This is an optimization exercise on Yosys and OpenROAD, whose aim is small area, not a production implementation. Where RTL was checked, it was by simulation tests only, not by an equivalence proof against the original. Some runs may be left out. An edit can pass the tests and still lose a function that they never use. The RTL of runs 2 to 5 was laid out without a check of its function.

File: flow/design.v
`timescale          1ns/1ns
`default_nettype    none
module EF_TCC32 (		
    input   wire            clk,
    input   wire	        rst_n,
    input	wire	        ctr_in,
    input   wire [31:0]     period,
    input   wire [31:0]     ctr_match,
    output  reg  [31:0]     tmr,
    output  reg  [31:0]     cp_count,
    input   wire [ 3:0]     clk_src,
    output  wire	        to_flag,
    output  wire            match_flag,
    input	wire	        tmr_en,
    input	wire	        one_shot,
    input	wire	        up,
    input   wire            cp_en,
    input   wire [1:0]      cp_event,
    output  wire            cp_flag,
    input   wire            en
);
    wire            ctr_clk;
    reg			    stop;
    reg			    pwm_out;
    assign to_flag = up ? (tmr == period) : (tmr == 32'b0);
    reg	ctr_in_sync [1:0];
    always @(posedge clk) begin
        ctr_in_sync[0] <= ctr_in;
        ctr_in_sync[1] <= ctr_in_sync[0];
    end
    assign ctr_clk = ctr_in_sync[1];
    reg [7:0] pre;
    always @(posedge clk or negedge rst_n)
        if(!rst_n)
            pre <= 8'd0;
        else
            if(en)
                pre <= pre + 1'd1;
    wire        tmr_clk;
    wire        tmr_clk_src;
    assign tmr_clk_src =    (clk_src[3] == 1'b0)    ? pre[clk_src[2:0]] :
                            (clk_src == 4'd9)       ? ctr_clk           : 1'b1;
    reg         tmr_clk_src_delayed;
    always @(posedge clk or negedge rst_n)
        if(!rst_n)
            tmr_clk_src_delayed <= 1'b0;
        else
            tmr_clk_src_delayed <= tmr_clk_src;
    assign tmr_clk =    (clk_src == 4'd8)   ? 1'b1 : ~tmr_clk_src_delayed & tmr_clk_src;
    always @ (posedge clk or negedge rst_n) begin
        if(!rst_n)
            tmr <= 32'b0;
        else
            if(~tmr_en)
                tmr <= up ? 32'b0 : period;
            else if(to_flag)
                tmr <= up ? 32'b0 : period;
            else if(~stop & tmr_clk)
                tmr <= up ? (tmr + 32'b1) : (tmr - 32'b1);
    end
    always @ (posedge clk or negedge rst_n)
        if(!rst_n)
            stop <= 1'b0;
        else if(~tmr_en)
            stop <= 1'b0;
        else if(to_flag & one_shot)
            stop <= 1'b1;
    reg [31:0]  cp_ctr;
    reg         cp_counting;
    wire        cp_pos, cp_neg;
    reg         ctr_in_sync_delayed;
    always @(posedge clk)
        ctr_in_sync_delayed <= ctr_in_sync[1];
    assign cp_pos = ~ctr_in_sync_delayed & ctr_in_sync[1];
    assign cp_neg = ctr_in_sync_delayed & ~ctr_in_sync[1];
    always @(posedge clk or negedge rst_n)
        if(!rst_n)
            cp_counting <= 1'b0;
        else if(!cp_en)
            cp_counting <= 1'b0;
        else if(cp_event[0] & cp_pos) 
            cp_counting <= ~cp_counting;
        else if(cp_event[1] & cp_neg)
            cp_counting <= ~cp_counting;
    always @(posedge clk or negedge rst_n)
        if(!rst_n)
            cp_ctr <= 32'd0;
        else if(!cp_counting)
            cp_ctr <= 32'd0;
        else if(tmr_clk)
            cp_ctr <= cp_ctr + 1'b1;
    reg cp_counting_delayed;
    always @(posedge clk or negedge rst_n)
        if(!rst_n)
            cp_counting_delayed <= 1'b0;
        else
            cp_counting_delayed <= cp_counting;
    assign cp_flag = cp_counting_delayed & ~cp_counting;
    always @(posedge clk or negedge rst_n)
    if(!rst_n)
        cp_count <= 32'd0;
    else if(cp_flag) 
        cp_count <= cp_ctr;
    reg     match;
    wire    ctr_mode = (clk_src == 4'd9);
    always @(posedge clk or negedge rst_n)
    if(!rst_n)
        match <= 1'b0;    
    else
        if(tmr == ctr_match && ctr_mode == 1'b1)
            match <= 1'b1;
        else
            match <= 1'b0;
    reg match_delayed;
    always @(posedge clk or negedge rst_n)
        if(!rst_n)
            match_delayed <= 1'b0;
        else
            match_delayed <= match;
    assign match_flag = match & ~match_delayed;
endmodule
`timescale			1ns/1ns
`default_nettype	none
module EF_TCC32_apb (
	input	wire 		ext_clk,
	input	wire 		PCLK,
	input	wire 		PRESETn,
	input	wire [31:0]	PADDR,
	input	wire 		PWRITE,
	input	wire 		PSEL,
	input	wire 		PENABLE,
	input	wire [31:0]	PWDATA,
	output	wire [31:0]	PRDATA,
	output	wire 		PREADY,
	output	wire 		irq
);
	localparam[15:0] TIMER_REG_ADDR = 16'h0000;
	localparam[15:0] PERIOD_REG_ADDR = 16'h0004;
	localparam[15:0] COUNTER_REG_ADDR = 16'h0008;
	localparam[15:0] COUNTER_MATCH_REG_ADDR = 16'h000c;
	localparam[15:0] CONTROL_REG_ADDR = 16'h0010;
	localparam[15:0] ICR_REG_ADDR = 16'h0f00;
	localparam[15:0] RIS_REG_ADDR = 16'h0f04;
	localparam[15:0] IM_REG_ADDR = 16'h0f08;
	localparam[15:0] MIS_REG_ADDR = 16'h0f0c;
	reg	[31:0]	PERIOD_REG;
	reg	[31:0]	COUNTER_MATCH_REG;
	reg	[31:0]	CONTROL_REG;
	reg	[2:0]	RIS_REG;
	reg	[2:0]	ICR_REG;
	reg	[2:0]	IM_REG;
	wire[31:0]	tmr;
	wire[31:0]	TIMER_REG	= tmr;
	wire[31:0]	period	= PERIOD_REG[31:0];
	wire[31:0]	cp_count;
	wire[31:0]	COUNTER_REG	= cp_count;
	wire[31:0]	ctr_match	= COUNTER_MATCH_REG[31:0];
	wire		en	= CONTROL_REG[0:0];
	wire		tmr_en	= CONTROL_REG[1:1];
	wire		cp_en	= CONTROL_REG[3:3];
	wire[3:0]	clk_src	= CONTROL_REG[11:8];
	wire		up	= CONTROL_REG[16:16];
	wire		one_shot	= CONTROL_REG[17:17];
	wire[1:0]	cp_event	= CONTROL_REG[25:24];
	wire		to_flag;
	wire		_TO_FLAG_	= to_flag;
	wire		cp_flag;
	wire		_CP_FLAG_	= cp_flag;
	wire		match_flag;
	wire		_MATCH_FLAG_	= match_flag;
	wire[2:0]	MIS_REG	= RIS_REG & IM_REG;
	wire		ctr_in	= ext_clk;
	wire		apb_valid	= PSEL & PENABLE;
	wire		apb_we	= PWRITE & apb_valid;
	wire		apb_re	= ~PWRITE & apb_valid;
	wire		_clk_	= PCLK;
	wire		_rst_	= ~PRESETn;
	EF_TCC32 inst_to_wrap (
		.clk(_clk_),
		.rst_n(~_rst_),
		.ctr_in(ctr_in),
		.period(period),
		.ctr_match(ctr_match),
		.tmr(tmr),
		.cp_count(cp_count),
		.clk_src(clk_src),
		.to_flag(to_flag),
		.match_flag(match_flag),
		.tmr_en(tmr_en),
		.one_shot(one_shot),
		.up(up),
		.cp_en(cp_en),
		.cp_event(cp_event),
		.cp_flag(cp_flag),
		.en(en)
	);
	always @(posedge PCLK or negedge PRESETn) if(~PRESETn) PERIOD_REG <= 0; else if(apb_we & (PADDR[15:0]==PERIOD_REG_ADDR)) PERIOD_REG <= PWDATA[32-1:0];
	always @(posedge PCLK or negedge PRESETn) if(~PRESETn) COUNTER_MATCH_REG <= 0; else if(apb_we & (PADDR[15:0]==COUNTER_MATCH_REG_ADDR)) COUNTER_MATCH_REG <= PWDATA[32-1:0];
	always @(posedge PCLK or negedge PRESETn) if(~PRESETn) CONTROL_REG <= 0; else if(apb_we & (PADDR[15:0]==CONTROL_REG_ADDR)) CONTROL_REG <= PWDATA[32-1:0];
	always @(posedge PCLK or negedge PRESETn) if(~PRESETn) IM_REG <= 0; else if(apb_we & (PADDR[15:0]==IM_REG_ADDR)) IM_REG <= PWDATA[3-1:0];
	always @(posedge PCLK or negedge PRESETn) if(~PRESETn) ICR_REG <= 3'b0; else if(apb_we & (PADDR[15:0]==ICR_REG_ADDR)) ICR_REG <= PWDATA[3-1:0]; else ICR_REG <= 3'd0;
	always @(posedge PCLK or negedge PRESETn)
		if(~PRESETn) RIS_REG <= 3'd0;
		else begin
			if(_TO_FLAG_) RIS_REG[0] <= 1'b1; else if(ICR_REG[0]) RIS_REG[0] <= 1'b0;
			if(_CP_FLAG_) RIS_REG[1] <= 1'b1; else if(ICR_REG[1]) RIS_REG[1] <= 1'b0;
			if(_MATCH_FLAG_) RIS_REG[2] <= 1'b1; else if(ICR_REG[2]) RIS_REG[2] <= 1'b0;
		end
	assign irq = |MIS_REG;
	assign	PRDATA = 
			(PADDR[15:0] == PERIOD_REG_ADDR) ? PERIOD_REG :
			(PADDR[15:0] == COUNTER_MATCH_REG_ADDR) ? COUNTER_MATCH_REG :
			(PADDR[15:0] == CONTROL_REG_ADDR) ? CONTROL_REG :
			(PADDR[15:0] == RIS_REG_ADDR) ? RIS_REG :
			(PADDR[15:0] == ICR_REG_ADDR) ? ICR_REG :
			(PADDR[15:0] == IM_REG_ADDR) ? IM_REG :
			(PADDR[15:0] == TIMER_REG_ADDR) ? TIMER_REG :
			(PADDR[15:0] == COUNTER_REG_ADDR) ? COUNTER_REG :
			(PADDR[15:0] == MIS_REG_ADDR) ? MIS_REG :
			32'hDEADBEEF;
	assign PREADY = 1'b1;
endmodule
File: flow/run.sh
#!/bin/bash
# synth_recipe.tcl (not shown) runs the flow's synth.tcl, then flattens the netlist and writes it again
# the make line also repeats each setting of config.mk as NAME=value (left out here)
make -C /OpenROAD-flow-scripts/flow DESIGN_CONFIG=/design/flow/config.mk WORK_HOME=/design/flow/orfs CLKGATE_MAP_FILE= SYNTH_SCRIPT=/design/flow/synth_recipe.tcl finish
File: flow/config.mk
export PLATFORM = sky130hd
export DESIGN_NAME = EF_TCC32_apb
export DESIGN_NICKNAME = EF_TCC32_apb
export VERILOG_FILES = /design/flow/design.v
export SDC_FILE = /design/flow/constraint.sdc
export NUM_CORES = 4
export LEC_CHECK = 0
export CAP_MARGIN = 20
export CORE_MARGIN = 2
export CORE_UTILIZATION = 40
export SLEW_MARGIN = 20
File: flow/constraint.sdc
create_clock -name core_clock -period 10.0 [get_ports {PCLK}]
set_input_delay 2.0000 -clock core_clock [delete_from_list [all_inputs] [get_ports {PCLK}]]
set_output_delay 2.0000 -clock core_clock [all_outputs]
set_load 0.01 [all_outputs]
Run 1, cell placement:
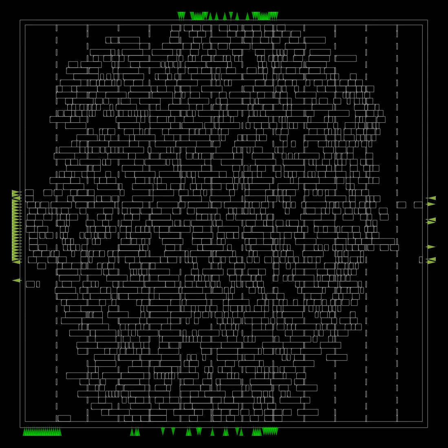
core area: 0.0313 mm^2
# fillers: 2917
num rows: 65
flip-flop and latch count: 218

Run 1, metal 2:
Cells faint in the background.
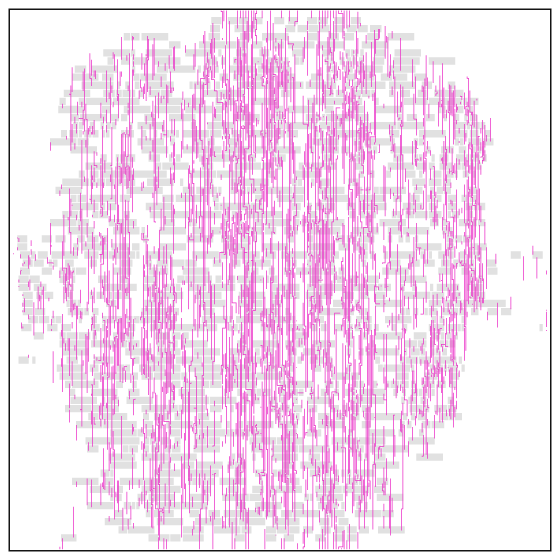
The layer carries 16300 um of wire. The layer holds 45% of the routed length.
final wirelength: 36200 um
met2 usage: 34.2%

==> summary.txt, run 1 <==
Post-DP Area=approximately 0.014 mm^2; largest net degree at the start of global routing=140; destination of the critical timing path=PRDATA[31]; syn_nets=1392; drt drc=0; Mapped Cells=~1300; post-synthesis average cell area=just under 10 um^2; DR vias=~10000; Crit path required time=8.00 ns; initial antenna violation count=0; sequential fraction of the synthesis area=a little over two fifths; Yosys top cell area share=roughly 43%; post-CTS setup buffers=0; pre-CTS setup slack=just under 2 ns; WL met2=16300 um; crit-path cells=clkdlybuf4s50_1, nor4_2, nand2_1, nor2_1, and4_1, buf_4, or2_2, nand2b_1, o21ai_0, o21ai_0, o21ai_0, clkdlybuf4s50_1; post-synthesis mux area share=12.9%; port bufs=86; CTS resizes=0; most common cell after layout, fill and taps aside=dfrtp_1; DR top layer=met4; Nets=~1400; final period utilization=between 80% and 90%; hold crit path type=reg -> reg; cell family with most CP delay=simple AND/OR/NAND/NOR gates; gpl congestion=0.847; gr busiest metal=met2; GRT met3 Usage=under 10%; post-route cell area=0.0147 mm^2; non-filler cells in the finished layout=around 1800; hold buffers post-CTS=0; Die H=~180 um; CP max-delay cell=nand2b_1; Synth Area in Adders=between 3 and 4%; hold_sp=inst_to_wrap.ctr_in_sync[0]; Total GRT Usage=between 20 and 25%; CP startpoint=PADDR[13]; fraction of area in multi-input gates=a little under half; synthesis-to-finish area growth=16.0%; Final setup viols=0; status=complete, no violations; FF+latch count, synth=218; synthesized cell area=approximately 0.013 mm^2; CTS Buf Count=23
Run 1, routed clock nets over the placement:
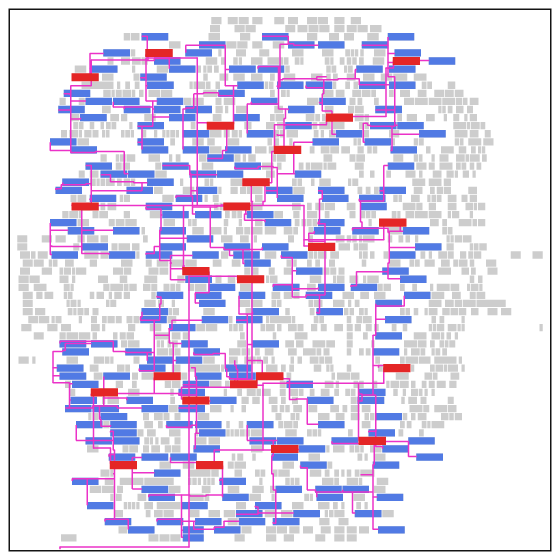
clock drivers: drawn in red, count 23. clock wires: drawn in magenta, length 2890 um. flip-flops: drawn in blue, count 218.
There are 24 routed clock nets.
Clock Latency Late Sink: 0.53 ns
skew final: 0.0278 ns

Run 1, zoomed window:
The bar under the picture is 20 um long. Region (111, 20) to (161, 70) um. Cells in gray, sequential cells in the stronger gray; small squares are vias.
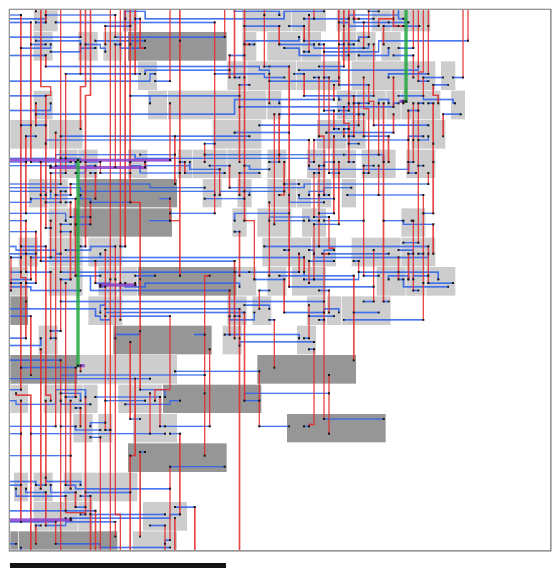
metal 2: drawn in red. metal 1: drawn in blue. metal 3: drawn in purple. metal 4: drawn in green.
Sequential cells in the window: 11. Most frequent: a21oi_1 (15), o21ai_0 (15), dfrtp_1 (11). 115 logic cells have their middle in the window. Netlist names of flops here include `inst_to_wrap.tmr` (6), `CONTROL_REG` (2), `COUNTER_MATCH_REG` (2).

Run 1, gate families picked out:
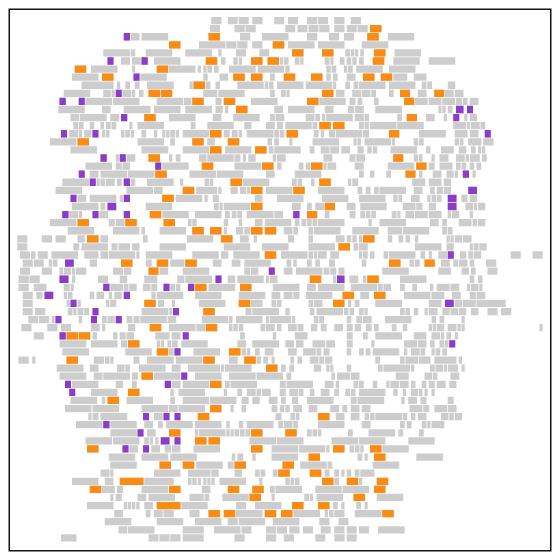

--- run 2 (changed files replaced; the others as in run 1) ---
==> flow/design.v <==
`timescale          1ns/1ns
`default_nettype    none
module EF_TCC32 (
    input   wire            clk,
    input   wire            rst_n,
    input   wire            ctr_in,
    input   wire [31:0]     period,
    input   wire [31:0]     ctr_match,
    output  reg  [31:0]     tmr,
    output  reg  [31:0]     cp_count,
    input   wire [ 3:0]     clk_src,
    output  wire            to_flag,
    output  wire            match_flag,
    input   wire            tmr_en,
    input   wire            one_shot,
    input   wire            up,
    input   wire            cp_en,
    input   wire [1:0]      cp_event,
    output  wire            cp_flag,
    input   wire            en
);
    reg ctr_in_sync0, ctr_in_sync1, ctr_in_sync_delayed;
    always @(posedge clk) begin
        ctr_in_sync0        <= ctr_in;
        ctr_in_sync1        <= ctr_in_sync0;
        ctr_in_sync_delayed <= ctr_in_sync1;
    end
    reg [7:0] pre;
    wire [8:0] pre_c;
    assign pre_c[0] = en;
    genvar gi;
    generate for (gi = 0; gi < 8; gi = gi + 1) begin : g_pre
        assign pre_c[gi+1] = pre_c[gi] & pre[gi];
    end endgenerate
    always @(posedge clk)
        pre <= (pre ^ pre_c[7:0]) & {8{rst_n}};
    wire ctr_mode    = (clk_src == 4'd9);
    wire tmr_clk_src = ~clk_src[3] ? pre[clk_src[2:0]] :
                       ctr_mode    ? ctr_in_sync1      : 1'b1;
    reg tmr_clk_src_delayed;
    always @(posedge clk)
        tmr_clk_src_delayed <= tmr_clk_src;
    wire tmr_clk = (clk_src == 4'd8) | (~tmr_clk_src_delayed & tmr_clk_src);
    reg stop;
    assign to_flag = up ? (tmr == period) : (tmr == 32'b0);
    wire        tmr_cnt = ~stop & tmr_clk;
    wire [31:0] tmr_y   = up ? tmr : ~tmr;
    wire [32:0] tmr_t;
    assign tmr_t[0] = tmr_cnt;
    generate for (gi = 0; gi < 32; gi = gi + 1) begin : g_tmr
        assign tmr_t[gi+1] = tmr_t[gi] & tmr_y[gi];
    end endgenerate
    wire reload = ~tmr_en | to_flag;
    always @(posedge clk)
        tmr <= reload ? (period & {32{~up}}) : (tmr ^ tmr_t[31:0]);
    always @(posedge clk)
        if (~tmr_en)
            stop <= 1'b0;
        else if (to_flag & one_shot)
            stop <= 1'b1;
    reg [31:0] cp_ctr;
    reg        cp_counting, cp_counting_delayed;
    wire cp_pos = ~ctr_in_sync_delayed &  ctr_in_sync1;
    wire cp_neg =  ctr_in_sync_delayed & ~ctr_in_sync1;
    always @(posedge clk)
        if (!cp_en)
            cp_counting <= 1'b0;
        else if ((cp_event[0] & cp_pos) | (cp_event[1] & cp_neg))
            cp_counting <= ~cp_counting;
    wire [32:0] cp_t;
    assign cp_t[0] = tmr_clk;
    generate for (gi = 0; gi < 32; gi = gi + 1) begin : g_cp
        assign cp_t[gi+1] = cp_t[gi] & cp_ctr[gi];
    end endgenerate
    always @(posedge clk)
        cp_ctr <= (cp_ctr ^ cp_t[31:0]) & {32{cp_counting & rst_n}};
    always @(posedge clk)
        cp_counting_delayed <= cp_counting;
    assign cp_flag = cp_counting_delayed & ~cp_counting;
    always @(posedge clk)
        if (cp_flag | ~rst_n)
            cp_count <= cp_ctr;
    reg match, match_delayed;
    always @(posedge clk) begin
        match         <= (tmr == ctr_match) & ctr_mode;
        match_delayed <= match;
    end
    assign match_flag = match & ~match_delayed;
endmodule
`timescale			1ns/1ns
`default_nettype	none
module EF_TCC32_apb (
	input	wire 		ext_clk,
	input	wire 		PCLK,
	input	wire 		PRESETn,
	input	wire [31:0]	PADDR,
	input	wire 		PWRITE,
	input	wire 		PSEL,
	input	wire 		PENABLE,
	input	wire [31:0]	PWDATA,
	output	wire [31:0]	PRDATA,
	output	wire 		PREADY,
	output	wire 		irq
);
	localparam[15:0] TIMER_REG_ADDR = 16'h0000;
	localparam[15:0] PERIOD_REG_ADDR = 16'h0004;
	localparam[15:0] COUNTER_REG_ADDR = 16'h0008;
	localparam[15:0] COUNTER_MATCH_REG_ADDR = 16'h000c;
	localparam[15:0] CONTROL_REG_ADDR = 16'h0010;
	localparam[15:0] ICR_REG_ADDR = 16'h0f00;
	localparam[15:0] RIS_REG_ADDR = 16'h0f04;
	localparam[15:0] IM_REG_ADDR = 16'h0f08;
	localparam[15:0] MIS_REG_ADDR = 16'h0f0c;
	reg	[31:0]	PERIOD_REG;
	reg	[31:0]	COUNTER_MATCH_REG;
	reg	[31:0]	CONTROL_REG;
	reg	[2:0]	IM_REG;
	reg	[2:0]	RIS_REG;
	reg		irq_pend;
	wire[31:0]	tmr;
	wire[31:0]	cp_count;
	wire		to_flag, cp_flag, match_flag;
	wire[2:0]	flags	= {match_flag, cp_flag, to_flag};
	wire		apb_we	= PWRITE & PSEL & PENABLE;
	wire[15:0]	addr	= PADDR[15:0];
	EF_TCC32 inst_to_wrap (
		.clk(PCLK),
		.rst_n(PRESETn),
		.ctr_in(ext_clk),
		.period(PERIOD_REG),
		.ctr_match(COUNTER_MATCH_REG),
		.tmr(tmr),
		.cp_count(cp_count),
		.clk_src(CONTROL_REG[11:8]),
		.to_flag(to_flag),
		.match_flag(match_flag),
		.tmr_en(CONTROL_REG[1]),
		.one_shot(CONTROL_REG[17]),
		.up(CONTROL_REG[16]),
		.cp_en(CONTROL_REG[3]),
		.cp_event(CONTROL_REG[25:24]),
		.cp_flag(cp_flag),
		.en(CONTROL_REG[0])
	);
	wire[31:0]	wdata	= PWDATA & {32{PRESETn}};
	always @(posedge PCLK) if((apb_we & (addr==PERIOD_REG_ADDR)) | ~PRESETn) PERIOD_REG <= wdata;
	always @(posedge PCLK) if((apb_we & (addr==COUNTER_MATCH_REG_ADDR)) | ~PRESETn) COUNTER_MATCH_REG <= wdata;
	always @(posedge PCLK) if((apb_we & (addr==CONTROL_REG_ADDR)) | ~PRESETn) CONTROL_REG <= wdata;
	always @(posedge PCLK) if((apb_we & (addr==IM_REG_ADDR)) | ~PRESETn) IM_REG <= wdata[2:0];
	wire[2:0]	icr	= (apb_we & (addr==ICR_REG_ADDR)) ? PWDATA[2:0] : 3'd0;
	wire[2:0]	ris_set	= flags | RIS_REG;
	always @(posedge PCLK or negedge PRESETn)
		if(~PRESETn) begin
			RIS_REG  <= 3'd0;
			irq_pend <= 1'b0;
		end else begin
			RIS_REG  <= ris_set & ~icr;
			irq_pend <= |(ris_set & icr & IM_REG);
		end
	wire[2:0]	MIS_REG	= RIS_REG & IM_REG;
	assign irq = (|MIS_REG) | irq_pend;
	assign	PRDATA =
			(addr == PERIOD_REG_ADDR) ? PERIOD_REG :
			(addr == COUNTER_MATCH_REG_ADDR) ? COUNTER_MATCH_REG :
			(addr == CONTROL_REG_ADDR) ? CONTROL_REG :
			(addr == RIS_REG_ADDR) ? {29'd0, RIS_REG} :
			(addr == ICR_REG_ADDR) ? 32'd0 :
			(addr == IM_REG_ADDR) ? {29'd0, IM_REG} :
			(addr == TIMER_REG_ADDR) ? tmr :
			(addr == COUNTER_REG_ADDR) ? cp_count :
			(addr == MIS_REG_ADDR) ? {29'd0, MIS_REG} :
			32'hDEADBEEF;
	assign PREADY = 1'b1;
endmodule
Run 2, gate families picked out:
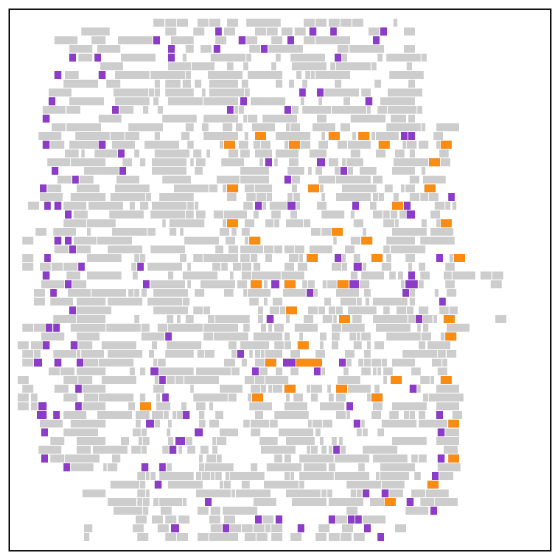
mux cells: drawn in orange, cells 41. and/or cells: drawn in purple, cells 126, where spread over the die.

Run 2, final layout:
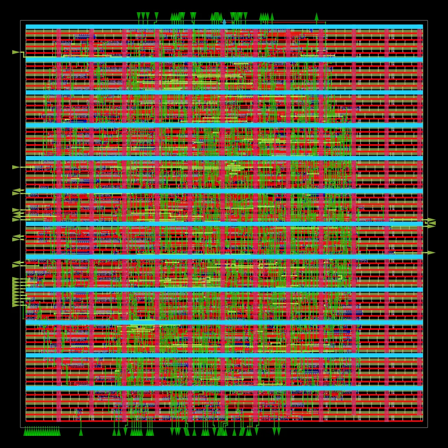
fin util: 47.1%
final wirelength: 30200 um

==> run 2 against run 1 <==
  * Count of clock-buffer cells in the layout increased by 1
  * Global-route usage shrank 0.89 points
  * Still clean
  * Setup slack improved by 0.25 ns
  * Critical path type is now reg -> reg
  * Die area fell by 14%
  * Clock skew fell by 0.021 ns
  * Largest cell class is now flip-flops and latches
  * First-iteration DRC count is 15% higher
  * Maximum frequency rose by 3.1%
  * Cell count down 21%
  * Cell area decreased by 14%
  * Via count decreased by 21%
==> summary.txt, run 2 <==
Post-Synth XOR/XNOR Area=around 8.8%; antenna-violating nets left=0; top cells by area, synth=edfxtp_1, dfxtp_1, xnor2_1; first-pass GRT wire length=45900 um; most common cell in the netlist=edfxtp_1; R2R depth=38; DR vias=roughly 7900; fraction of area in multi-input gates=between 30% and 40%; met1 GRT Util=just under 30%; post-route cell area=0.0126 mm^2; synthesized cell area=around 0.011 mm^2; WL met2=14700 um; Multi-In Gates=between 600 and 700; sequential fraction of the synthesis area=52.2%; Total GRT Usage=21.0%; crit path setup slack, layout=2.10 ns; CP endpoint kind=flip-flop; DR top layer=met4; syn_nets=1100; Die X=169 um; pre-CTS setup slack=between 1.5 and 2 ns; Die H=between 150 and 200 um; CTS Buf Count=23; top_reg_cell synth=edfxtp_1; DP HPWL=between 20000 and 25000 um; post-synthesis compound-gate area fraction=between 10% and 20%; Nets=roughly 1100; most frequent cells in the layout=edfxtp_1, clkdlybuf4s50_1, a21oi_1, dfxtp_1, xnor2_1; post-synthesis mux area share=under 10%; met2 usage=around 35%; Synth Area in Adders=about 4.4%; hold crit path type=reg -> reg; worst path buffer plus inverter count=0; Min Hold Slack=roughly 0.34 ns; Final setup viols=0; Post-synth EDFFs=between 100 and 150; status=complete, no violations; drt first pass iters=5; clock sink count=about 220; Yosys top cell area share=about 36%; Critical Path Max Stage Delay=approximately 0.69 ns; vias in the first global route=7572; fin crit period=around 7.9 ns; setup TNS=0 ns; post-synthesis average cell area=between 10 and 15 um^2; post-CTS setup buffers=0; critical path class=reg -> reg; starting DRC count in detailed routing=692; final period utilization=between 70% and 80%; drt drc=0; die area=between 0.02 and 0.03 mm^2; initial antenna violation count=0; destination of the critical timing path=inst_to_wrap.cp_ctr[31]; CTS root buffer=clkbuf_16; port bufs=86; hold_sp=inst_to_wrap.ctr_in_sync0; cell family with most CP delay=adder cells; synthesis-to-finish area growth=16.6%; Non-CTS buffers=a little under 100; hold buffers post-CTS=0; CP max-delay cell=edfxtp_1; r2r setup slk=between 2 and 2.5 ns; Stages on worst setup path=38; num rows=60; total gr overflow=0; final hold violations=0; Mapped Cells=just under 1000; hold-critical path depth=0; gpl congestion=0.873; GRT met3 Usage=under 10%; WL per Instance=roughly 22 um; Max Freq=127 MHz; FF+latch count, synth=216; CTS resizes=0; max_cap viols=0; NonClk Buf Share=under 10%; deepest clock path buffer count=3; inverter count=10; M1 WL=around 13000 um; ANT cells=0; FF-to-FF Start=CONTROL_REG[8]; gr busiest metal=met2; DP Cell Count=1344; Max Slew Vio Count=0; most common cell after layout, fill and taps aside=edfxtp_1; share of cells above drive strength 1=6.89%; CP startpoint=CONTROL_REG[8]; library cells used by synthesis=56; largest net degree at the start of global routing=82; Crit path required time=between 10 and 15 ns; # fillers=2444; Post-DP Area=roughly 0.012 mm^2
Run 2, routed clock nets over the placement:
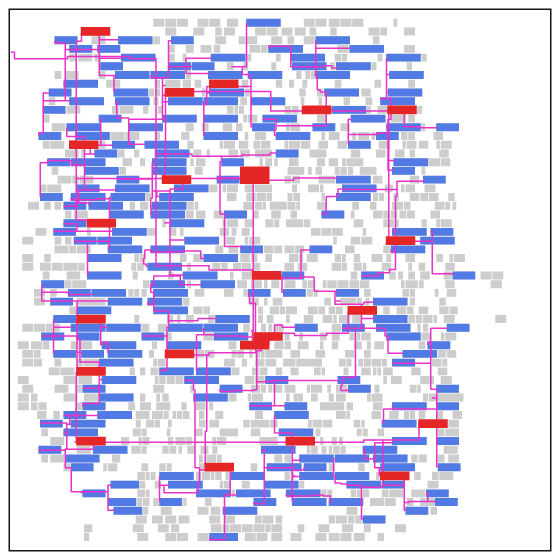
clock drivers: drawn in red, count 23. flip-flops: drawn in blue, count 216. clock wires: drawn in magenta, length 2690 um.
There are 24 routed clock nets.
skew final: 0.00718 ns
Clock Latency Late Sink: 0.51 ns

Run 2, cell placement:
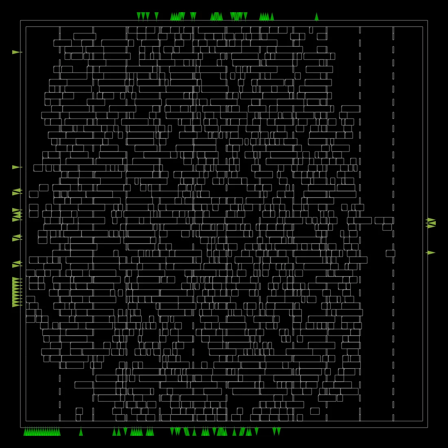
flip-flop and latch count: 216
core area: 0.0268 mm^2
sequential share of cell area: 44.8%
Well Taps: 341
non-filler cells in the finished layout: 1386

Run 2, zoomed window:
The bar under the picture is 20 um long. Region (101, 17) to (151, 67) um. Cells in gray, sequential cells in the stronger gray; small squares are vias.
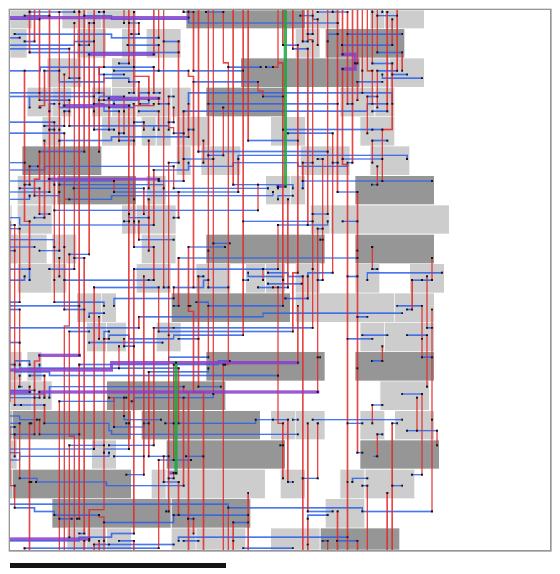

## Run 3: what changed since run 2
--- a/flow/config.mk
+++ b/flow/config.mk
@@ -8,4 +8,5 @@
 export CAP_MARGIN = 20
 export CORE_MARGIN = 2
 export CORE_UTILIZATION = 40
+export CTS_BUF_LIST = sky130_fd_sc_hd__clkbuf_4
 export SLEW_MARGIN = 20
Run 3, zoomed window:
The bar under the picture is 20 um long. Region (101, 17) to (151, 67) um. Cells in gray, sequential cells in the stronger gray; small squares are vias.
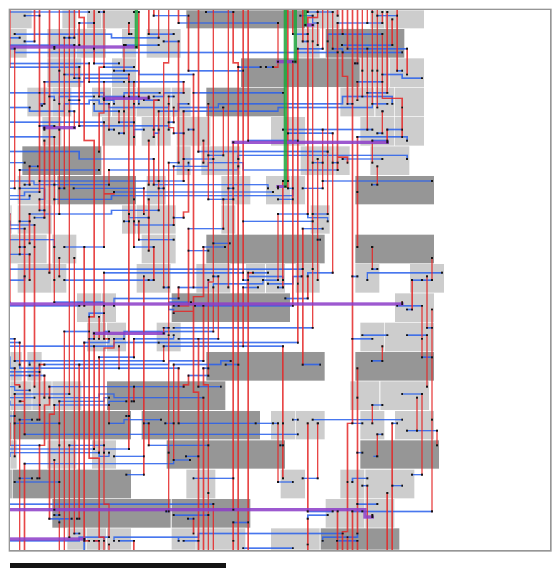
metal 4: drawn in green. metal 1: drawn in blue. metal 2: drawn in red. metal 3: drawn in purple.
Most frequent: a21oi_1 (12), edfxtp_1 (11), xnor2_1 (11). Netlist names of flops here include `inst_to_wrap.pre` (5), `inst_to_wrap.tmr` (5), `COUNTER_MATCH_REG` (4). 114 logic cells have their middle in the window. Sequential cells in the window: 21.

Run 3, cell placement:
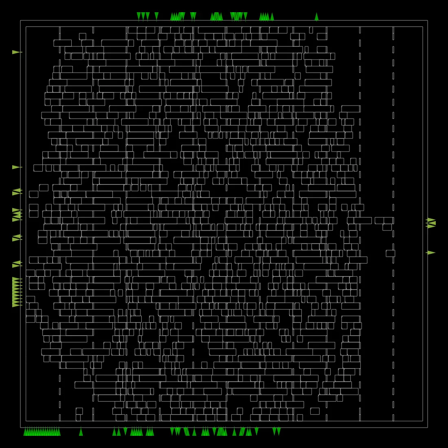
# fillers: 2498
sequential share of cell area: 44.7%
num rows: 60
fin util: 47.2%

Run 3, metal 2:
Cells faint in the background.
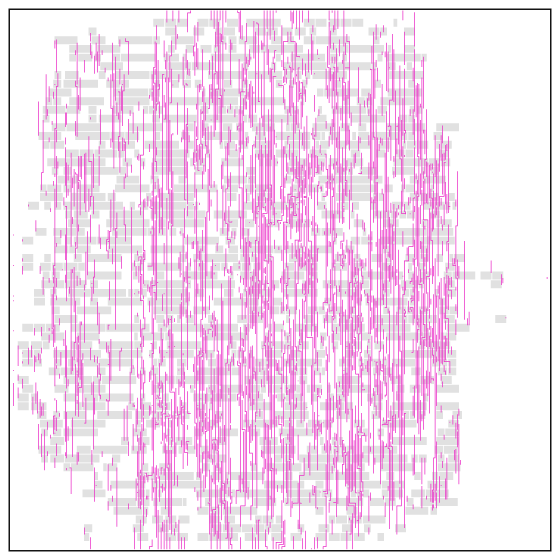
The layer carries 14800 um of wire. The wires run mostly vertical. The longest straight run is 71.6 um.

Run 3, routed clock nets over the placement:
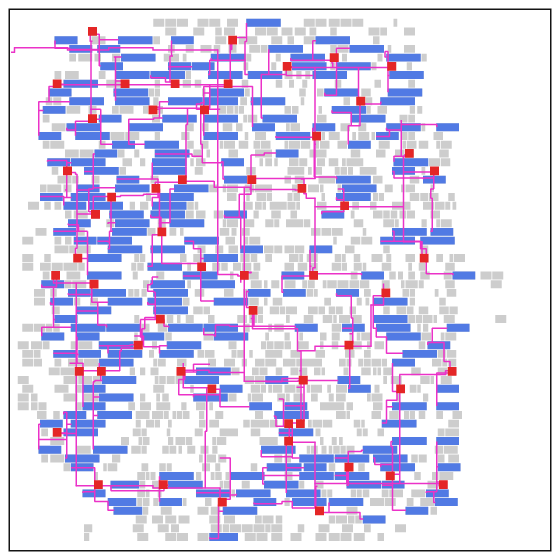
flip-flops: drawn in blue, count 216. clock wires: drawn in magenta, length 3030 um. clock drivers: drawn in red, count 55.
There are 56 routed clock nets.
Clock Latency Late Sink: 0.68 ns
skew final: 0.0324 ns

==> run 3 against run 2 <==
  * Register-to-register slack worse by 0.04 ns
  * Worst hold slack hardly changed
  * Sequential cell count stayed put
  * Via count is 3.8% higher
  * Setup slack worse by 0.035 ns
  * Sequential share of layout area hardly changed
  * Synthesized cell count stayed put
  * Highest routed layer unchanged
==> summary.txt, run 3 <==
synthesis-to-finish area growth=16.7%; setup TNS=0 ns; CTS resizes=0; Die X=between 150 and 200 um; sequential fraction of the synthesis area=52.2%; Nets=between 1000 and 1500; NonClk Buf Share=7.60%; met1 GRT Util=slightly below 30%; crit path setup slack, layout=2.06 ns; Max Freq=roughly 130 MHz; DP HPWL=between 20000 and 25000 um; R2R depth=38; post-synthesis mux area share=around 3.9%; Final setup viols=0; synthesized cell area=between 0.01 and 0.015 mm^2; Synth Area in Adders=approximately 4.4%; critical path class=reg -> reg; DR top layer=met4; drt drc=0; Well Taps=between 300 and 400; CP max-delay cell=edfxtp_1; fin crit period=a little under 8 ns; non-filler cells in the finished layout=1450; fraction of area in multi-input gates=38.1%; met2 usage=a little over a third; initial antenna violation count=1; Yosys top cell area share=36.3%; post-synthesis compound-gate area fraction=between 10% and 20%; Non-CTS buffers=99; Crit path required time=between 10 and 15 ns; cell family with most CP delay=adder cells; clock sink count=around 220; gpl congestion=approximately 0.87; Total GRT Usage=21.4%; vias in the first global route=a little under 8000; final wirelength=slightly above 30000 um; Mapped Cells=~1000; top_reg_cell synth=edfxtp_1; syn_nets=1100; destination of the critical timing path=inst_to_wrap.cp_ctr[31]; status=complete, no violations; Max Slew Vio Count=0
Run 3, final layout:
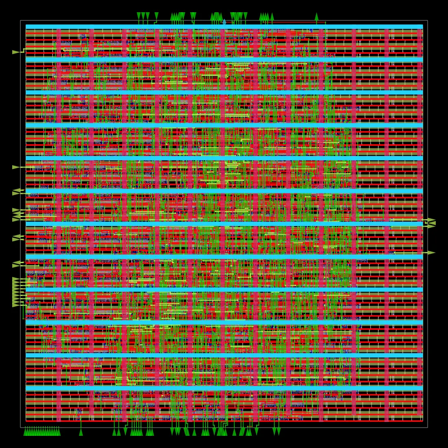

## Run 4: what changed since run 3
--- a/flow/config.mk
+++ b/flow/config.mk
@@ -7,6 +7,6 @@
 export LEC_CHECK = 0
 export CAP_MARGIN = 20
 export CORE_MARGIN = 2
-export CORE_UTILIZATION = 40
-export CTS_BUF_LIST = sky130_fd_sc_hd__clkbuf_4
+export CORE_UTILIZATION = 60
+export CTS_BUF_LIST = sky130_fd_sc_hd__clkbuf_2 sky130_fd_sc_hd__clkbuf_4 sky130_fd_sc_hd__clkbuf_8
 export SLEW_MARGIN = 20
Run 4, final layout:
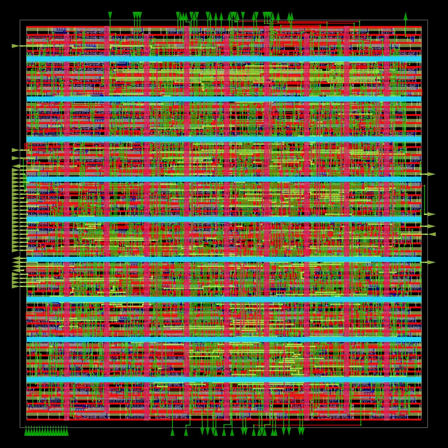
Die H: 138 um
die area: 0.0191 mm^2
final wirelength: 30000 um

Run 4, gate families picked out:
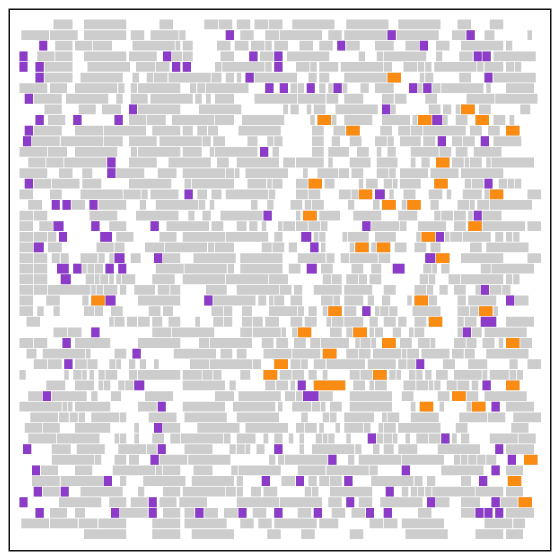
mux cells: drawn in orange, cells 41. and/or cells: drawn in purple, cells 126, where spread over the die.

==> run 4 against run 3 <==
  * First-iteration DRC count rose by 71%
  * Sequential share of layout area is 0.34 points higher
  * Global-route usage up 9.5 points
  * Via count fell by 0.50%
  * Core utilization up 23 points
  * Critical endpoint unchanged
==> summary.txt, run 4 <==
WL per Instance=around 23 um; CTS resizes=0; FF+latch count, synth=about 220; FF-to-FF Start=CONTROL_REG[8]; top cells by area, synth=edfxtp_1, dfxtp_1, xnor2_1; R2R depth=38; drt drc=0; Critical Path Max Stage Delay=~0.7 ns; Total GRT Usage=a little over 30%; most common cell after layout, fill and taps aside=edfxtp_1; clock sink count=around 220; NonClk Buf Share=under 10%; Clock Latency Late Sink=0.54 ns; gr busiest metal=met2; WL met2=13800 um; post-route cell area=0.0125 mm^2; CP max-delay cell=edfxtp_1; M1 WL=around 12000 um; final period utilization=80.7%; Non-CTS buffers=101; initial antenna violation count=0; flip-flop and latch count=216; Max Freq=124 MHz; synthesized cell area=0.0108 mm^2; syn_nets=1100; Mapped Cells=a little under 1000; fraction of area in multi-input gates=a little under two fifths; asr flop ratio synth=~1.9%; Synth Area in Adders=4.39%; non-filler cells in the finished layout=roughly 1300; top_reg_cell synth=edfxtp_1; r2r setup slk=between 1.5 and 2 ns; Max Slew Vio Count=0; DP HPWL=approximately 21000 um; most frequent cells in the layout=edfxtp_1, clkdlybuf4s50_1, a21oi_1, dfxtp_1, xnor2_1; synthesis-to-finish area growth=15.8%; Yosys top cell area share=36.3%; largest net degree at the start of global routing=~80; share of cells above drive strength 1=under 10%; inverter count=10; Nets=about 1200; setup TNS=0 ns; port bufs=86; hold_sp=inst_to_wrap.ctr_in_sync0; max_cap viols=0; fin crit period=8.07 ns; Post-DP Area=0.0118 mm^2; worst path buffer plus inverter count=0; hold-critical path depth=0; DR top layer=met4; unrepaired setup endpoints after global routing=no; final hold violations=0; destination of the critical timing path=inst_to_wrap.cp_ctr[31]; crit path setup slack, layout=around 1.9 ns; most common cell in the netlist=edfxtp_1; num rows=between 40 and 50; pre-CTS setup slack=about 1.9 ns; vias in the first global route=8080; DP Cell Count=between 1000 and 1500; gpl congestion=0.865; Die X=between 100 and 150 um; core area=0.0178 mm^2; CP startpoint=CONTROL_REG[8]; status=complete, no violations; CTS root buffer=clkbuf_8; drt first pass iters=7; post-synthesis average cell area=between 10 and 15 um^2; Final setup viols=0; post-CTS setup buffers=0; first-pass GRT wire length=roughly 46000 um; CTS Buf Count=36; critical path class=reg -> reg; Post-synth EDFFs=approximately 130; met1 GRT Util=42.9%; Multi-In Gates=679; library cells used by synthesis=56; # fillers=1375; Stages on worst setup path=38; post-synthesis mux area share=under 10%; hold crit path type=reg -> reg; sequential fraction of the synthesis area=a little over half; IO Count=approximately 100; GRT met3 Usage=between 7 and 8%; Crit path required time=approximately 10 ns; ANT cells=0; cell family with most CP delay=adder cells; skew final=about 0.033 ns; Well Taps=229; CP endpoint kind=flip-flop; antenna-violating nets left=0; simple-gate area share of the yosys netlist=~15%; starting DRC count in detailed routing=between 900 and 1000; post-synthesis compound-gate area fraction=a little under an eighth; Min Hold Slack=about 0.32 ns; hold buffers post-CTS=0; deepest clock path buffer count=3
Run 4, cell placement:
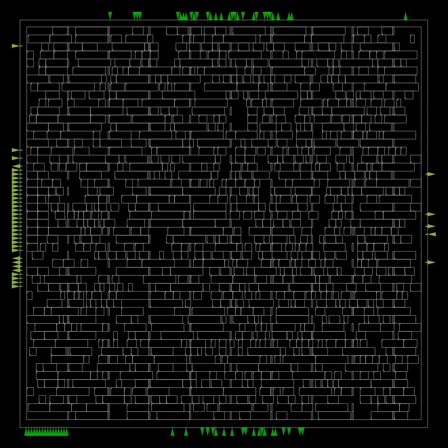
fin util: 70.3%
sequential share of cell area: 45.1%

Run 4, metal 2:
Cells faint in the background.
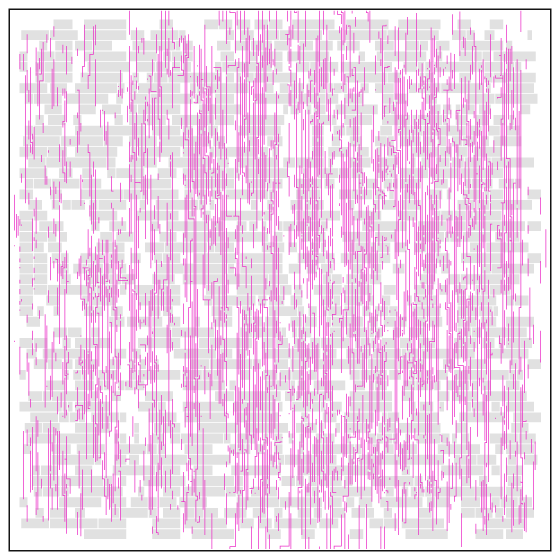
962 nets have wire on it. The wires run mostly vertical.
met2 usage: 47.7%
DR vias: 8167

Run 4, routed clock nets over the placement:
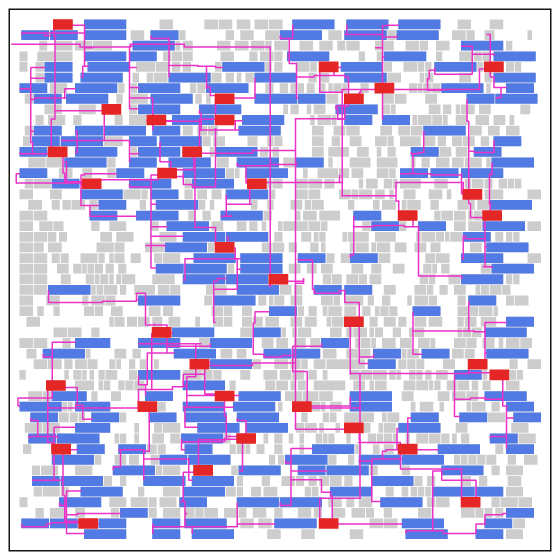

## Run 5: what changed since run 4
--- a/flow/config.mk
+++ b/flow/config.mk
@@ -8,5 +8,7 @@
 export CAP_MARGIN = 20
 export CORE_MARGIN = 2
 export CORE_UTILIZATION = 60
-export CTS_BUF_LIST = sky130_fd_sc_hd__clkbuf_2 sky130_fd_sc_hd__clkbuf_4 sky130_fd_sc_hd__clkbuf_8
+export CTS_BUF_LIST = sky130_fd_sc_hd__clkbuf_8
+export CTS_CLUSTER_DIAMETER = 50
+export CTS_CLUSTER_SIZE = 15
 export SLEW_MARGIN = 20
Run 5, routed clock nets over the placement:
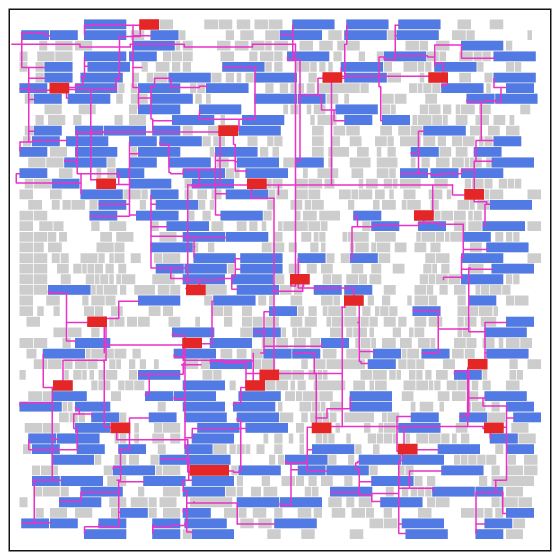
flip-flops: drawn in blue, count 216. clock wires: drawn in magenta, length 2500 um. clock drivers: drawn in red, count 24.
Position of the flops: spread over the die.

Run 5, gate families picked out:
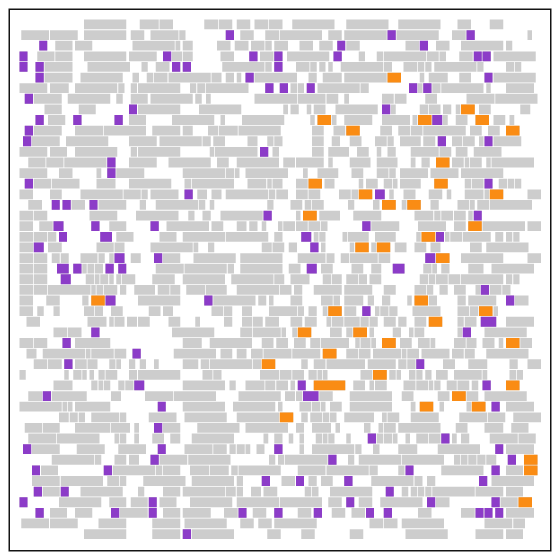
and/or cells: drawn in purple, cells 126, where spread over the die. mux cells: drawn in orange, cells 41.

==> run 5 against run 4 <==
  * Setup slack gained 0.051 ns
  * Sequential share of layout area grew 0.78 points
  * Via count shrank 1.1%
  * Global-route usage shrank 0.17 points
  * Critical path depth is the same
==> summary.txt, run 5 <==
status=complete, no violations; vias in the first global route=approximately 8000; CP endpoint kind=flip-flop; die area=between 0.015 and 0.02 mm^2; ANT cells=0; # fillers=roughly 1400; total gr overflow=0; DR top layer=met4; DP Cell Count=approximately 1200; drt first pass iters=5; Non-CTS buffers=100; synthesized cell area=0.0108 mm^2; Yosys top cell area share=between 30% and 40%; sequential fraction of the synthesis area=between 50% and 60%; hold buffers post-CTS=0; max_cap viols=0; destination of the critical timing path=inst_to_wrap.cp_ctr[31]; top_reg_cell synth=edfxtp_1; Max Slew Vio Count=0; clock sink count=216; Mapped Cells=about 1000; num rows=49; asr flop ratio synth=1.85%; NonClk Buf Share=between 8 and 9%; Nets=about 1100; antenna-violating nets left=0; fin crit period=about 8 ns; Stages on worst setup path=38; synthesis-to-finish area growth=13.8%; FF-to-FF Start=CONTROL_REG[8]; core area=0.0178 mm^2; R2R depth=38; share of cells above drive strength 1=roughly 7.5%; non-filler cells in the finished layout=around 1300; pre-CTS setup slack=approximately 1.9 ns; simple-gate area share of the yosys netlist=between 10% and 20%; gpl congestion=roughly 0.86; Post-DP Area=~0.012 mm^2; setup TNS=0 ns; Min Hold Slack=about 0.33 ns; Die H=around 140 um; deepest clock path buffer count=3; post-CTS setup buffers=0; syn_nets=1100; met1 GRT Util=between 40% and 50%; crit path setup slack, layout=approximately 2.0 ns; post-synthesis compound-gate area fraction=11.5%; final hold violations=0
Run 5, zoomed window:
The bar under the picture is 20 um long. Region (79, 10) to (129, 60) um. Cells in gray, sequential cells in the stronger gray; small squares are vias.
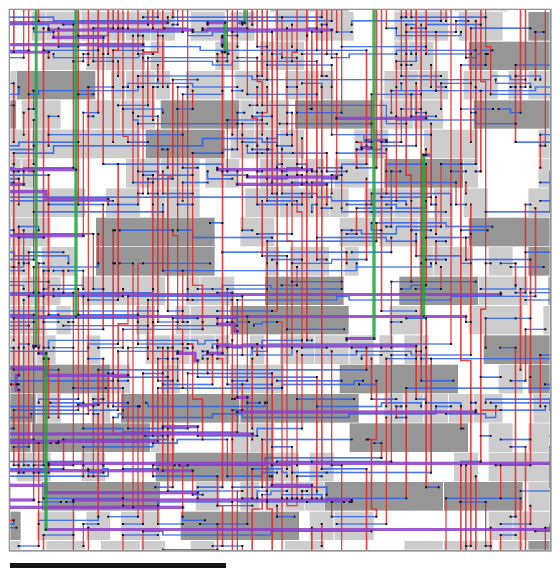
metal 3: drawn in purple. metal 2: drawn in red. metal 4: drawn in green. metal 1: drawn in blue.
Netlist names of flops here include `inst_to_wrap.tmr` (7), `CONTROL_REG` (6), `COUNTER_MATCH_REG` (5). 171 logic cells have their middle in the window. Most frequent: xnor2_1 (20), a21oi_1 (18), nand2_1 (17). Sequential cells in the window: 25.

Run 5, metal 2:
Cells faint in the background.
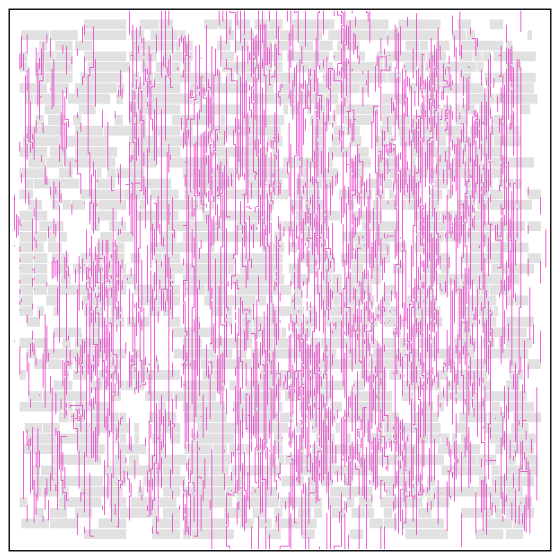
The longest straight run is 65.6 um. The layer holds 47% of the routed length. The layer carries 13900 um of wire.
DR vias: 8077
met2 usage: 48.5%
final wirelength: 29700 um

Run 5, final layout:
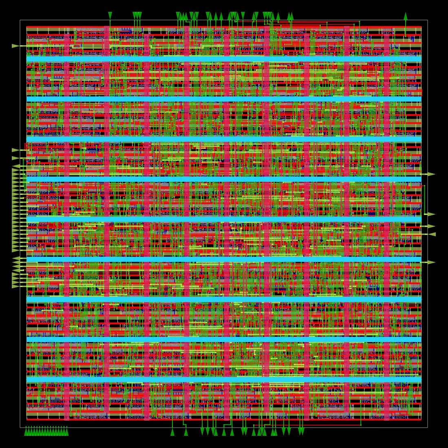

## Run 6: files that changed since run 5, shown whole
==> flow/design.v <==
`timescale          1ns/1ns
`default_nettype    none
module tcc_inv   (input wire a, output wire y); assign y = ~a; endmodule
module tcc_nand2 (input wire a, b, output wire y); assign y = ~(a & b); endmodule
module tcc_nor2  (input wire a, b, output wire y); assign y = ~(a | b); endmodule
module tcc_nor2b (input wire a, bn, output wire y); assign y = ~a & bn; endmodule
module tcc_xor2  (input wire a, b, output wire y); assign y = a ^ b; endmodule
module tcc_xnor2 (input wire a, b, output wire y); assign y = ~(a ^ b); endmodule
module tcc_nor4  (input wire a, b, c, d, output wire y); assign y = ~(a | b | c | d); endmodule
module tcc_nand4 (input wire a, b, c, d, output wire y); assign y = ~(a & b & c & d); endmodule
module tcc_a22o  (input wire a1, a2, b1, b2, output wire y); assign y = (a1 & a2) | (b1 & b2); endmodule
module tcc_eq32 (input wire [31:0] a, input wire [31:0] b, output wire y);
    wire [31:0] d;
    wire [7:0]  g;
    wire [1:0]  h;
    genvar i;
    generate for (i = 0; i < 32; i = i + 1) begin : g_x
        tcc_xor2 u (.a(a[i]), .b(b[i]), .y(d[i]));
    end endgenerate
    generate for (i = 0; i < 8; i = i + 1) begin : g_o
        tcc_nor4 u (.a(d[4*i]), .b(d[4*i+1]), .c(d[4*i+2]), .d(d[4*i+3]), .y(g[i]));
    end endgenerate
    tcc_nand4 u_h0 (.a(g[0]), .b(g[1]), .c(g[2]), .d(g[3]), .y(h[0]));
    tcc_nand4 u_h1 (.a(g[4]), .b(g[5]), .c(g[6]), .d(g[7]), .y(h[1]));
    tcc_nor2  u_y  (.a(h[0]), .b(h[1]), .y(y));
endmodule
module tcc_zero32 (input wire [31:0] a, output wire y);
    wire [7:0]  g;
    wire [1:0]  h;
    genvar i;
    generate for (i = 0; i < 8; i = i + 1) begin : g_o
        tcc_nor4 u (.a(a[4*i]), .b(a[4*i+1]), .c(a[4*i+2]), .d(a[4*i+3]), .y(g[i]));
    end endgenerate
    tcc_nand4 u_h0 (.a(g[0]), .b(g[1]), .c(g[2]), .d(g[3]), .y(h[0]));
    tcc_nand4 u_h1 (.a(g[4]), .b(g[5]), .c(g[6]), .d(g[7]), .y(h[1]));
    tcc_nor2  u_y  (.a(h[0]), .b(h[1]), .y(y));
endmodule
module tcc_tmr_next (
    input  wire        cnt, up, r0, r1,
    input  wire [31:0] q, p,
    output wire [31:0] d
);
    wire [32:0] c;       
    wire [31:0] x;
    assign c[0] = cnt;
    genvar i;
    generate for (i = 0; i < 32; i = i + 1) begin : g_b
        wire y;
        if (i % 2 == 0) begin : g_e
            tcc_xnor2 u_y (.a(q[i]), .b(up),   .y(y));       
            tcc_nand2 u_c (.a(c[i]), .b(y),    .y(c[i+1]));
            tcc_xor2  u_x (.a(q[i]), .b(c[i]), .y(x[i]));
        end else begin : g_o
            tcc_xor2  u_y (.a(q[i]), .b(up),   .y(y));       
            tcc_nor2  u_c (.a(c[i]), .b(y),    .y(c[i+1]));
            tcc_xnor2 u_x (.a(q[i]), .b(c[i]), .y(x[i]));
        end
        tcc_a22o u_d (.a1(r0), .a2(x[i]), .b1(r1), .b2(p[i]), .y(d[i]));
    end endgenerate
endmodule
module tcc_ctr_next (
    input  wire        cnt, nkeep,
    input  wire [31:0] q,
    output wire [31:0] d
);
    wire [32:0] c;       
    wire [31:0] xn;
    assign c[0] = cnt;
    genvar i;
    generate for (i = 0; i < 32; i = i + 1) begin : g_b
        if (i % 2 == 0) begin : g_e
            tcc_nand2 u_c (.a(c[i]), .b(q[i]), .y(c[i+1]));
            tcc_xnor2 u_x (.a(q[i]), .b(c[i]), .y(xn[i]));
        end else begin : g_o
            tcc_nor2b u_c (.a(c[i]), .bn(q[i]), .y(c[i+1]));
            tcc_xor2  u_x (.a(q[i]), .b(c[i]), .y(xn[i]));
        end
        tcc_nor2 u_d (.a(nkeep), .b(xn[i]), .y(d[i]));
    end endgenerate
endmodule
module EF_TCC32 (
    input   wire            clk,
    input   wire            rst_n,
    input   wire            ctr_in,
    input   wire [31:0]     period,
    input   wire [31:0]     ctr_match,
    output  reg  [31:0]     tmr,
    output  reg  [31:0]     cp_count,
    input   wire [ 3:0]     clk_src,
    output  wire            to_flag,
    output  wire            match_flag,
    input   wire            tmr_en,
    input   wire            one_shot,
    input   wire            up,
    input   wire            cp_en,
    input   wire [1:0]      cp_event,
    output  wire            cp_flag,
    input   wire            en
);
    reg ctr_in_sync0, ctr_in_sync1, ctr_in_sync_delayed;
    always @(posedge clk) begin
        ctr_in_sync0        <= ctr_in;
        ctr_in_sync1        <= ctr_in_sync0;
        ctr_in_sync_delayed <= ctr_in_sync1;
    end
    reg [7:0] pre;
    always @(posedge clk)
        if (!rst_n)
            pre <= 8'd0;
        else if (en)
            pre <= pre + 1'd1;
    wire ctr_mode    = (clk_src == 4'd9);
    wire tmr_clk_src = ~clk_src[3] ? pre[clk_src[2:0]] :
                       ctr_mode    ? ctr_in_sync1      : 1'b1;
    reg tmr_clk_src_delayed;
    always @(posedge clk)
        tmr_clk_src_delayed <= tmr_clk_src;
    wire tmr_clk = (clk_src == 4'd8) | (~tmr_clk_src_delayed & tmr_clk_src);
    reg  stop;
    wire eq_period, tmr_zero;
    tcc_eq32   u_eq_period (.a(tmr), .b(period), .y(eq_period));
    tcc_zero32 u_tmr_zero  (.a(tmr), .y(tmr_zero));
    assign to_flag = up ? eq_period : tmr_zero;
    wire        reload = ~tmr_en | to_flag;
    wire [31:0] tmr_d;
    tcc_tmr_next u_tmr_next (
        .cnt(~stop & tmr_clk), .up(up), .r0(~reload), .r1(reload & ~up),
        .q(tmr), .p(period), .d(tmr_d)
    );
    always @(posedge clk)
        tmr <= tmr_d;
    always @(posedge clk)
        if (~tmr_en)
            stop <= 1'b0;
        else if (to_flag & one_shot)
            stop <= 1'b1;
    reg [31:0] cp_ctr;
    reg        cp_counting, cp_counting_delayed;
    wire cp_pos = ~ctr_in_sync_delayed &  ctr_in_sync1;
    wire cp_neg =  ctr_in_sync_delayed & ~ctr_in_sync1;
    always @(posedge clk)
        if (!cp_en)
            cp_counting <= 1'b0;
        else if ((cp_event[0] & cp_pos) | (cp_event[1] & cp_neg))
            cp_counting <= ~cp_counting;
    wire [31:0] cp_ctr_d;
    tcc_ctr_next u_ctr_next (
        .cnt(tmr_clk), .nkeep(~(cp_counting & rst_n)), .q(cp_ctr), .d(cp_ctr_d)
    );
    always @(posedge clk)
        cp_ctr <= cp_ctr_d;
    always @(posedge clk)
        cp_counting_delayed <= cp_counting;
    assign cp_flag = cp_counting_delayed & ~cp_counting;
    always @(posedge clk)
        if (cp_flag | ~rst_n)
            cp_count <= cp_ctr;
    wire eq_match;
    tcc_eq32 u_eq_match (.a(tmr), .b(ctr_match), .y(eq_match));
    reg match, match_delayed;
    always @(posedge clk) begin
        match         <= eq_match & ctr_mode;
        match_delayed <= match;
    end
    assign match_flag = match & ~match_delayed;
endmodule
`timescale			1ns/1ns
`default_nettype	none
module tcc_a22oi  (input wire a1, a2, b1, b2, output wire y); assign y = ~((a1 & a2) | (b1 & b2)); endmodule
module tcc_a222oi (input wire a1, a2, b1, b2, c1, c2, output wire y); assign y = ~((a1 & a2) | (b1 & b2) | (c1 & c2)); endmodule
module tcc_nand3  (input wire a, b, c, output wire y); assign y = ~(a & b & c); endmodule
module tcc_nand4b (input wire a, b, c, d, output wire y); assign y = ~(a & b & c & d); endmodule
module tcc_rd_bit #(parameter K = 1'b0) (
    input wire sel_t, sel_p, sel_c, sel_m, sel_k, nsel_d,
    input wire t, p, c, m, k,
    output wire y
);
    wire n0, n1;
    tcc_a222oi u_0 (.a1(sel_t), .a2(t), .b1(sel_p), .b2(p), .c1(sel_c), .c2(c), .y(n0));
    tcc_a22oi  u_1 (.a1(sel_m), .a2(m), .b1(sel_k), .b2(k), .y(n1));
    generate if (K) begin : g_k
        tcc_nand3 u_y (.a(n0), .b(n1), .c(nsel_d), .y(y));
    end else begin : g_z
        tcc_nand2 u_y (.a(n0), .b(n1), .y(y));
    end endgenerate
endmodule
module tcc_rd_bit_lo (
    input wire sel_t, sel_p, sel_c, sel_m, sel_k, nsel_d, sel_r, sel_i, sel_s,
    input wire t, p, c, m, k, r, i, s,
    output wire y
);
    wire n0, n1, n2;
    tcc_a222oi u_0 (.a1(sel_t), .a2(t), .b1(sel_p), .b2(p), .c1(sel_c), .c2(c), .y(n0));
    tcc_a22oi  u_1 (.a1(sel_m), .a2(m), .b1(sel_k), .b2(k), .y(n1));
    tcc_a222oi u_2 (.a1(sel_r), .a2(r), .b1(sel_i), .b2(i), .c1(sel_s), .c2(s), .y(n2));
    tcc_nand4b u_y (.a(n0), .b(n1), .c(n2), .d(nsel_d), .y(y));
endmodule
module EF_TCC32_apb (
	input	wire 		ext_clk,
	input	wire 		PCLK,
	input	wire 		PRESETn,
	input	wire [31:0]	PADDR,
	input	wire 		PWRITE,
	input	wire 		PSEL,
	input	wire 		PENABLE,
	input	wire [31:0]	PWDATA,
	output	wire [31:0]	PRDATA,
	output	wire 		PREADY,
	output	wire 		irq
);
	localparam[15:0] TIMER_REG_ADDR = 16'h0000;
	localparam[15:0] PERIOD_REG_ADDR = 16'h0004;
	localparam[15:0] COUNTER_REG_ADDR = 16'h0008;
	localparam[15:0] COUNTER_MATCH_REG_ADDR = 16'h000c;
	localparam[15:0] CONTROL_REG_ADDR = 16'h0010;
	localparam[15:0] ICR_REG_ADDR = 16'h0f00;
	localparam[15:0] RIS_REG_ADDR = 16'h0f04;
	localparam[15:0] IM_REG_ADDR = 16'h0f08;
	localparam[15:0] MIS_REG_ADDR = 16'h0f0c;
	localparam[31:0] DEFAULT_READ = 32'hDEADBEEF;
	reg	[31:0]	PERIOD_REG;
	reg	[31:0]	COUNTER_MATCH_REG;
	reg	[31:0]	CONTROL_REG;
	reg	[2:0]	IM_REG;
	reg	[2:0]	RIS_REG;
	reg		irq_pend;
	wire[31:0]	tmr;
	wire[31:0]	cp_count;
	wire		to_flag, cp_flag, match_flag;
	wire[2:0]	flags	= {match_flag, cp_flag, to_flag};
	wire		apb_we	= PWRITE & PSEL & PENABLE;
	wire[15:0]	addr	= PADDR[15:0];
	EF_TCC32 inst_to_wrap (
		.clk(PCLK),
		.rst_n(PRESETn),
		.ctr_in(ext_clk),
		.period(PERIOD_REG),
		.ctr_match(COUNTER_MATCH_REG),
		.tmr(tmr),
		.cp_count(cp_count),
		.clk_src(CONTROL_REG[11:8]),
		.to_flag(to_flag),
		.match_flag(match_flag),
		.tmr_en(CONTROL_REG[1]),
		.one_shot(CONTROL_REG[17]),
		.up(CONTROL_REG[16]),
		.cp_en(CONTROL_REG[3]),
		.cp_event(CONTROL_REG[25:24]),
		.cp_flag(cp_flag),
		.en(CONTROL_REG[0])
	);
	wire[31:0]	wdata	= PWDATA & {32{PRESETn}};
	always @(posedge PCLK) if((apb_we & (addr==PERIOD_REG_ADDR)) | ~PRESETn) PERIOD_REG <= wdata;
	always @(posedge PCLK) if((apb_we & (addr==COUNTER_MATCH_REG_ADDR)) | ~PRESETn) COUNTER_MATCH_REG <= wdata;
	always @(posedge PCLK) if((apb_we & (addr==CONTROL_REG_ADDR)) | ~PRESETn) CONTROL_REG <= wdata;
	always @(posedge PCLK) if((apb_we & (addr==IM_REG_ADDR)) | ~PRESETn) IM_REG <= wdata[2:0];
	wire[2:0]	icr	= (apb_we & (addr==ICR_REG_ADDR)) ? PWDATA[2:0] : 3'd0;
	wire[2:0]	ris_set	= flags | RIS_REG;
	always @(posedge PCLK or negedge PRESETn)
		if(~PRESETn) begin
			RIS_REG  <= 3'd0;
			irq_pend <= 1'b0;
		end else begin
			RIS_REG  <= ris_set & ~icr;
			irq_pend <= |(ris_set & icr & IM_REG);
		end
	wire[2:0]	MIS_REG	= RIS_REG & IM_REG;
	assign irq = (|MIS_REG) | irq_pend;
	wire sel_t = (addr == TIMER_REG_ADDR);
	wire sel_p = (addr == PERIOD_REG_ADDR);
	wire sel_c = (addr == COUNTER_REG_ADDR);
	wire sel_m = (addr == COUNTER_MATCH_REG_ADDR);
	wire sel_k = (addr == CONTROL_REG_ADDR);
	wire sel_i = (addr == ICR_REG_ADDR);
	wire sel_r = (addr == RIS_REG_ADDR);
	wire sel_n = (addr == IM_REG_ADDR);
	wire sel_s = (addr == MIS_REG_ADDR);
	wire nsel_d = sel_t | sel_p | sel_c | sel_m | sel_k | sel_i | sel_r | sel_n | sel_s;
	genvar gi;
	generate for (gi = 0; gi < 32; gi = gi + 1) begin : g_rd
		if (gi < 3) begin : g_lo
			tcc_rd_bit_lo u (
				.sel_t(sel_t), .sel_p(sel_p), .sel_c(sel_c), .sel_m(sel_m), .sel_k(sel_k),
				.nsel_d(nsel_d), .sel_r(sel_r), .sel_i(sel_n), .sel_s(sel_s),
				.t(tmr[gi]), .p(PERIOD_REG[gi]), .c(cp_count[gi]), .m(COUNTER_MATCH_REG[gi]),
				.k(CONTROL_REG[gi]), .r(RIS_REG[gi]), .i(IM_REG[gi]), .s(MIS_REG[gi]),
				.y(PRDATA[gi])
			);
		end else begin : g_hi
			tcc_rd_bit #(.K(DEFAULT_READ[gi])) u (
				.sel_t(sel_t), .sel_p(sel_p), .sel_c(sel_c), .sel_m(sel_m), .sel_k(sel_k),
				.nsel_d(nsel_d),
				.t(tmr[gi]), .p(PERIOD_REG[gi]), .c(cp_count[gi]), .m(COUNTER_MATCH_REG[gi]),
				.k(CONTROL_REG[gi]),
				.y(PRDATA[gi])
			);
		end
	end endgenerate
	assign PREADY = 1'b1;
endmodule
==> flow/config.mk <==
export PLATFORM = sky130hd
export DESIGN_NAME = EF_TCC32_apb
export DESIGN_NICKNAME = EF_TCC32_apb
export VERILOG_FILES = /design/flow/design.v
export SDC_FILE = /design/flow/constraint.sdc
export NUM_CORES = 4
export LEC_CHECK = 0
export CAP_MARGIN = 20
export CORE_MARGIN = 2
export CORE_UTILIZATION = 40
export SLEW_MARGIN = 20
export SYNTH_HIERARCHICAL = 1
export SYNTH_MINIMUM_KEEP_SIZE = 0
Run 6, final layout:
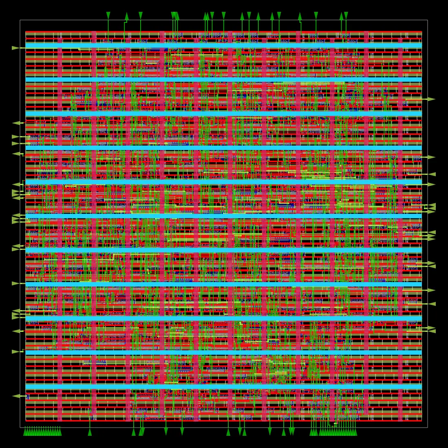
non-filler cells in the finished layout: 1246
Die H: 162 um
final wirelength: 24700 um
num rows: 57
fin util: 50.0%

Run 6, zoomed window:
The bar under the picture is 20 um long. Region (97, 16) to (147, 66) um. Cells in gray, sequential cells in the stronger gray; small squares are vias.
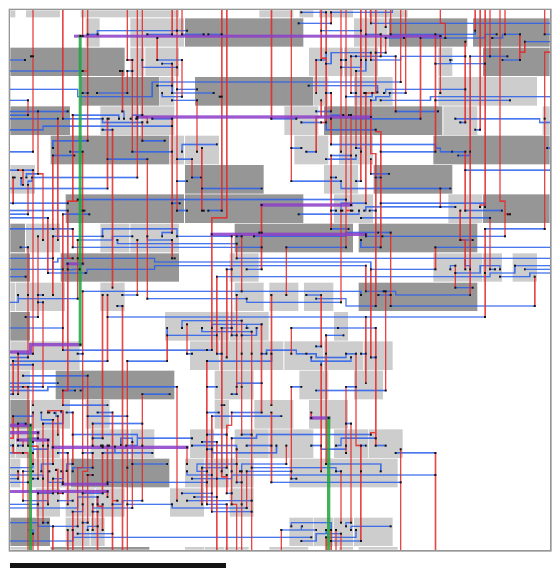
metal 2: drawn in red. metal 4: drawn in green. metal 3: drawn in purple. metal 1: drawn in blue.
102 logic cells have their middle in the window. Most frequent: edfxtp_1 (16), buf_4 (9), xor2_1 (8). Sequential cells in the window: 22. Netlist names of flops here include `CONTROL_REG` (4), `PERIOD_REG` (4), `inst_to_wrap.cp_count` (4).

==> run 6 against run 5 <==
  * Synthesized area fell by 7.3%
  * Wire length fell by 17%
  * Count of clock-buffer cells in the layout up 14
==> summary.txt, run 6 <==
Post-synth EDFFs=131; fraction of area in multi-input gates=a little over a third; total gr overflow=0; WL per Instance=19.8 um; synthesis-to-finish area growth=21.9%; Post-Synth XOR/XNOR Area=14.2%; unrepaired setup endpoints after global routing=no; clock sink count=216; CTS Buf Count=24; hold buffers post-CTS=0; post-synthesis average cell area=roughly 13 um^2; Max Slew Vio Count=0; Clock Latency Late Sink=between 0.5 and 0.6 ns; vias in the first global route=6652; Crit path required time=around 8.0 ns; initial antenna violation count=0; Mapped Cells=slightly below 800; inverter count=7; r2r setup slk=3.63 ns; Well Taps=324; CP startpoint=PADDR[7]; most common cell after layout, fill and taps aside=edfxtp_1; crit path setup slack, layout=roughly 2.4 ns; CP max-delay cell=nor3_2; top_reg_cell synth=edfxtp_1; hold_sp=inst_to_wrap.match; destination of the critical timing path=PRDATA[25]; post-route cell area=approximately 0.012 mm^2; post-synthesis mux area share=less than 1%; DP HPWL=approximately 15000 um; fin crit period=about 7.6 ns; Synth Area in Adders=0.125%; antenna-violating nets left=0; Yosys top cell area share=about two fifths; largest net degree at the start of global routing=44; NonClk Buf Share=around 7.9%; hold crit path type=reg -> reg; Max Freq=132 MHz; met1 GRT Util=26.3%; FF+latch count, synth=roughly 220; Critical Path Max Stage Delay=between 0.9 and 1 ns; deepest clock path buffer count=3; ANT cells=0; first-pass GRT wire length=about 38000 um; core area=roughly 0.024 mm^2; post-CTS setup buffers=0; gpl congestion=about 0.77; starting DRC count in detailed routing=slightly below 600; drt first pass iters=7; most frequent cells in the layout=edfxtp_1, xor2_1, clkdlybuf4s50_1; status=complete, no violations; GRT met3 Usage=under 10%; Nets=around 980; CP endpoint kind=primary output; # fillers=2193; CTS root buffer=clkbuf_16; final hold violations=0; setup TNS=0 ns; crit-path cells=clkdlybuf4s50_1, nor4_1, nand3_1, nor3_2, buf_4, a22oi_2, nand3_1, clkdlybuf4s50_1
Run 6, routed clock nets over the placement:
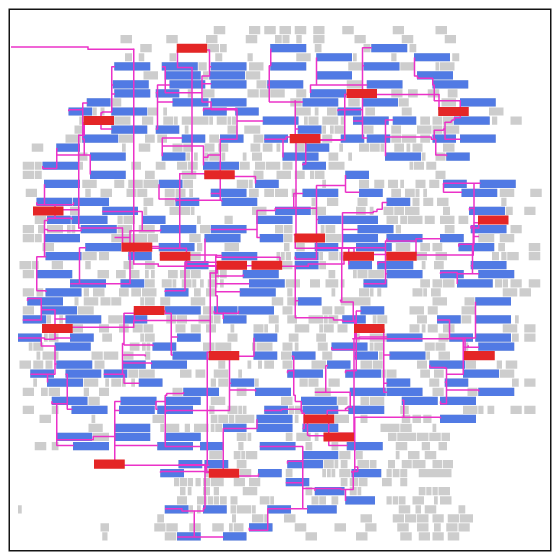
flip-flops: drawn in blue, count 216. clock drivers: drawn in red, count 24. clock wires: drawn in magenta, length 2750 um.
Position of the flops: spread over the die. There are 25 routed clock nets.

Run 6, metal 2:
Cells faint in the background.
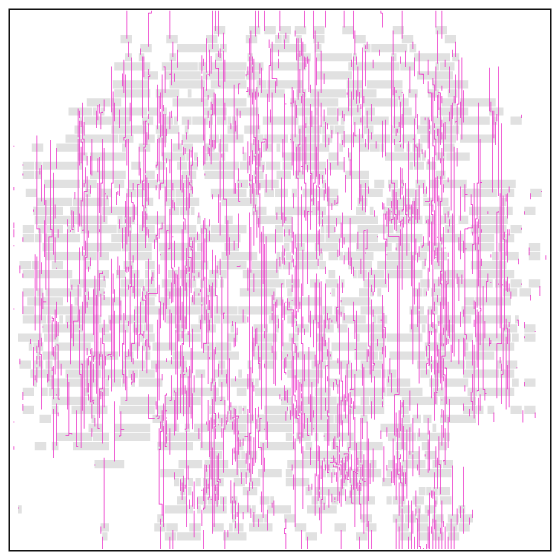
812 nets have wire on it. The layer holds 47% of the routed length. The wires run mostly vertical.
DR vias: 6712
met2 usage: 30.7%

Run 6, gate families picked out:
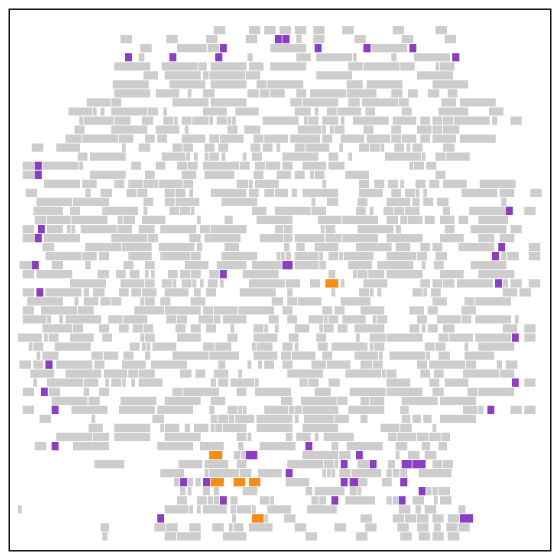

## Run 7: what changed since run 6
--- a/flow/config.mk
+++ b/flow/config.mk
@@ -8,6 +8,9 @@
 export CAP_MARGIN = 20
 export CORE_MARGIN = 2
 export CORE_UTILIZATION = 40
+export CTS_BUF_LIST = sky130_fd_sc_hd__clkbuf_8
+export CTS_CLUSTER_DIAMETER = 50
+export CTS_CLUSTER_SIZE = 15
 export SLEW_MARGIN = 20
 export SYNTH_HIERARCHICAL = 1
 export SYNTH_MINIMUM_KEEP_SIZE = 0
Run 7, gate families picked out:
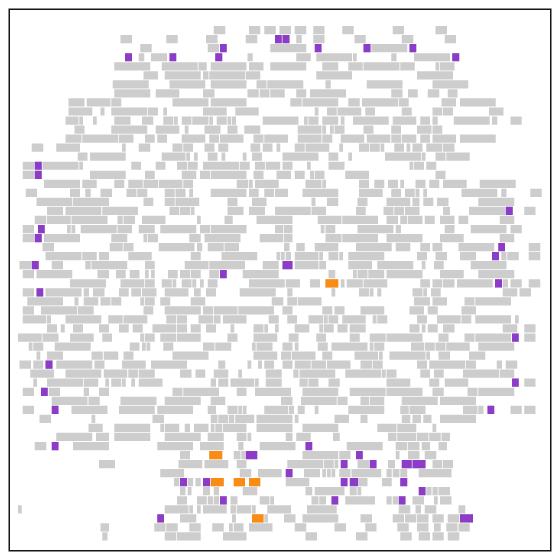
and/or cells: drawn in purple, cells 48, where spread over the die. mux cells: drawn in orange, cells 6, where bottom middle.
most common cell after layout, fill and taps aside: edfxtp_1
fraction of area in multi-input gates: 36.2%
non-filler cells in the finished layout: 1250

Run 7, cell placement:
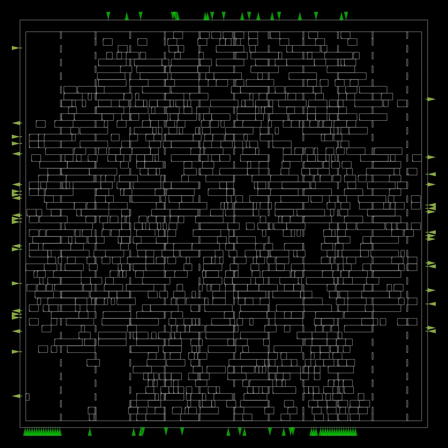
sequential share of cell area: 46.7%
core area: 0.0245 mm^2
Well Taps: 324
fin util: 49.5%

Run 7, final layout:
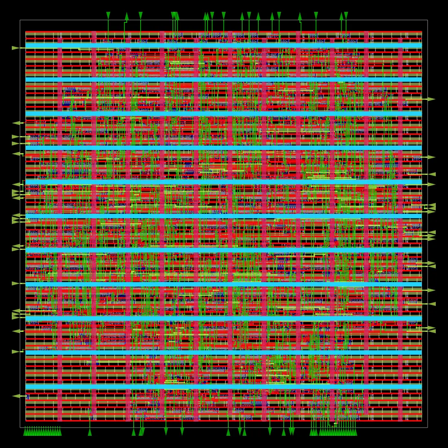
IO Count: 104
final wirelength: 24600 um
post-route cell area: 0.0121 mm^2

Run 7, metal 2:
Cells faint in the background.
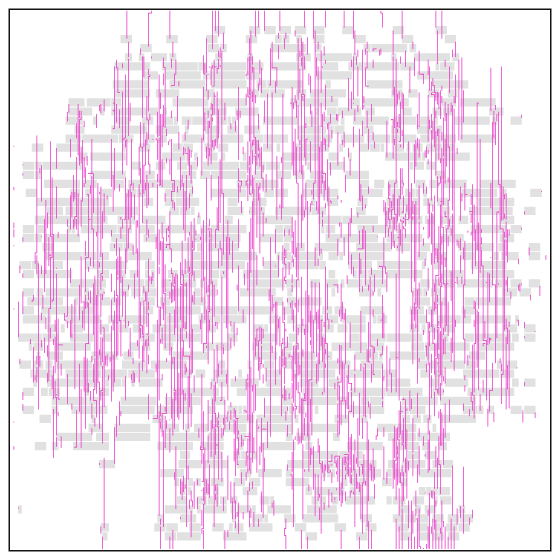
The wires run mostly vertical. The layer carries 11700 um of wire. The layer holds 47% of the routed length.
met2 usage: 31.1%
DR vias: 6734

==> run 7 against run 6 <==
  * Cell area fell by 1.1%
  * Non-clock buffer count stayed put
  * Critical path type unchanged
  * Critical endpoint unchanged
  * Wire length down 0.22%
  * Count of clock-buffer cells in the layout decreased by 11
==> summary.txt, run 7 <==
Crit path required time=8.00 ns; skew final=about 0.025 ns; hold-critical path depth=0; synthesized cell area=about 0.010 mm^2; Mapped Cells=approximately 800; initial antenna violation count=0; Final setup viols=0; post-CTS setup buffers=0; Max Slew Vio Count=0; first-pass GRT wire length=around 38000 um; library cells used by synthesis=51; Nets=~980; antenna-violating nets left=0; top_reg_cell synth=edfxtp_1; hold crit path type=reg -> reg; R2R depth=36; num rows=57; vias in the first global route=~6700; final period utilization=between 70% and 80%; WL per Instance=between 15 and 20 um; largest net degree at the start of global routing=between 40 and 50; CP startpoint=PADDR[7]; r2r setup slk=around 3.6 ns; critical path class=in -> out; fin crit period=7.63 ns; status=complete, no violations; DP HPWL=around 15000 um; drt first pass iters=6; starting DRC count in detailed routing=approximately 560; GRT met3 Usage=2.57%; pre-CTS setup slack=approximately 2.4 ns; Clock Latency Late Sink=0.56 ns; post-synthesis compound-gate area fraction=between 10 and 15%; top cells by area, synth=edfxtp_1, dfxtp_1, xor2_1; deepest clock path buffer count=3; cell family with most CP delay=simple AND/OR/NAND/NOR gates
Run 7, zoomed window:
The bar under the picture is 20 um long. Region (97, 16) to (147, 66) um. Cells in gray, sequential cells in the stronger gray; small squares are vias.
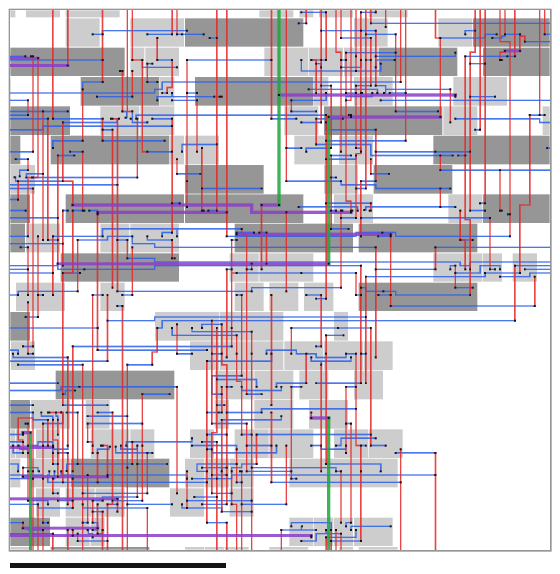

## Run 8: what changed since run 7
==> flow/flow/run.sh (new file) <==
#!/bin/bash
# Standard ORFS layout (standard.sh), with two changes to how the
# layout is made:
#  - port buffers use the smallest buffer cell (buf_1) instead of ORFS's pick
#  - after global routing, non-critical gates are downsized (RECOVER_POWER)
# The make output goes to flow_make.log; ORFS's own per-step logs stay under
# orfs/logs/.
set -euo pipefail
bash standard.sh \
  "BUFFER_PORTS_ARGS=-buffer_cell sky130_fd_sc_hd__buf_1" \
  "RECOVER_POWER=100" \
  finish > flow_make.log 2>&1
==> flow/standard.sh (new file) <==
#!/bin/bash
# synth_recipe.tcl (not shown) runs the flow's synth.tcl, then flattens the netlist and writes it again
# the make line also repeats each setting of config.mk as NAME=value (left out here)
make -C /OpenROAD-flow-scripts/flow DESIGN_CONFIG=/design/flow/config.mk WORK_HOME=/design/flow/orfs CLKGATE_MAP_FILE= SYNTH_SCRIPT=/design/flow/synth_recipe.tcl "${@:-finish}"
removed: flow/run.sh
Run 8, zoomed window:
The bar under the picture is 20 um long. Region (97, 16) to (147, 66) um. Cells in gray, sequential cells in the stronger gray; small squares are vias.
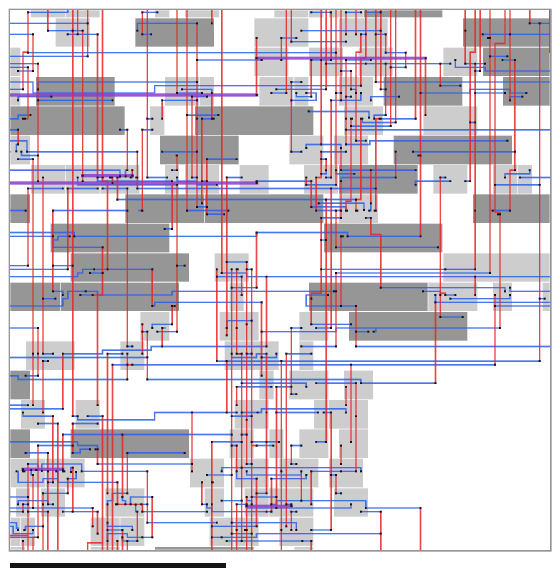
metal 3: drawn in purple. metal 1: drawn in blue. metal 2: drawn in red.
94 logic cells have their middle in the window. Netlist names of flops here include `CONTROL_REG` (4), `COUNTER_MATCH_REG` (3), `PERIOD_REG` (3). Sequential cells in the window: 20. Most frequent: edfxtp_1 (14), xor2_1 (9), a222oi_1 (7).

Run 8, cell placement:
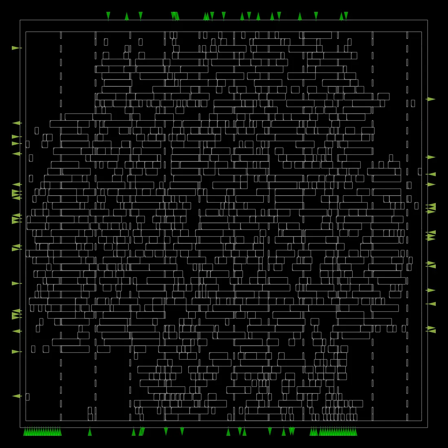
sequential share of cell area: 50.0%
fin util: 46.3%
# fillers: 2316
non-filler cells in the finished layout: 1248

Run 8, routed clock nets over the placement:
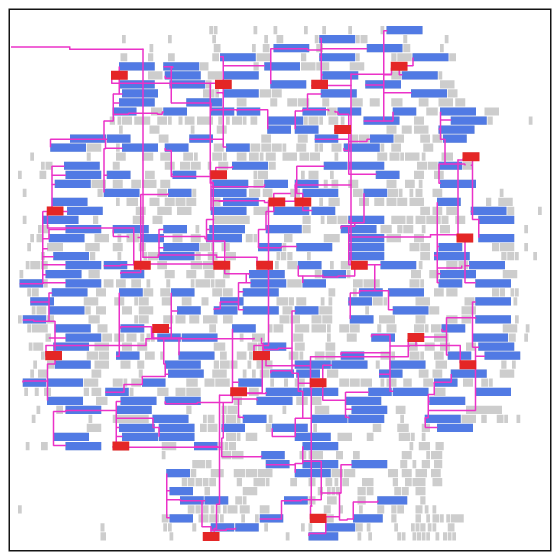
clock drivers: drawn in red, count 25. flip-flops: drawn in blue, count 216. clock wires: drawn in magenta, length 2630 um.
Position of the flops: spread over the die.

Run 8, metal 2:
Cells faint in the background.
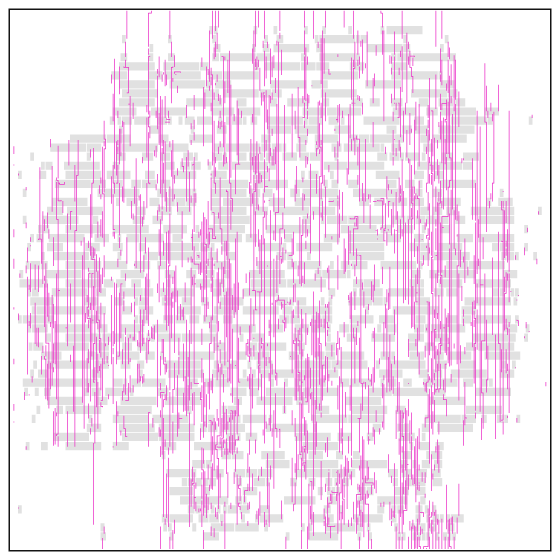
The longest straight run is 85.7 um. The layer carries 11500 um of wire. The layer holds 48% of the routed length. The wires run mostly vertical. 814 nets have wire on it.
final wirelength: 24100 um
DR vias: 6690

==> run 8 against run 7 <==
  * The layout now fails its checks (max-capacitance violations, max-slew violations)
  * Sequential share of layout area up 3.2 points
  * Critical path depth did not move
  * Critical endpoint is now PRDATA[11]
  * Sequential cell count unchanged
  * Core utilization is 3.2 points lower
  * Cell count fell by 0.16%
  * Largest cell class unchanged
  * Highest routed layer unchanged
  * Clock skew shrank 0.0024 ns
==> summary.txt, run 8 <==
status=finished with violations; Fail Reasons=max-capacitance violations, max-slew violations; Multi-In Gates=554; drt first pass iters=5; starting DRC count in detailed routing=488; CTS root buffer=clkbuf_8; Die H=approximately 160 um; final period utilization=about four fifths; Total GRT Usage=18.2%; hold-critical path depth=0; met2 usage=31.1%; FF-to-FF Start=CONTROL_REG[8]; synthesized cell area=between 0.01 and 0.015 mm^2; num rows=57; Nets=between 900 and 1000; skew final=around 0.023 ns; most common cell in the netlist=edfxtp_1; M1 WL=~11000 um; most common cell after layout, fill and taps aside=edfxtp_1; post-synthesis compound-gate area fraction=around 12%; final hold violations=0; Post-synth EDFFs=131; synthesis-to-finish area growth=12.7%; inverter count=7; IO Count=about 100; gpl congestion=roughly 0.75; unrepaired setup endpoints after global routing=no; WL met2=between 10000 and 15000 um; deepest clock path buffer count=3; Max Freq=~130 MHz; Crit path required time=8.00 ns; DP HPWL=15300 um; cell family with most CP delay=buffers and inverters; initial antenna violation count=0; most frequent cells in the layout=edfxtp_1, xor2_1, buf_1; Max Slew Vio Count=243; Yosys top cell area share=roughly 39%; port bufs=86; syn_nets=roughly 860; Well Taps=324; vias in the first global route=roughly 6600; Non-CTS buffers=around 100; Die X=162 um; first-pass GRT wire length=about 37000 um; Synth Area in Adders=less than 1%; top cells by area, synth=edfxtp_1, dfxtp_1, xor2_1; total gr overflow=0; ANT cells=0; hold crit path type=reg -> reg; largest net degree at the start of global routing=44; simple-gate area share of the yosys netlist=roughly 16%; pre-CTS setup slack=around 3.6 ns; crit path setup slack, layout=slightly above 2 ns; met1 GRT Util=24.9%; CP max-delay cell=clkbuf_1; DR top layer=met4; fraction of area in multi-input gates=37.5%; library cells used by synthesis=51; R2R depth=36; fin crit period=around 7.9 ns; critical path class=in -> out; post-CTS setup buffers=0; asr flop ratio synth=~1.9%; setup TNS=0 ns; CTS resizes=0; post-synthesis average cell area=between 10 and 15 um^2; share of cells above drive strength 1=about an eighth; CP endpoint kind=primary output; antenna-violating nets left=0; flip-flop and latch count=216; Stages on worst setup path=8; max_cap viols=7; Mapped Cells=slightly below 800; WL per Instance=between 15 and 20 um; sequential fraction of the synthesis area=56.3%; clock sink count=216; core area=~0.024 mm^2; Min Hold Slack=about 0.35 ns
Run 8, final layout:
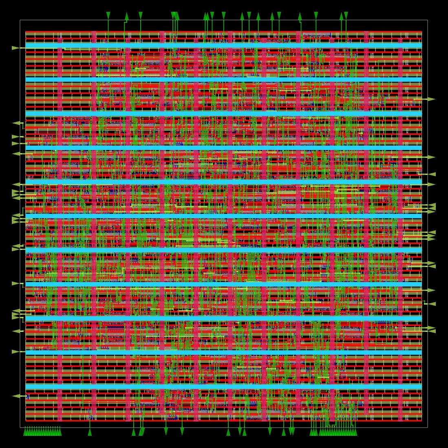

## Run 9: what changed since run 8
==> flow/flow/run.sh (replaced) <==
#!/bin/bash
# Standard ORFS layout (standard.sh) with two changes to how the
# layout is made:
#  - after synthesis, combinational cells that ABC sized up are set back to
#    their smallest size (flow/downsize.py); the resizer sizes up again where
#    slew, capacitance or timing need it
#  - port buffers use the smallest buffer cell (buf_1)
# Each step's output goes to its own log in this folder; ORFS's own per-step
# logs stay under orfs/logs/.
set -euo pipefail
RES=orfs/results/${FLOW_PLATFORM}/EF_TCC32_apb/base
LIB=${FLOW_HOME}/platforms/${FLOW_PLATFORM}/lib/sky130_fd_sc_hd__tt_025C_1v80.lib
bash standard.sh "$PWD/$RES/1_2_yosys.v" > flow_synth.log 2>&1
python3 flow/downsize.py "$LIB" "$RES/1_2_yosys.v" > flow_downsize.log 2>&1
bash standard.sh \
  "BUFFER_PORTS_ARGS=-buffer_cell sky130_fd_sc_hd__buf_1" \
  finish > flow_make.log 2>&1
==> flow/flow/downsize.py (new file) <==
#!/usr/bin/env python3
"""Replace every combinational cell in a Yosys netlist by the smallest-area
cell of the same family (same function and pins, e.g. nor4_2 -> nor4_1).
Flip-flops, buffers and inverters are left as they are. The placer's
repair_design and repair_timing size cells up again where slew, capacitance
or timing need it.  usage: downsize.py LIB NETLIST"""
import re, sys
lib, net = sys.argv[1], sys.argv[2]
area = {}
for c in re.split(r'\n\s*cell\s*\(', open(lib).read())[1:]:
    n = re.match(r'\s*"?(\w+)', c).group(1)
    m = re.search(r'area\s*:\s*([\d.]+)', c)
    if m:
        area[n] = float(m.group(1))
fam = {}
for n, a in area.items():
    m = re.match(r'(sky130_fd_sc_hd__\w+?)_(\d+)$', n)
    if m:
        fam.setdefault(m.group(1), []).append((a, int(m.group(2)), n))
skip = re.compile(r'__(e?s?df|dl|buf|clkbuf|inv|clkinv|bufinv|clkdly|dlygate|dlymetal|conb|tap|fill|decap|lpflow|probe|diode|macro)')
best = {}
for f, v in fam.items():
    if skip.search(f + '_'):
        continue
    v.sort()
    for a, d, n in v:
        best[n] = v[0][2]
s = open(net).read()
cnt = [0]
def rep(m):
    n = m.group(1)
    b = best.get(n, n)
    if b != n:
        cnt[0] += 1
    return b + m.group(2)
s = re.sub(r'\b(sky130_fd_sc_hd__\w+)(\s+\S+\s*\()', rep, s)
open(net, 'w').write(s)
print('downsized', cnt[0], 'cells')
--- a/flow/config.mk
+++ b/flow/config.mk
@@ -7,10 +7,10 @@
 export LEC_CHECK = 0
 export CAP_MARGIN = 20
 export CORE_MARGIN = 2
-export CORE_UTILIZATION = 40
+export CORE_UTILIZATION = 60
 export CTS_BUF_LIST = sky130_fd_sc_hd__clkbuf_8
-export CTS_CLUSTER_DIAMETER = 50
-export CTS_CLUSTER_SIZE = 15
+export CTS_CLUSTER_DIAMETER = 60
+export CTS_CLUSTER_SIZE = 20
 export SLEW_MARGIN = 20
 export SYNTH_HIERARCHICAL = 1
 export SYNTH_MINIMUM_KEEP_SIZE = 0
Run 9, final layout:
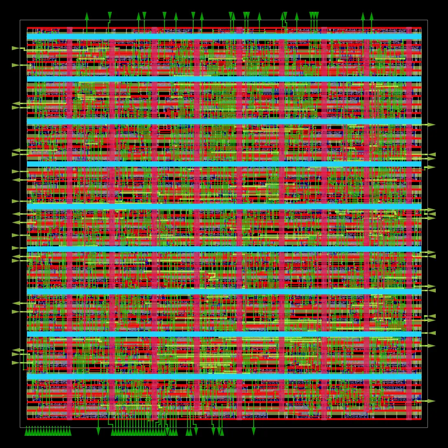
post-route cell area: 0.0107 mm^2
final wirelength: 23600 um
fin util: 67.8%
Die X: 130 um
die area: 0.0170 mm^2

Run 9, zoomed window:
The bar under the picture is 20 um long. Region (73, 8) to (123, 58) um. Cells in gray, sequential cells in the stronger gray; small squares are vias.
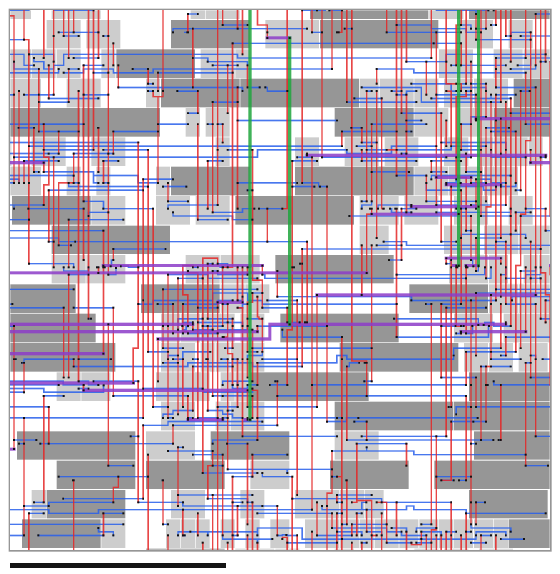
metal 3: drawn in purple. metal 1: drawn in blue. metal 4: drawn in green. metal 2: drawn in red.
Most frequent: dfxtp_1 (20), xor2_1 (18), edfxtp_1 (17). Sequential cells in the window: 37. 151 logic cells have their middle in the window. Netlist names of flops here include `inst_to_wrap.pre` (6), `CONTROL_REG` (5), `inst_to_wrap.cp_ctr` (5).

Run 9, routed clock nets over the placement:
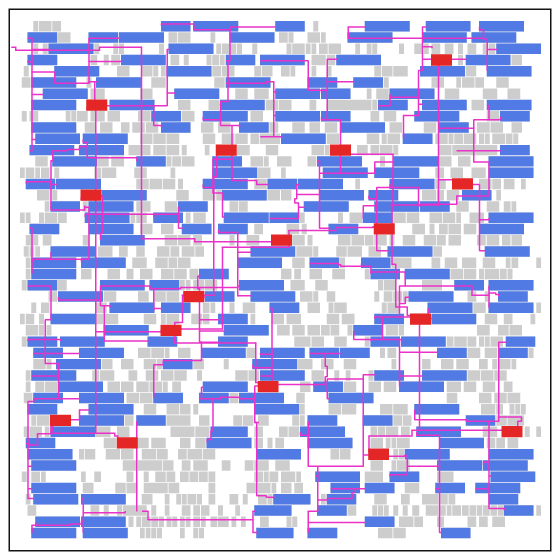
flip-flops: drawn in blue, count 216. clock wires: drawn in magenta, length 2280 um. clock drivers: drawn in red, count 16.
There are 17 routed clock nets. Position of the flops: spread over the die.
skew final: 0.0252 ns
Clock Latency Late Sink: 0.52 ns

Run 9, metal 2:
Cells faint in the background.
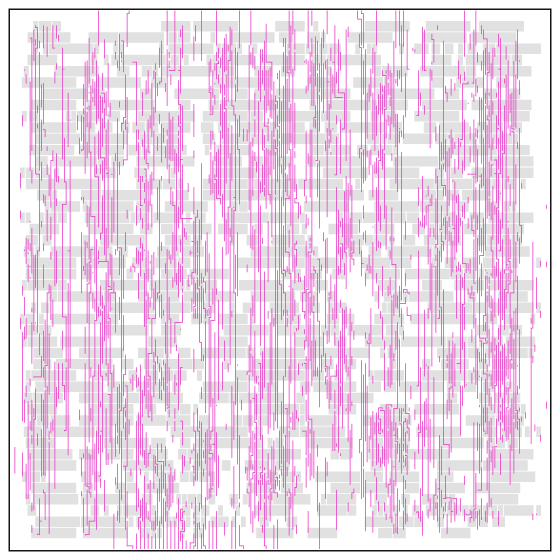
The wires run mostly vertical. 823 nets have wire on it. The layer carries 11800 um of wire. The layer holds 50% of the routed length. The longest straight run is 54.1 um.

==> run 9 against run 8 <==
  * The run now finishes clean
  * Worst hold slack worse by 0.00076 ns
  * Sequential cell count unchanged
  * Die area down 36%
  * Cell count down 10%
  * Synthesized cell count unchanged
  * Wire length down 2.3%
==> summary.txt, run 9 <==
inverter count=7; setup TNS=0 ns; Final setup viols=0; crit start category=flip-flop; IO Count=around 100; max_cap viols=0; ANT cells=0; antenna-violating nets left=0; worst path buffer plus inverter count=0; largest net degree at the start of global routing=44; Nets=between 900 and 1000; Total GRT Usage=28.0%; hold_sp=inst_to_wrap.ctr_in_sync0; initial antenna violation count=0; FF-to-FF Start=CONTROL_REG[8]; share of cells above drive strength 1=5.74%; met2 usage=between 40% and 50%; final hold violations=0; CP startpoint=CONTROL_REG[8]; CTS H-tree depth=1; NonClk Buf Share=between 4 and 5%; CTS Buf Count=16; met1 GRT Util=roughly 36%; Stages on worst setup path=36; starting DRC count in detailed routing=between 500 and 600; crit path setup slack, layout=2.95 ns; sequential share of cell area=a little over half; fin crit period=7.05 ns; crit-path max FO=7; Non-CTS buffers=about 100; gpl congestion=about 0.85; hold-critical path depth=0; drt first pass iters=8; Well Taps=~220; critical path class=reg -> reg; drt drc=0; cell family with most CP delay=simple AND/OR/NAND/NOR gates; CP endpoint kind=flip-flop; post-synthesis average cell area=~12 um^2; synthesized cell area=0.00959 mm^2; deepest clock path buffer count=3; Multi-In Gates=554; pre-CTS setup slack=between 2 and 3 ns; first-pass GRT wire length=between 30000 and 40000 um; synthesis-to-finish area growth=11.6%; destination of the critical timing path=inst_to_wrap.cp_ctr[31]; DP HPWL=~15000 um; hold endpoint=inst_to_wrap.ctr_in_sync1; most common cell after layout, fill and taps aside=edfxtp_1; Crit path required time=between 10 and 15 ns; hold buffers post-CTS=0; Relative slew margins=between 20% and 30%; num rows=46; DR top layer=met4; Critical Path Max Stage Delay=about 0.54 ns; most frequent CP cell=nand2_1; Yosys warning total=8; flip-flop and latch count=216; CP max-delay cell=edfxtp_1; fraction of area in multi-input gates=36.8%; Initial Utilization=about three fifths; clkbuf count=19; WL met2=11800 um; syn_nets=roughly 860; R2R depth=36; Mapped Cells=between 700 and 800; r2r setup slk=roughly 2.9 ns; port bufs=86; core area=~0.016 mm^2; hold crit path type=reg -> reg; GRT met3 Usage=3.50%; most frequent cells in the layout=edfxtp_1, xor2_1, buf_1; area taken by flip-flops and latches=0.00566 mm^2; Min Hold Slack=between 0.3 and 0.4 ns; CTS resizes=0; gr busiest metal=met2; WL per Instance=about 21 um; DR vias=~6800; vias in the first global route=approximately 6900; unrepaired setup endpoints after global routing=no; Max Slew Vio Count=0; status=complete, no violations; total gr overflow=0; DP Cell Count=roughly 1100; # fillers=1265; CTS root buffer=clkbuf_8; post-CTS setup buffers=0; non-filler cells in the finished layout=roughly 1100; clock sink count=216; final period utilization=between 70% and 80%; M1 WL=9720 um; Post-DP Area=0.0103 mm^2; Max Freq=142 MHz
Run 9, cell placement:
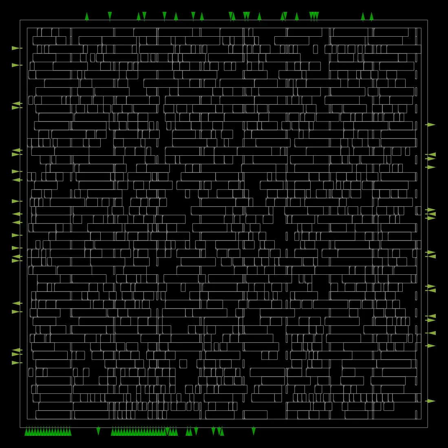

## Run 10: what changed since run 9
--- a/flow/config.mk
+++ b/flow/config.mk
@@ -7,10 +7,10 @@
 export LEC_CHECK = 0
 export CAP_MARGIN = 20
 export CORE_MARGIN = 2
-export CORE_UTILIZATION = 60
+export CORE_UTILIZATION = 40
 export CTS_BUF_LIST = sky130_fd_sc_hd__clkbuf_8
-export CTS_CLUSTER_DIAMETER = 60
-export CTS_CLUSTER_SIZE = 20
+export CTS_CLUSTER_DIAMETER = 50
+export CTS_CLUSTER_SIZE = 15
 export SLEW_MARGIN = 20
 export SYNTH_HIERARCHICAL = 1
 export SYNTH_MINIMUM_KEEP_SIZE = 0
Run 10, cell placement:
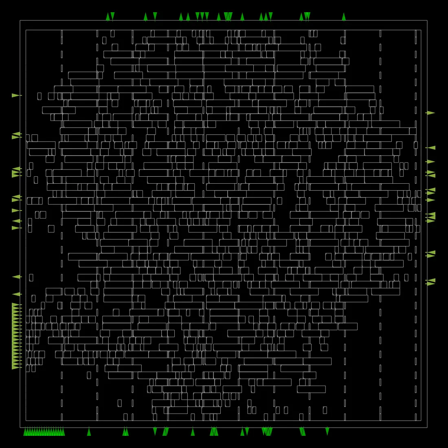
num rows: 56
Well Taps: 319
# fillers: 2205
core area: 0.0235 mm^2

Run 10, routed clock nets over the placement:
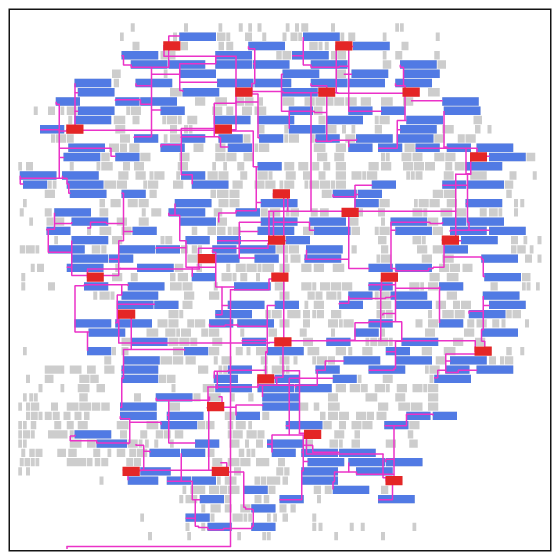
flip-flops: drawn in blue, count 216. clock drivers: drawn in red, count 25. clock wires: drawn in magenta, length 2640 um.
Position of the flops: spread over the die.
Clock Latency Late Sink: 0.57 ns
skew final: 0.0272 ns

Run 10, zoomed window:
The bar under the picture is 20 um long. Region (94, 15) to (144, 65) um. Cells in gray, sequential cells in the stronger gray; small squares are vias.
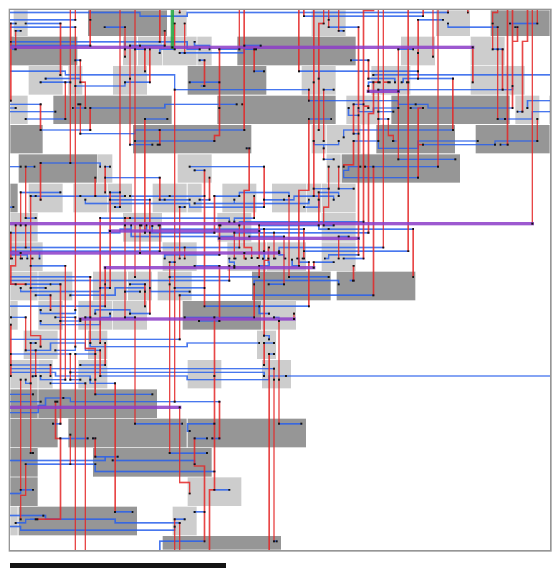
metal 2: drawn in red. metal 1: drawn in blue. metal 4: drawn in green. metal 3: drawn in purple.
Netlist names of flops here include `inst_to_wrap.tmr` (5), `COUNTER_MATCH_REG` (4), `inst_to_wrap.cp_count` (4). Most frequent: xor2_1 (16), edfxtp_1 (13). 82 logic cells have their middle in the window. Sequential cells in the window: 21.

Run 10, metal 2:
Cells faint in the background.
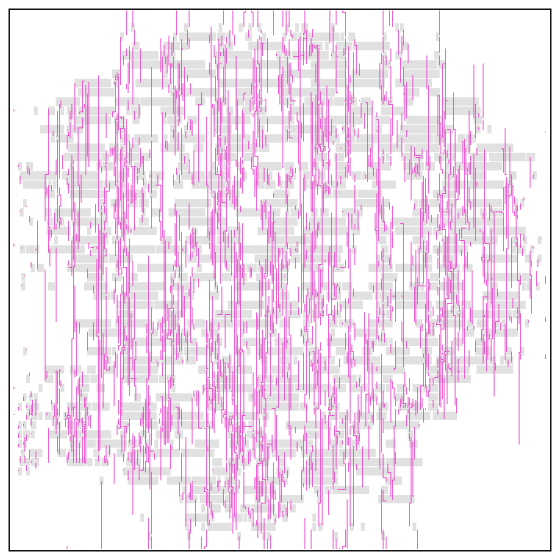
801 nets have wire on it. The layer carries 11000 um of wire. The wires run mostly vertical. The longest straight run is 61.9 um.
final wirelength: 24000 um
met2 usage: 29.8%

==> run 10 against run 9 <==
  * Clock skew rose by 0.0020 ns
  * Wire length is 2.0% higher
  * Synthesized cell count stayed put
  * Sequential share of layout area down 1.2 points
  * Critical path type unchanged
  * Worst hold slack worse by 0.016 ns
  * Die area up 48%
==> summary.txt, run 10 <==
status=complete, no violations; post-synthesis average cell area=about 12 um^2; max_cap viols=0; CTS Buf Count=25; Post-DP Area=approximately 0.010 mm^2; gpl congestion=0.784; crit start category=flip-flop; share of cells above drive strength 1=about 7.5%; post-CTS setup buffers=0; most frequent cells in the layout=edfxtp_1, xor2_1, buf_1; port bufs=86; Crit path required time=~10 ns; DR vias=about 6700; FF-to-FF Start=CONTROL_REG[8]; clkbuf count=26; deepest clock path buffer count=3; Non-CTS buffers=101; NonClk Buf Share=3.99%; final period utilization=a little under 70%; synthesized cell area=between 0.009 and 0.01 mm^2; CP max-delay cell=edfxtp_1; unrepaired setup endpoints after global routing=no; first-pass GRT wire length=between 30000 and 40000 um; Relative slew margins=27.1%; non-filler cells in the finished layout=roughly 1200; GRT met3 Usage=under 10%; Die X=around 160 um; CTS resizes=0; Final setup viols=0; Stages on worst setup path=36; drt drc=0; fin crit period=~6.9 ns; clock sink count=around 220; starting DRC count in detailed routing=between 700 and 800; hold endpoint=inst_to_wrap.ctr_in_sync1; die area=0.0252 mm^2; pre-CTS setup slack=3.18 ns; cell family with most CP delay=simple AND/OR/NAND/NOR gates; worst path buffer plus inverter count=0; crit path setup slack, layout=between 3 and 4 ns; most common cell after layout, fill and taps aside=edfxtp_1; IO Count=roughly 100; CTS root buffer=clkbuf_8; M1 WL=approximately 11000 um; Initial Utilization=a little over 40%; r2r setup slk=between 3 and 4 ns; total gr overflow=0; hold crit path type=reg -> reg; Yosys warning total=8; WL met2=~11000 um; syn_nets=around 860; gr busiest metal=met2; final hold violations=0; area taken by flip-flops and latches=approximately 0.0057 mm^2; Critical Path Max Stage Delay=~0.53 ns; WL per Instance=19.3 um; DR top layer=met4; most frequent CP cell=nand2_1; critical path class=reg -> reg; flip-flop and latch count=between 200 and 250; Die H=159 um; drt first pass iters=8; largest net degree at the start of global routing=44; crit-path max FO=7
Run 10, final layout:
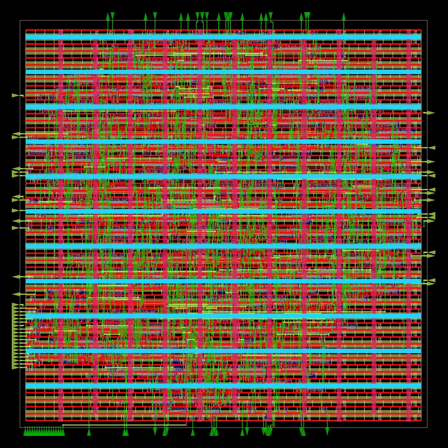

## Run 11: what changed since run 10
--- a/flow/flow/run.sh
+++ b/flow/flow/run.sh
@@ -5,6 +5,7 @@
 #    their smallest size (flow/downsize.py); the resizer sizes up again where
 #    slew, capacitance or timing need it
 #  - port buffers use the smallest buffer cell (buf_1)
+#  - clock tree: clkbuf_8 buffers, small sink clusters, no dummy load cells
 # Each step's output goes to its own log in this folder; ORFS's own per-step
 # logs stay under orfs/logs/.
 set -euo pipefail
@@ -14,4 +15,5 @@
 python3 flow/downsize.py "$LIB" "$RES/1_2_yosys.v" > flow_downsize.log 2>&1
 bash standard.sh \
   "BUFFER_PORTS_ARGS=-buffer_cell sky130_fd_sc_hd__buf_1" \
+  "CTS_ARGS=-sink_clustering_enable -repair_clock_nets -dont_use_dummy_load -buf_list sky130_fd_sc_hd__clkbuf_8 -sink_clustering_size 15 -sink_clustering_max_diameter 50" \
   finish > flow_make.log 2>&1
--- a/flow/config.mk
+++ b/flow/config.mk
@@ -8,9 +8,6 @@
 export CAP_MARGIN = 20
 export CORE_MARGIN = 2
 export CORE_UTILIZATION = 40
-export CTS_BUF_LIST = sky130_fd_sc_hd__clkbuf_8
-export CTS_CLUSTER_DIAMETER = 50
-export CTS_CLUSTER_SIZE = 15
 export SLEW_MARGIN = 20
 export SYNTH_HIERARCHICAL = 1
 export SYNTH_MINIMUM_KEEP_SIZE = 0
Run 11, final layout:
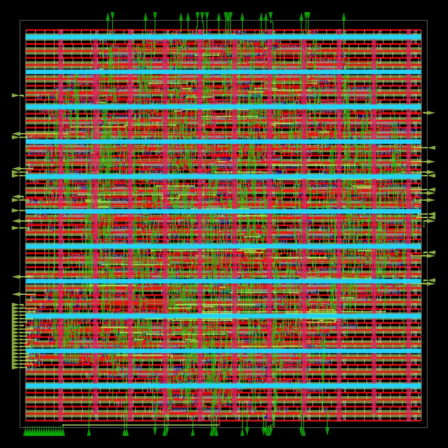
non-filler cells in the finished layout: 1222
die area: 0.0252 mm^2
Die X: 159 um

Run 11, gate families picked out:
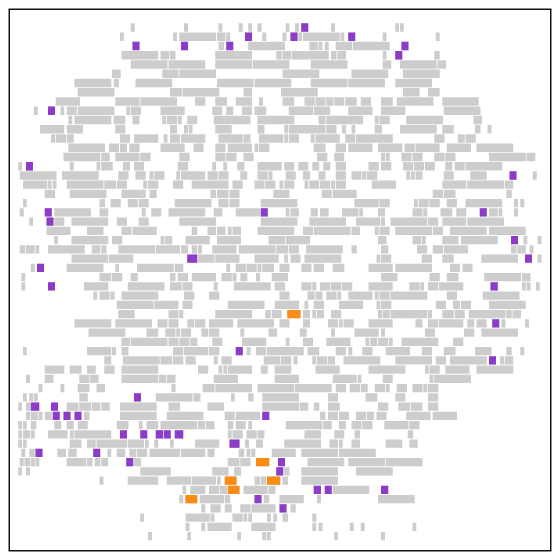
mux cells: drawn in orange, cells 6, where bottom middle. and/or cells: drawn in purple, cells 48, where spread over the die.

Run 11, cell placement:
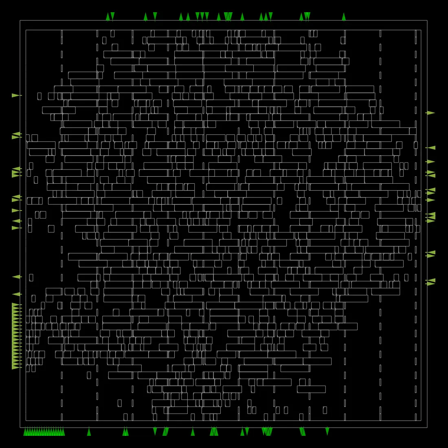
fin util: 45.9%
sequential share of cell area: 52.5%
# fillers: 2218

Run 11, routed clock nets over the placement:
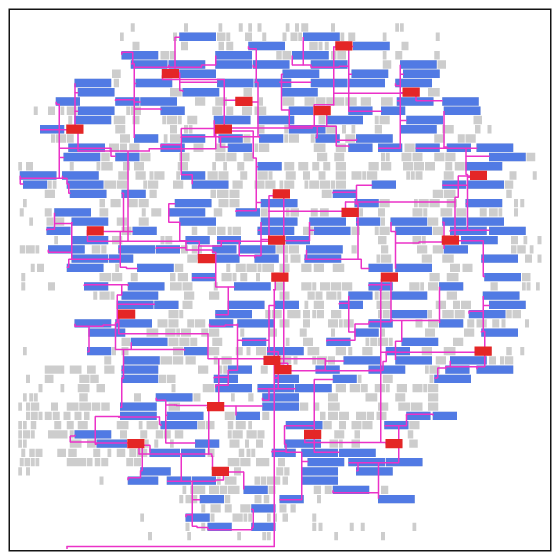
clock drivers: drawn in red, count 25. flip-flops: drawn in blue, count 216. clock wires: drawn in magenta, length 2530 um.
There are 26 routed clock nets. Position of the flops: spread over the die.

==> run 11 against run 10 <==
  * Core utilization down 0.71 points
  * Count of clock-buffer cells in the layout down 1
  * Wire length down 0.43%
  * Largest cell class unchanged
==> summary.txt, run 11 <==
flip-flop and latch count=216; Stages on worst setup path=36; CTS H-tree depth=1; gr busiest metal=met2; Mapped Cells=slightly below 800; Post-DP Area=between 0.01 and 0.015 mm^2; r2r setup slk=between 3 and 4 ns; synthesis-to-finish area growth=12.5%; final hold violations=0; deepest clock path buffer count=3; R2R depth=36; port bufs=86; clock sink count=approximately 220; Non-CTS buffers=~100; most frequent cells in the layout=edfxtp_1, xor2_1, buf_1; share of cells above drive strength 1=roughly 5.8%; DR top layer=met4; crit path setup slack, layout=3.15 ns; unrepaired setup endpoints after global routing=no; most common cell after layout, fill and taps aside=edfxtp_1; Initial Utilization=between 40% and 50%; FF-to-FF Start=CONTROL_REG[8]; drt first pass iters=7; worst path buffer plus inverter count=0; inverter count=7; status=complete, no violations; hold endpoint=inst_to_wrap.ctr_in_sync1; Clock Pin Slew Worst Setup and Hold Paths=around 0.080 ns; synthesized cell area=roughly 0.0096 mm^2; max_cap viols=0; post-CTS setup buffers=0; final period utilization=68.5%; hold_sp=inst_to_wrap.ctr_in_sync0; post-route cell area=0.0108 mm^2; vias in the first global route=about 6700; initial antenna violation count=0; clkbuf count=25; syn_nets=855; CTS resizes=0; Yosys warning total=8; DP Cell Count=1197; crit-path max FO=7; Crit path required time=about 10 ns; antenna-violating nets left=0; Max Slew Vio Count=0; area taken by flip-flops and latches=0.00566 mm^2; Final setup viols=0; Relative slew margins=between 20% and 30%; num rows=between 50 and 60; total gr overflow=0; largest net degree at the start of global routing=44; ANT cells=0; most frequent CP cell=nand2_1; GRT met3 Usage=under 10%; final wirelength=~24000 um; post-synthesis average cell area=between 10 and 15 um^2; DR vias=around 6700; met1 GRT Util=approximately a quarter; pre-CTS setup slack=roughly 3.2 ns; Well Taps=about 320; WL per Instance=between 15 and 20 um; skew final=about 0.087 ns; met2 usage=between 20% and 30%; first-pass GRT wire length=approximately 37000 um; drt drc=0; crit start category=flip-flop; gpl congestion=around 0.78; Nets=between 900 and 1000; Clock Latency Late Sink=~0.57 ns; CTS Buf Count=25; setup TNS=0 ns; IO Count=between 100 and 150; hold buffers post-CTS=0; destination of the critical timing path=inst_to_wrap.cp_ctr[31]; DP HPWL=~15000 um; CP endpoint kind=flip-flop; hold crit path type=reg -> reg; Multi-In Gates=approximately 550; Max Freq=approximately 150 MHz; CP startpoint=CONTROL_REG[8]; fraction of area in multi-input gates=36.4%; core area=around 0.023 mm^2; cell family with most CP delay=simple AND/OR/NAND/NOR gates; NonClk Buf Share=under 10%; hold-critical path depth=0; CTS root buffer=clkbuf_8; fin crit period=around 6.9 ns; Total GRT Usage=18.8%

==> layout pictures side by side <==
Gate families picked out.
Plate I
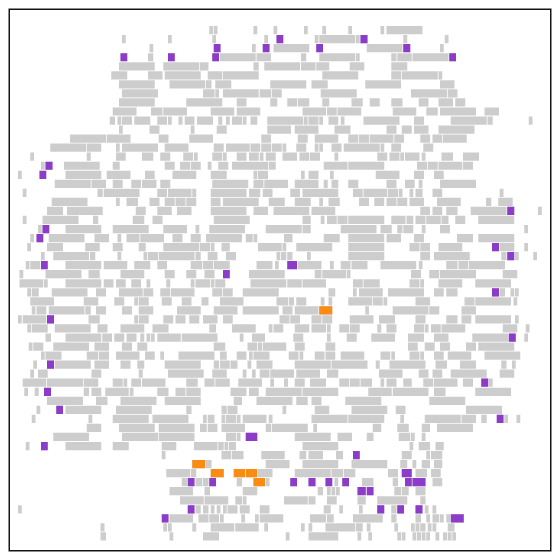
Plate II
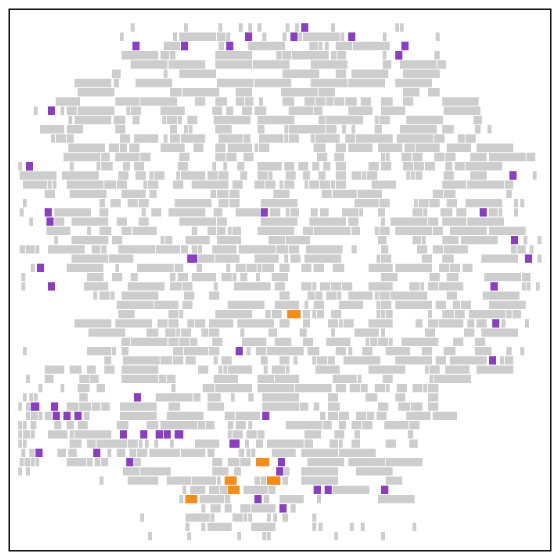
Plate III
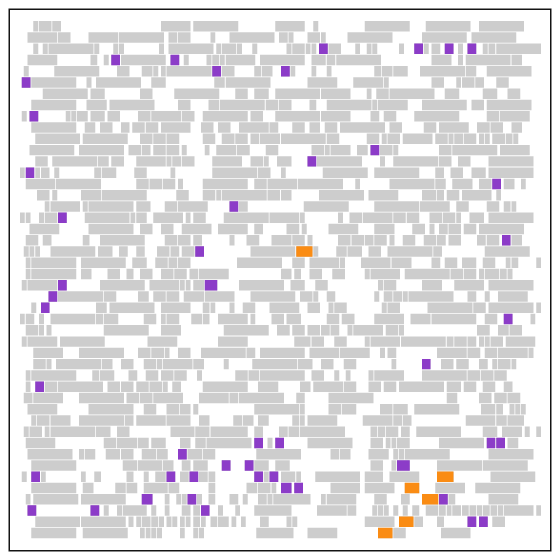
Plate IV
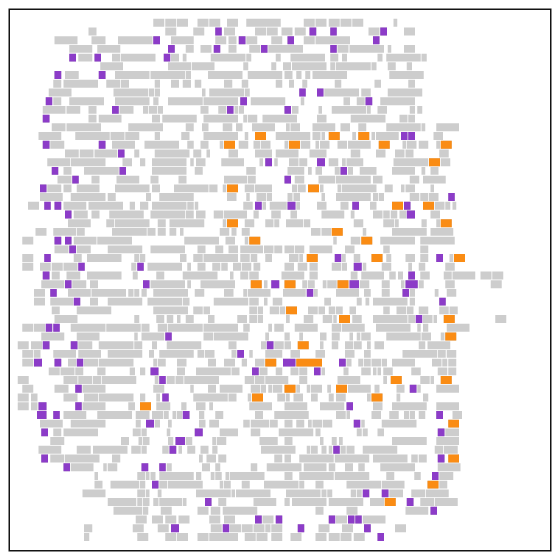
- most cells: Plate IV
- Plate IV = run 3
- Plate I = run 8
- Plate III = run 9
- Plate II = run 10

Key to Plate II:
mux cells: drawn in orange, cells 6, where bottom middle. and/or cells: drawn in purple, cells 48, where spread over the die.

-- re-timing with driven ports --
In the flow no input, the clock included, has a driving cell. The finished layouts below were timed again as built, in two steps.
Step 1: set_driving_cell puts a clkbuf_16 on PCLK and a buf_2 on each other input, an assumption about the parent block.
Step 2, shift: input delay + t, output delay - t, t = (earliest + latest rising clock arrival at the registers) / 2. This alone moves slack from input paths to output paths.
Slacks: ideal / step 1 / step 2; pairs: ideal / step 1.
run | t (ns) | setup WS [ns] | hold WS [ns] | worst setup path after step 2 | clock arrival spread, ns
run 1 | 0.559 | 1.850 / 1.830 / 1.830 | 0.334 / 0.334 / 0.334 | input to output | 0.029 / 0.029
run 2 | 0.554 | 2.095 / 2.084 / 2.084 | 0.337 / 0.337 / 0.337 | input to output | 0.009 / 0.008
run 3 | 0.709 | 2.060 / 2.060 / 2.060 | 0.337 / 0.337 / 0.337 | register to register | 0.033 / 0.032
run 4 | 0.571 | 1.926 / 1.926 / 1.926 | 0.325 / 0.325 / 0.325 | register to register | 0.034 / 0.033
run 5 | 0.599 | 1.977 / 1.977 / 1.977 | 0.335 / 0.335 / 0.335 | register to register | 0.021 / 0.020
run 6 | 0.553 | 2.425 / 2.404 / 2.404 | 0.351 / 0.351 / 0.351 | input to output | 0.012 / 0.012
run 7 | 0.593 | 2.374 / 2.352 / 2.352 | 0.350 / 0.350 / 0.350 | input to output | 0.025 / 0.025
run 8 | 0.595 | 2.060 / 2.040 / 2.040 | 0.348 / 0.348 / 0.348 | input to output | 0.023 / 0.023
run 9 | 0.548 | 2.949 / 2.949 / 2.949 | 0.347 / 0.347 / 0.347 | register to register | 0.025 / 0.025
run 10 | 0.599 | 3.081 / 3.081 / 3.081 | 0.331 / 0.331 / 0.331 | register to register | 0.027 / 0.027
run 11 | 0.568 | 3.149 / 3.149 / 3.149 | 0.327 / 0.327 / 0.327 | register to register | 0.087 / 0.087
The setup slack of run 7, which loses most, moves by -0.022 ns with the drivers and by -0.022 ns with both steps.
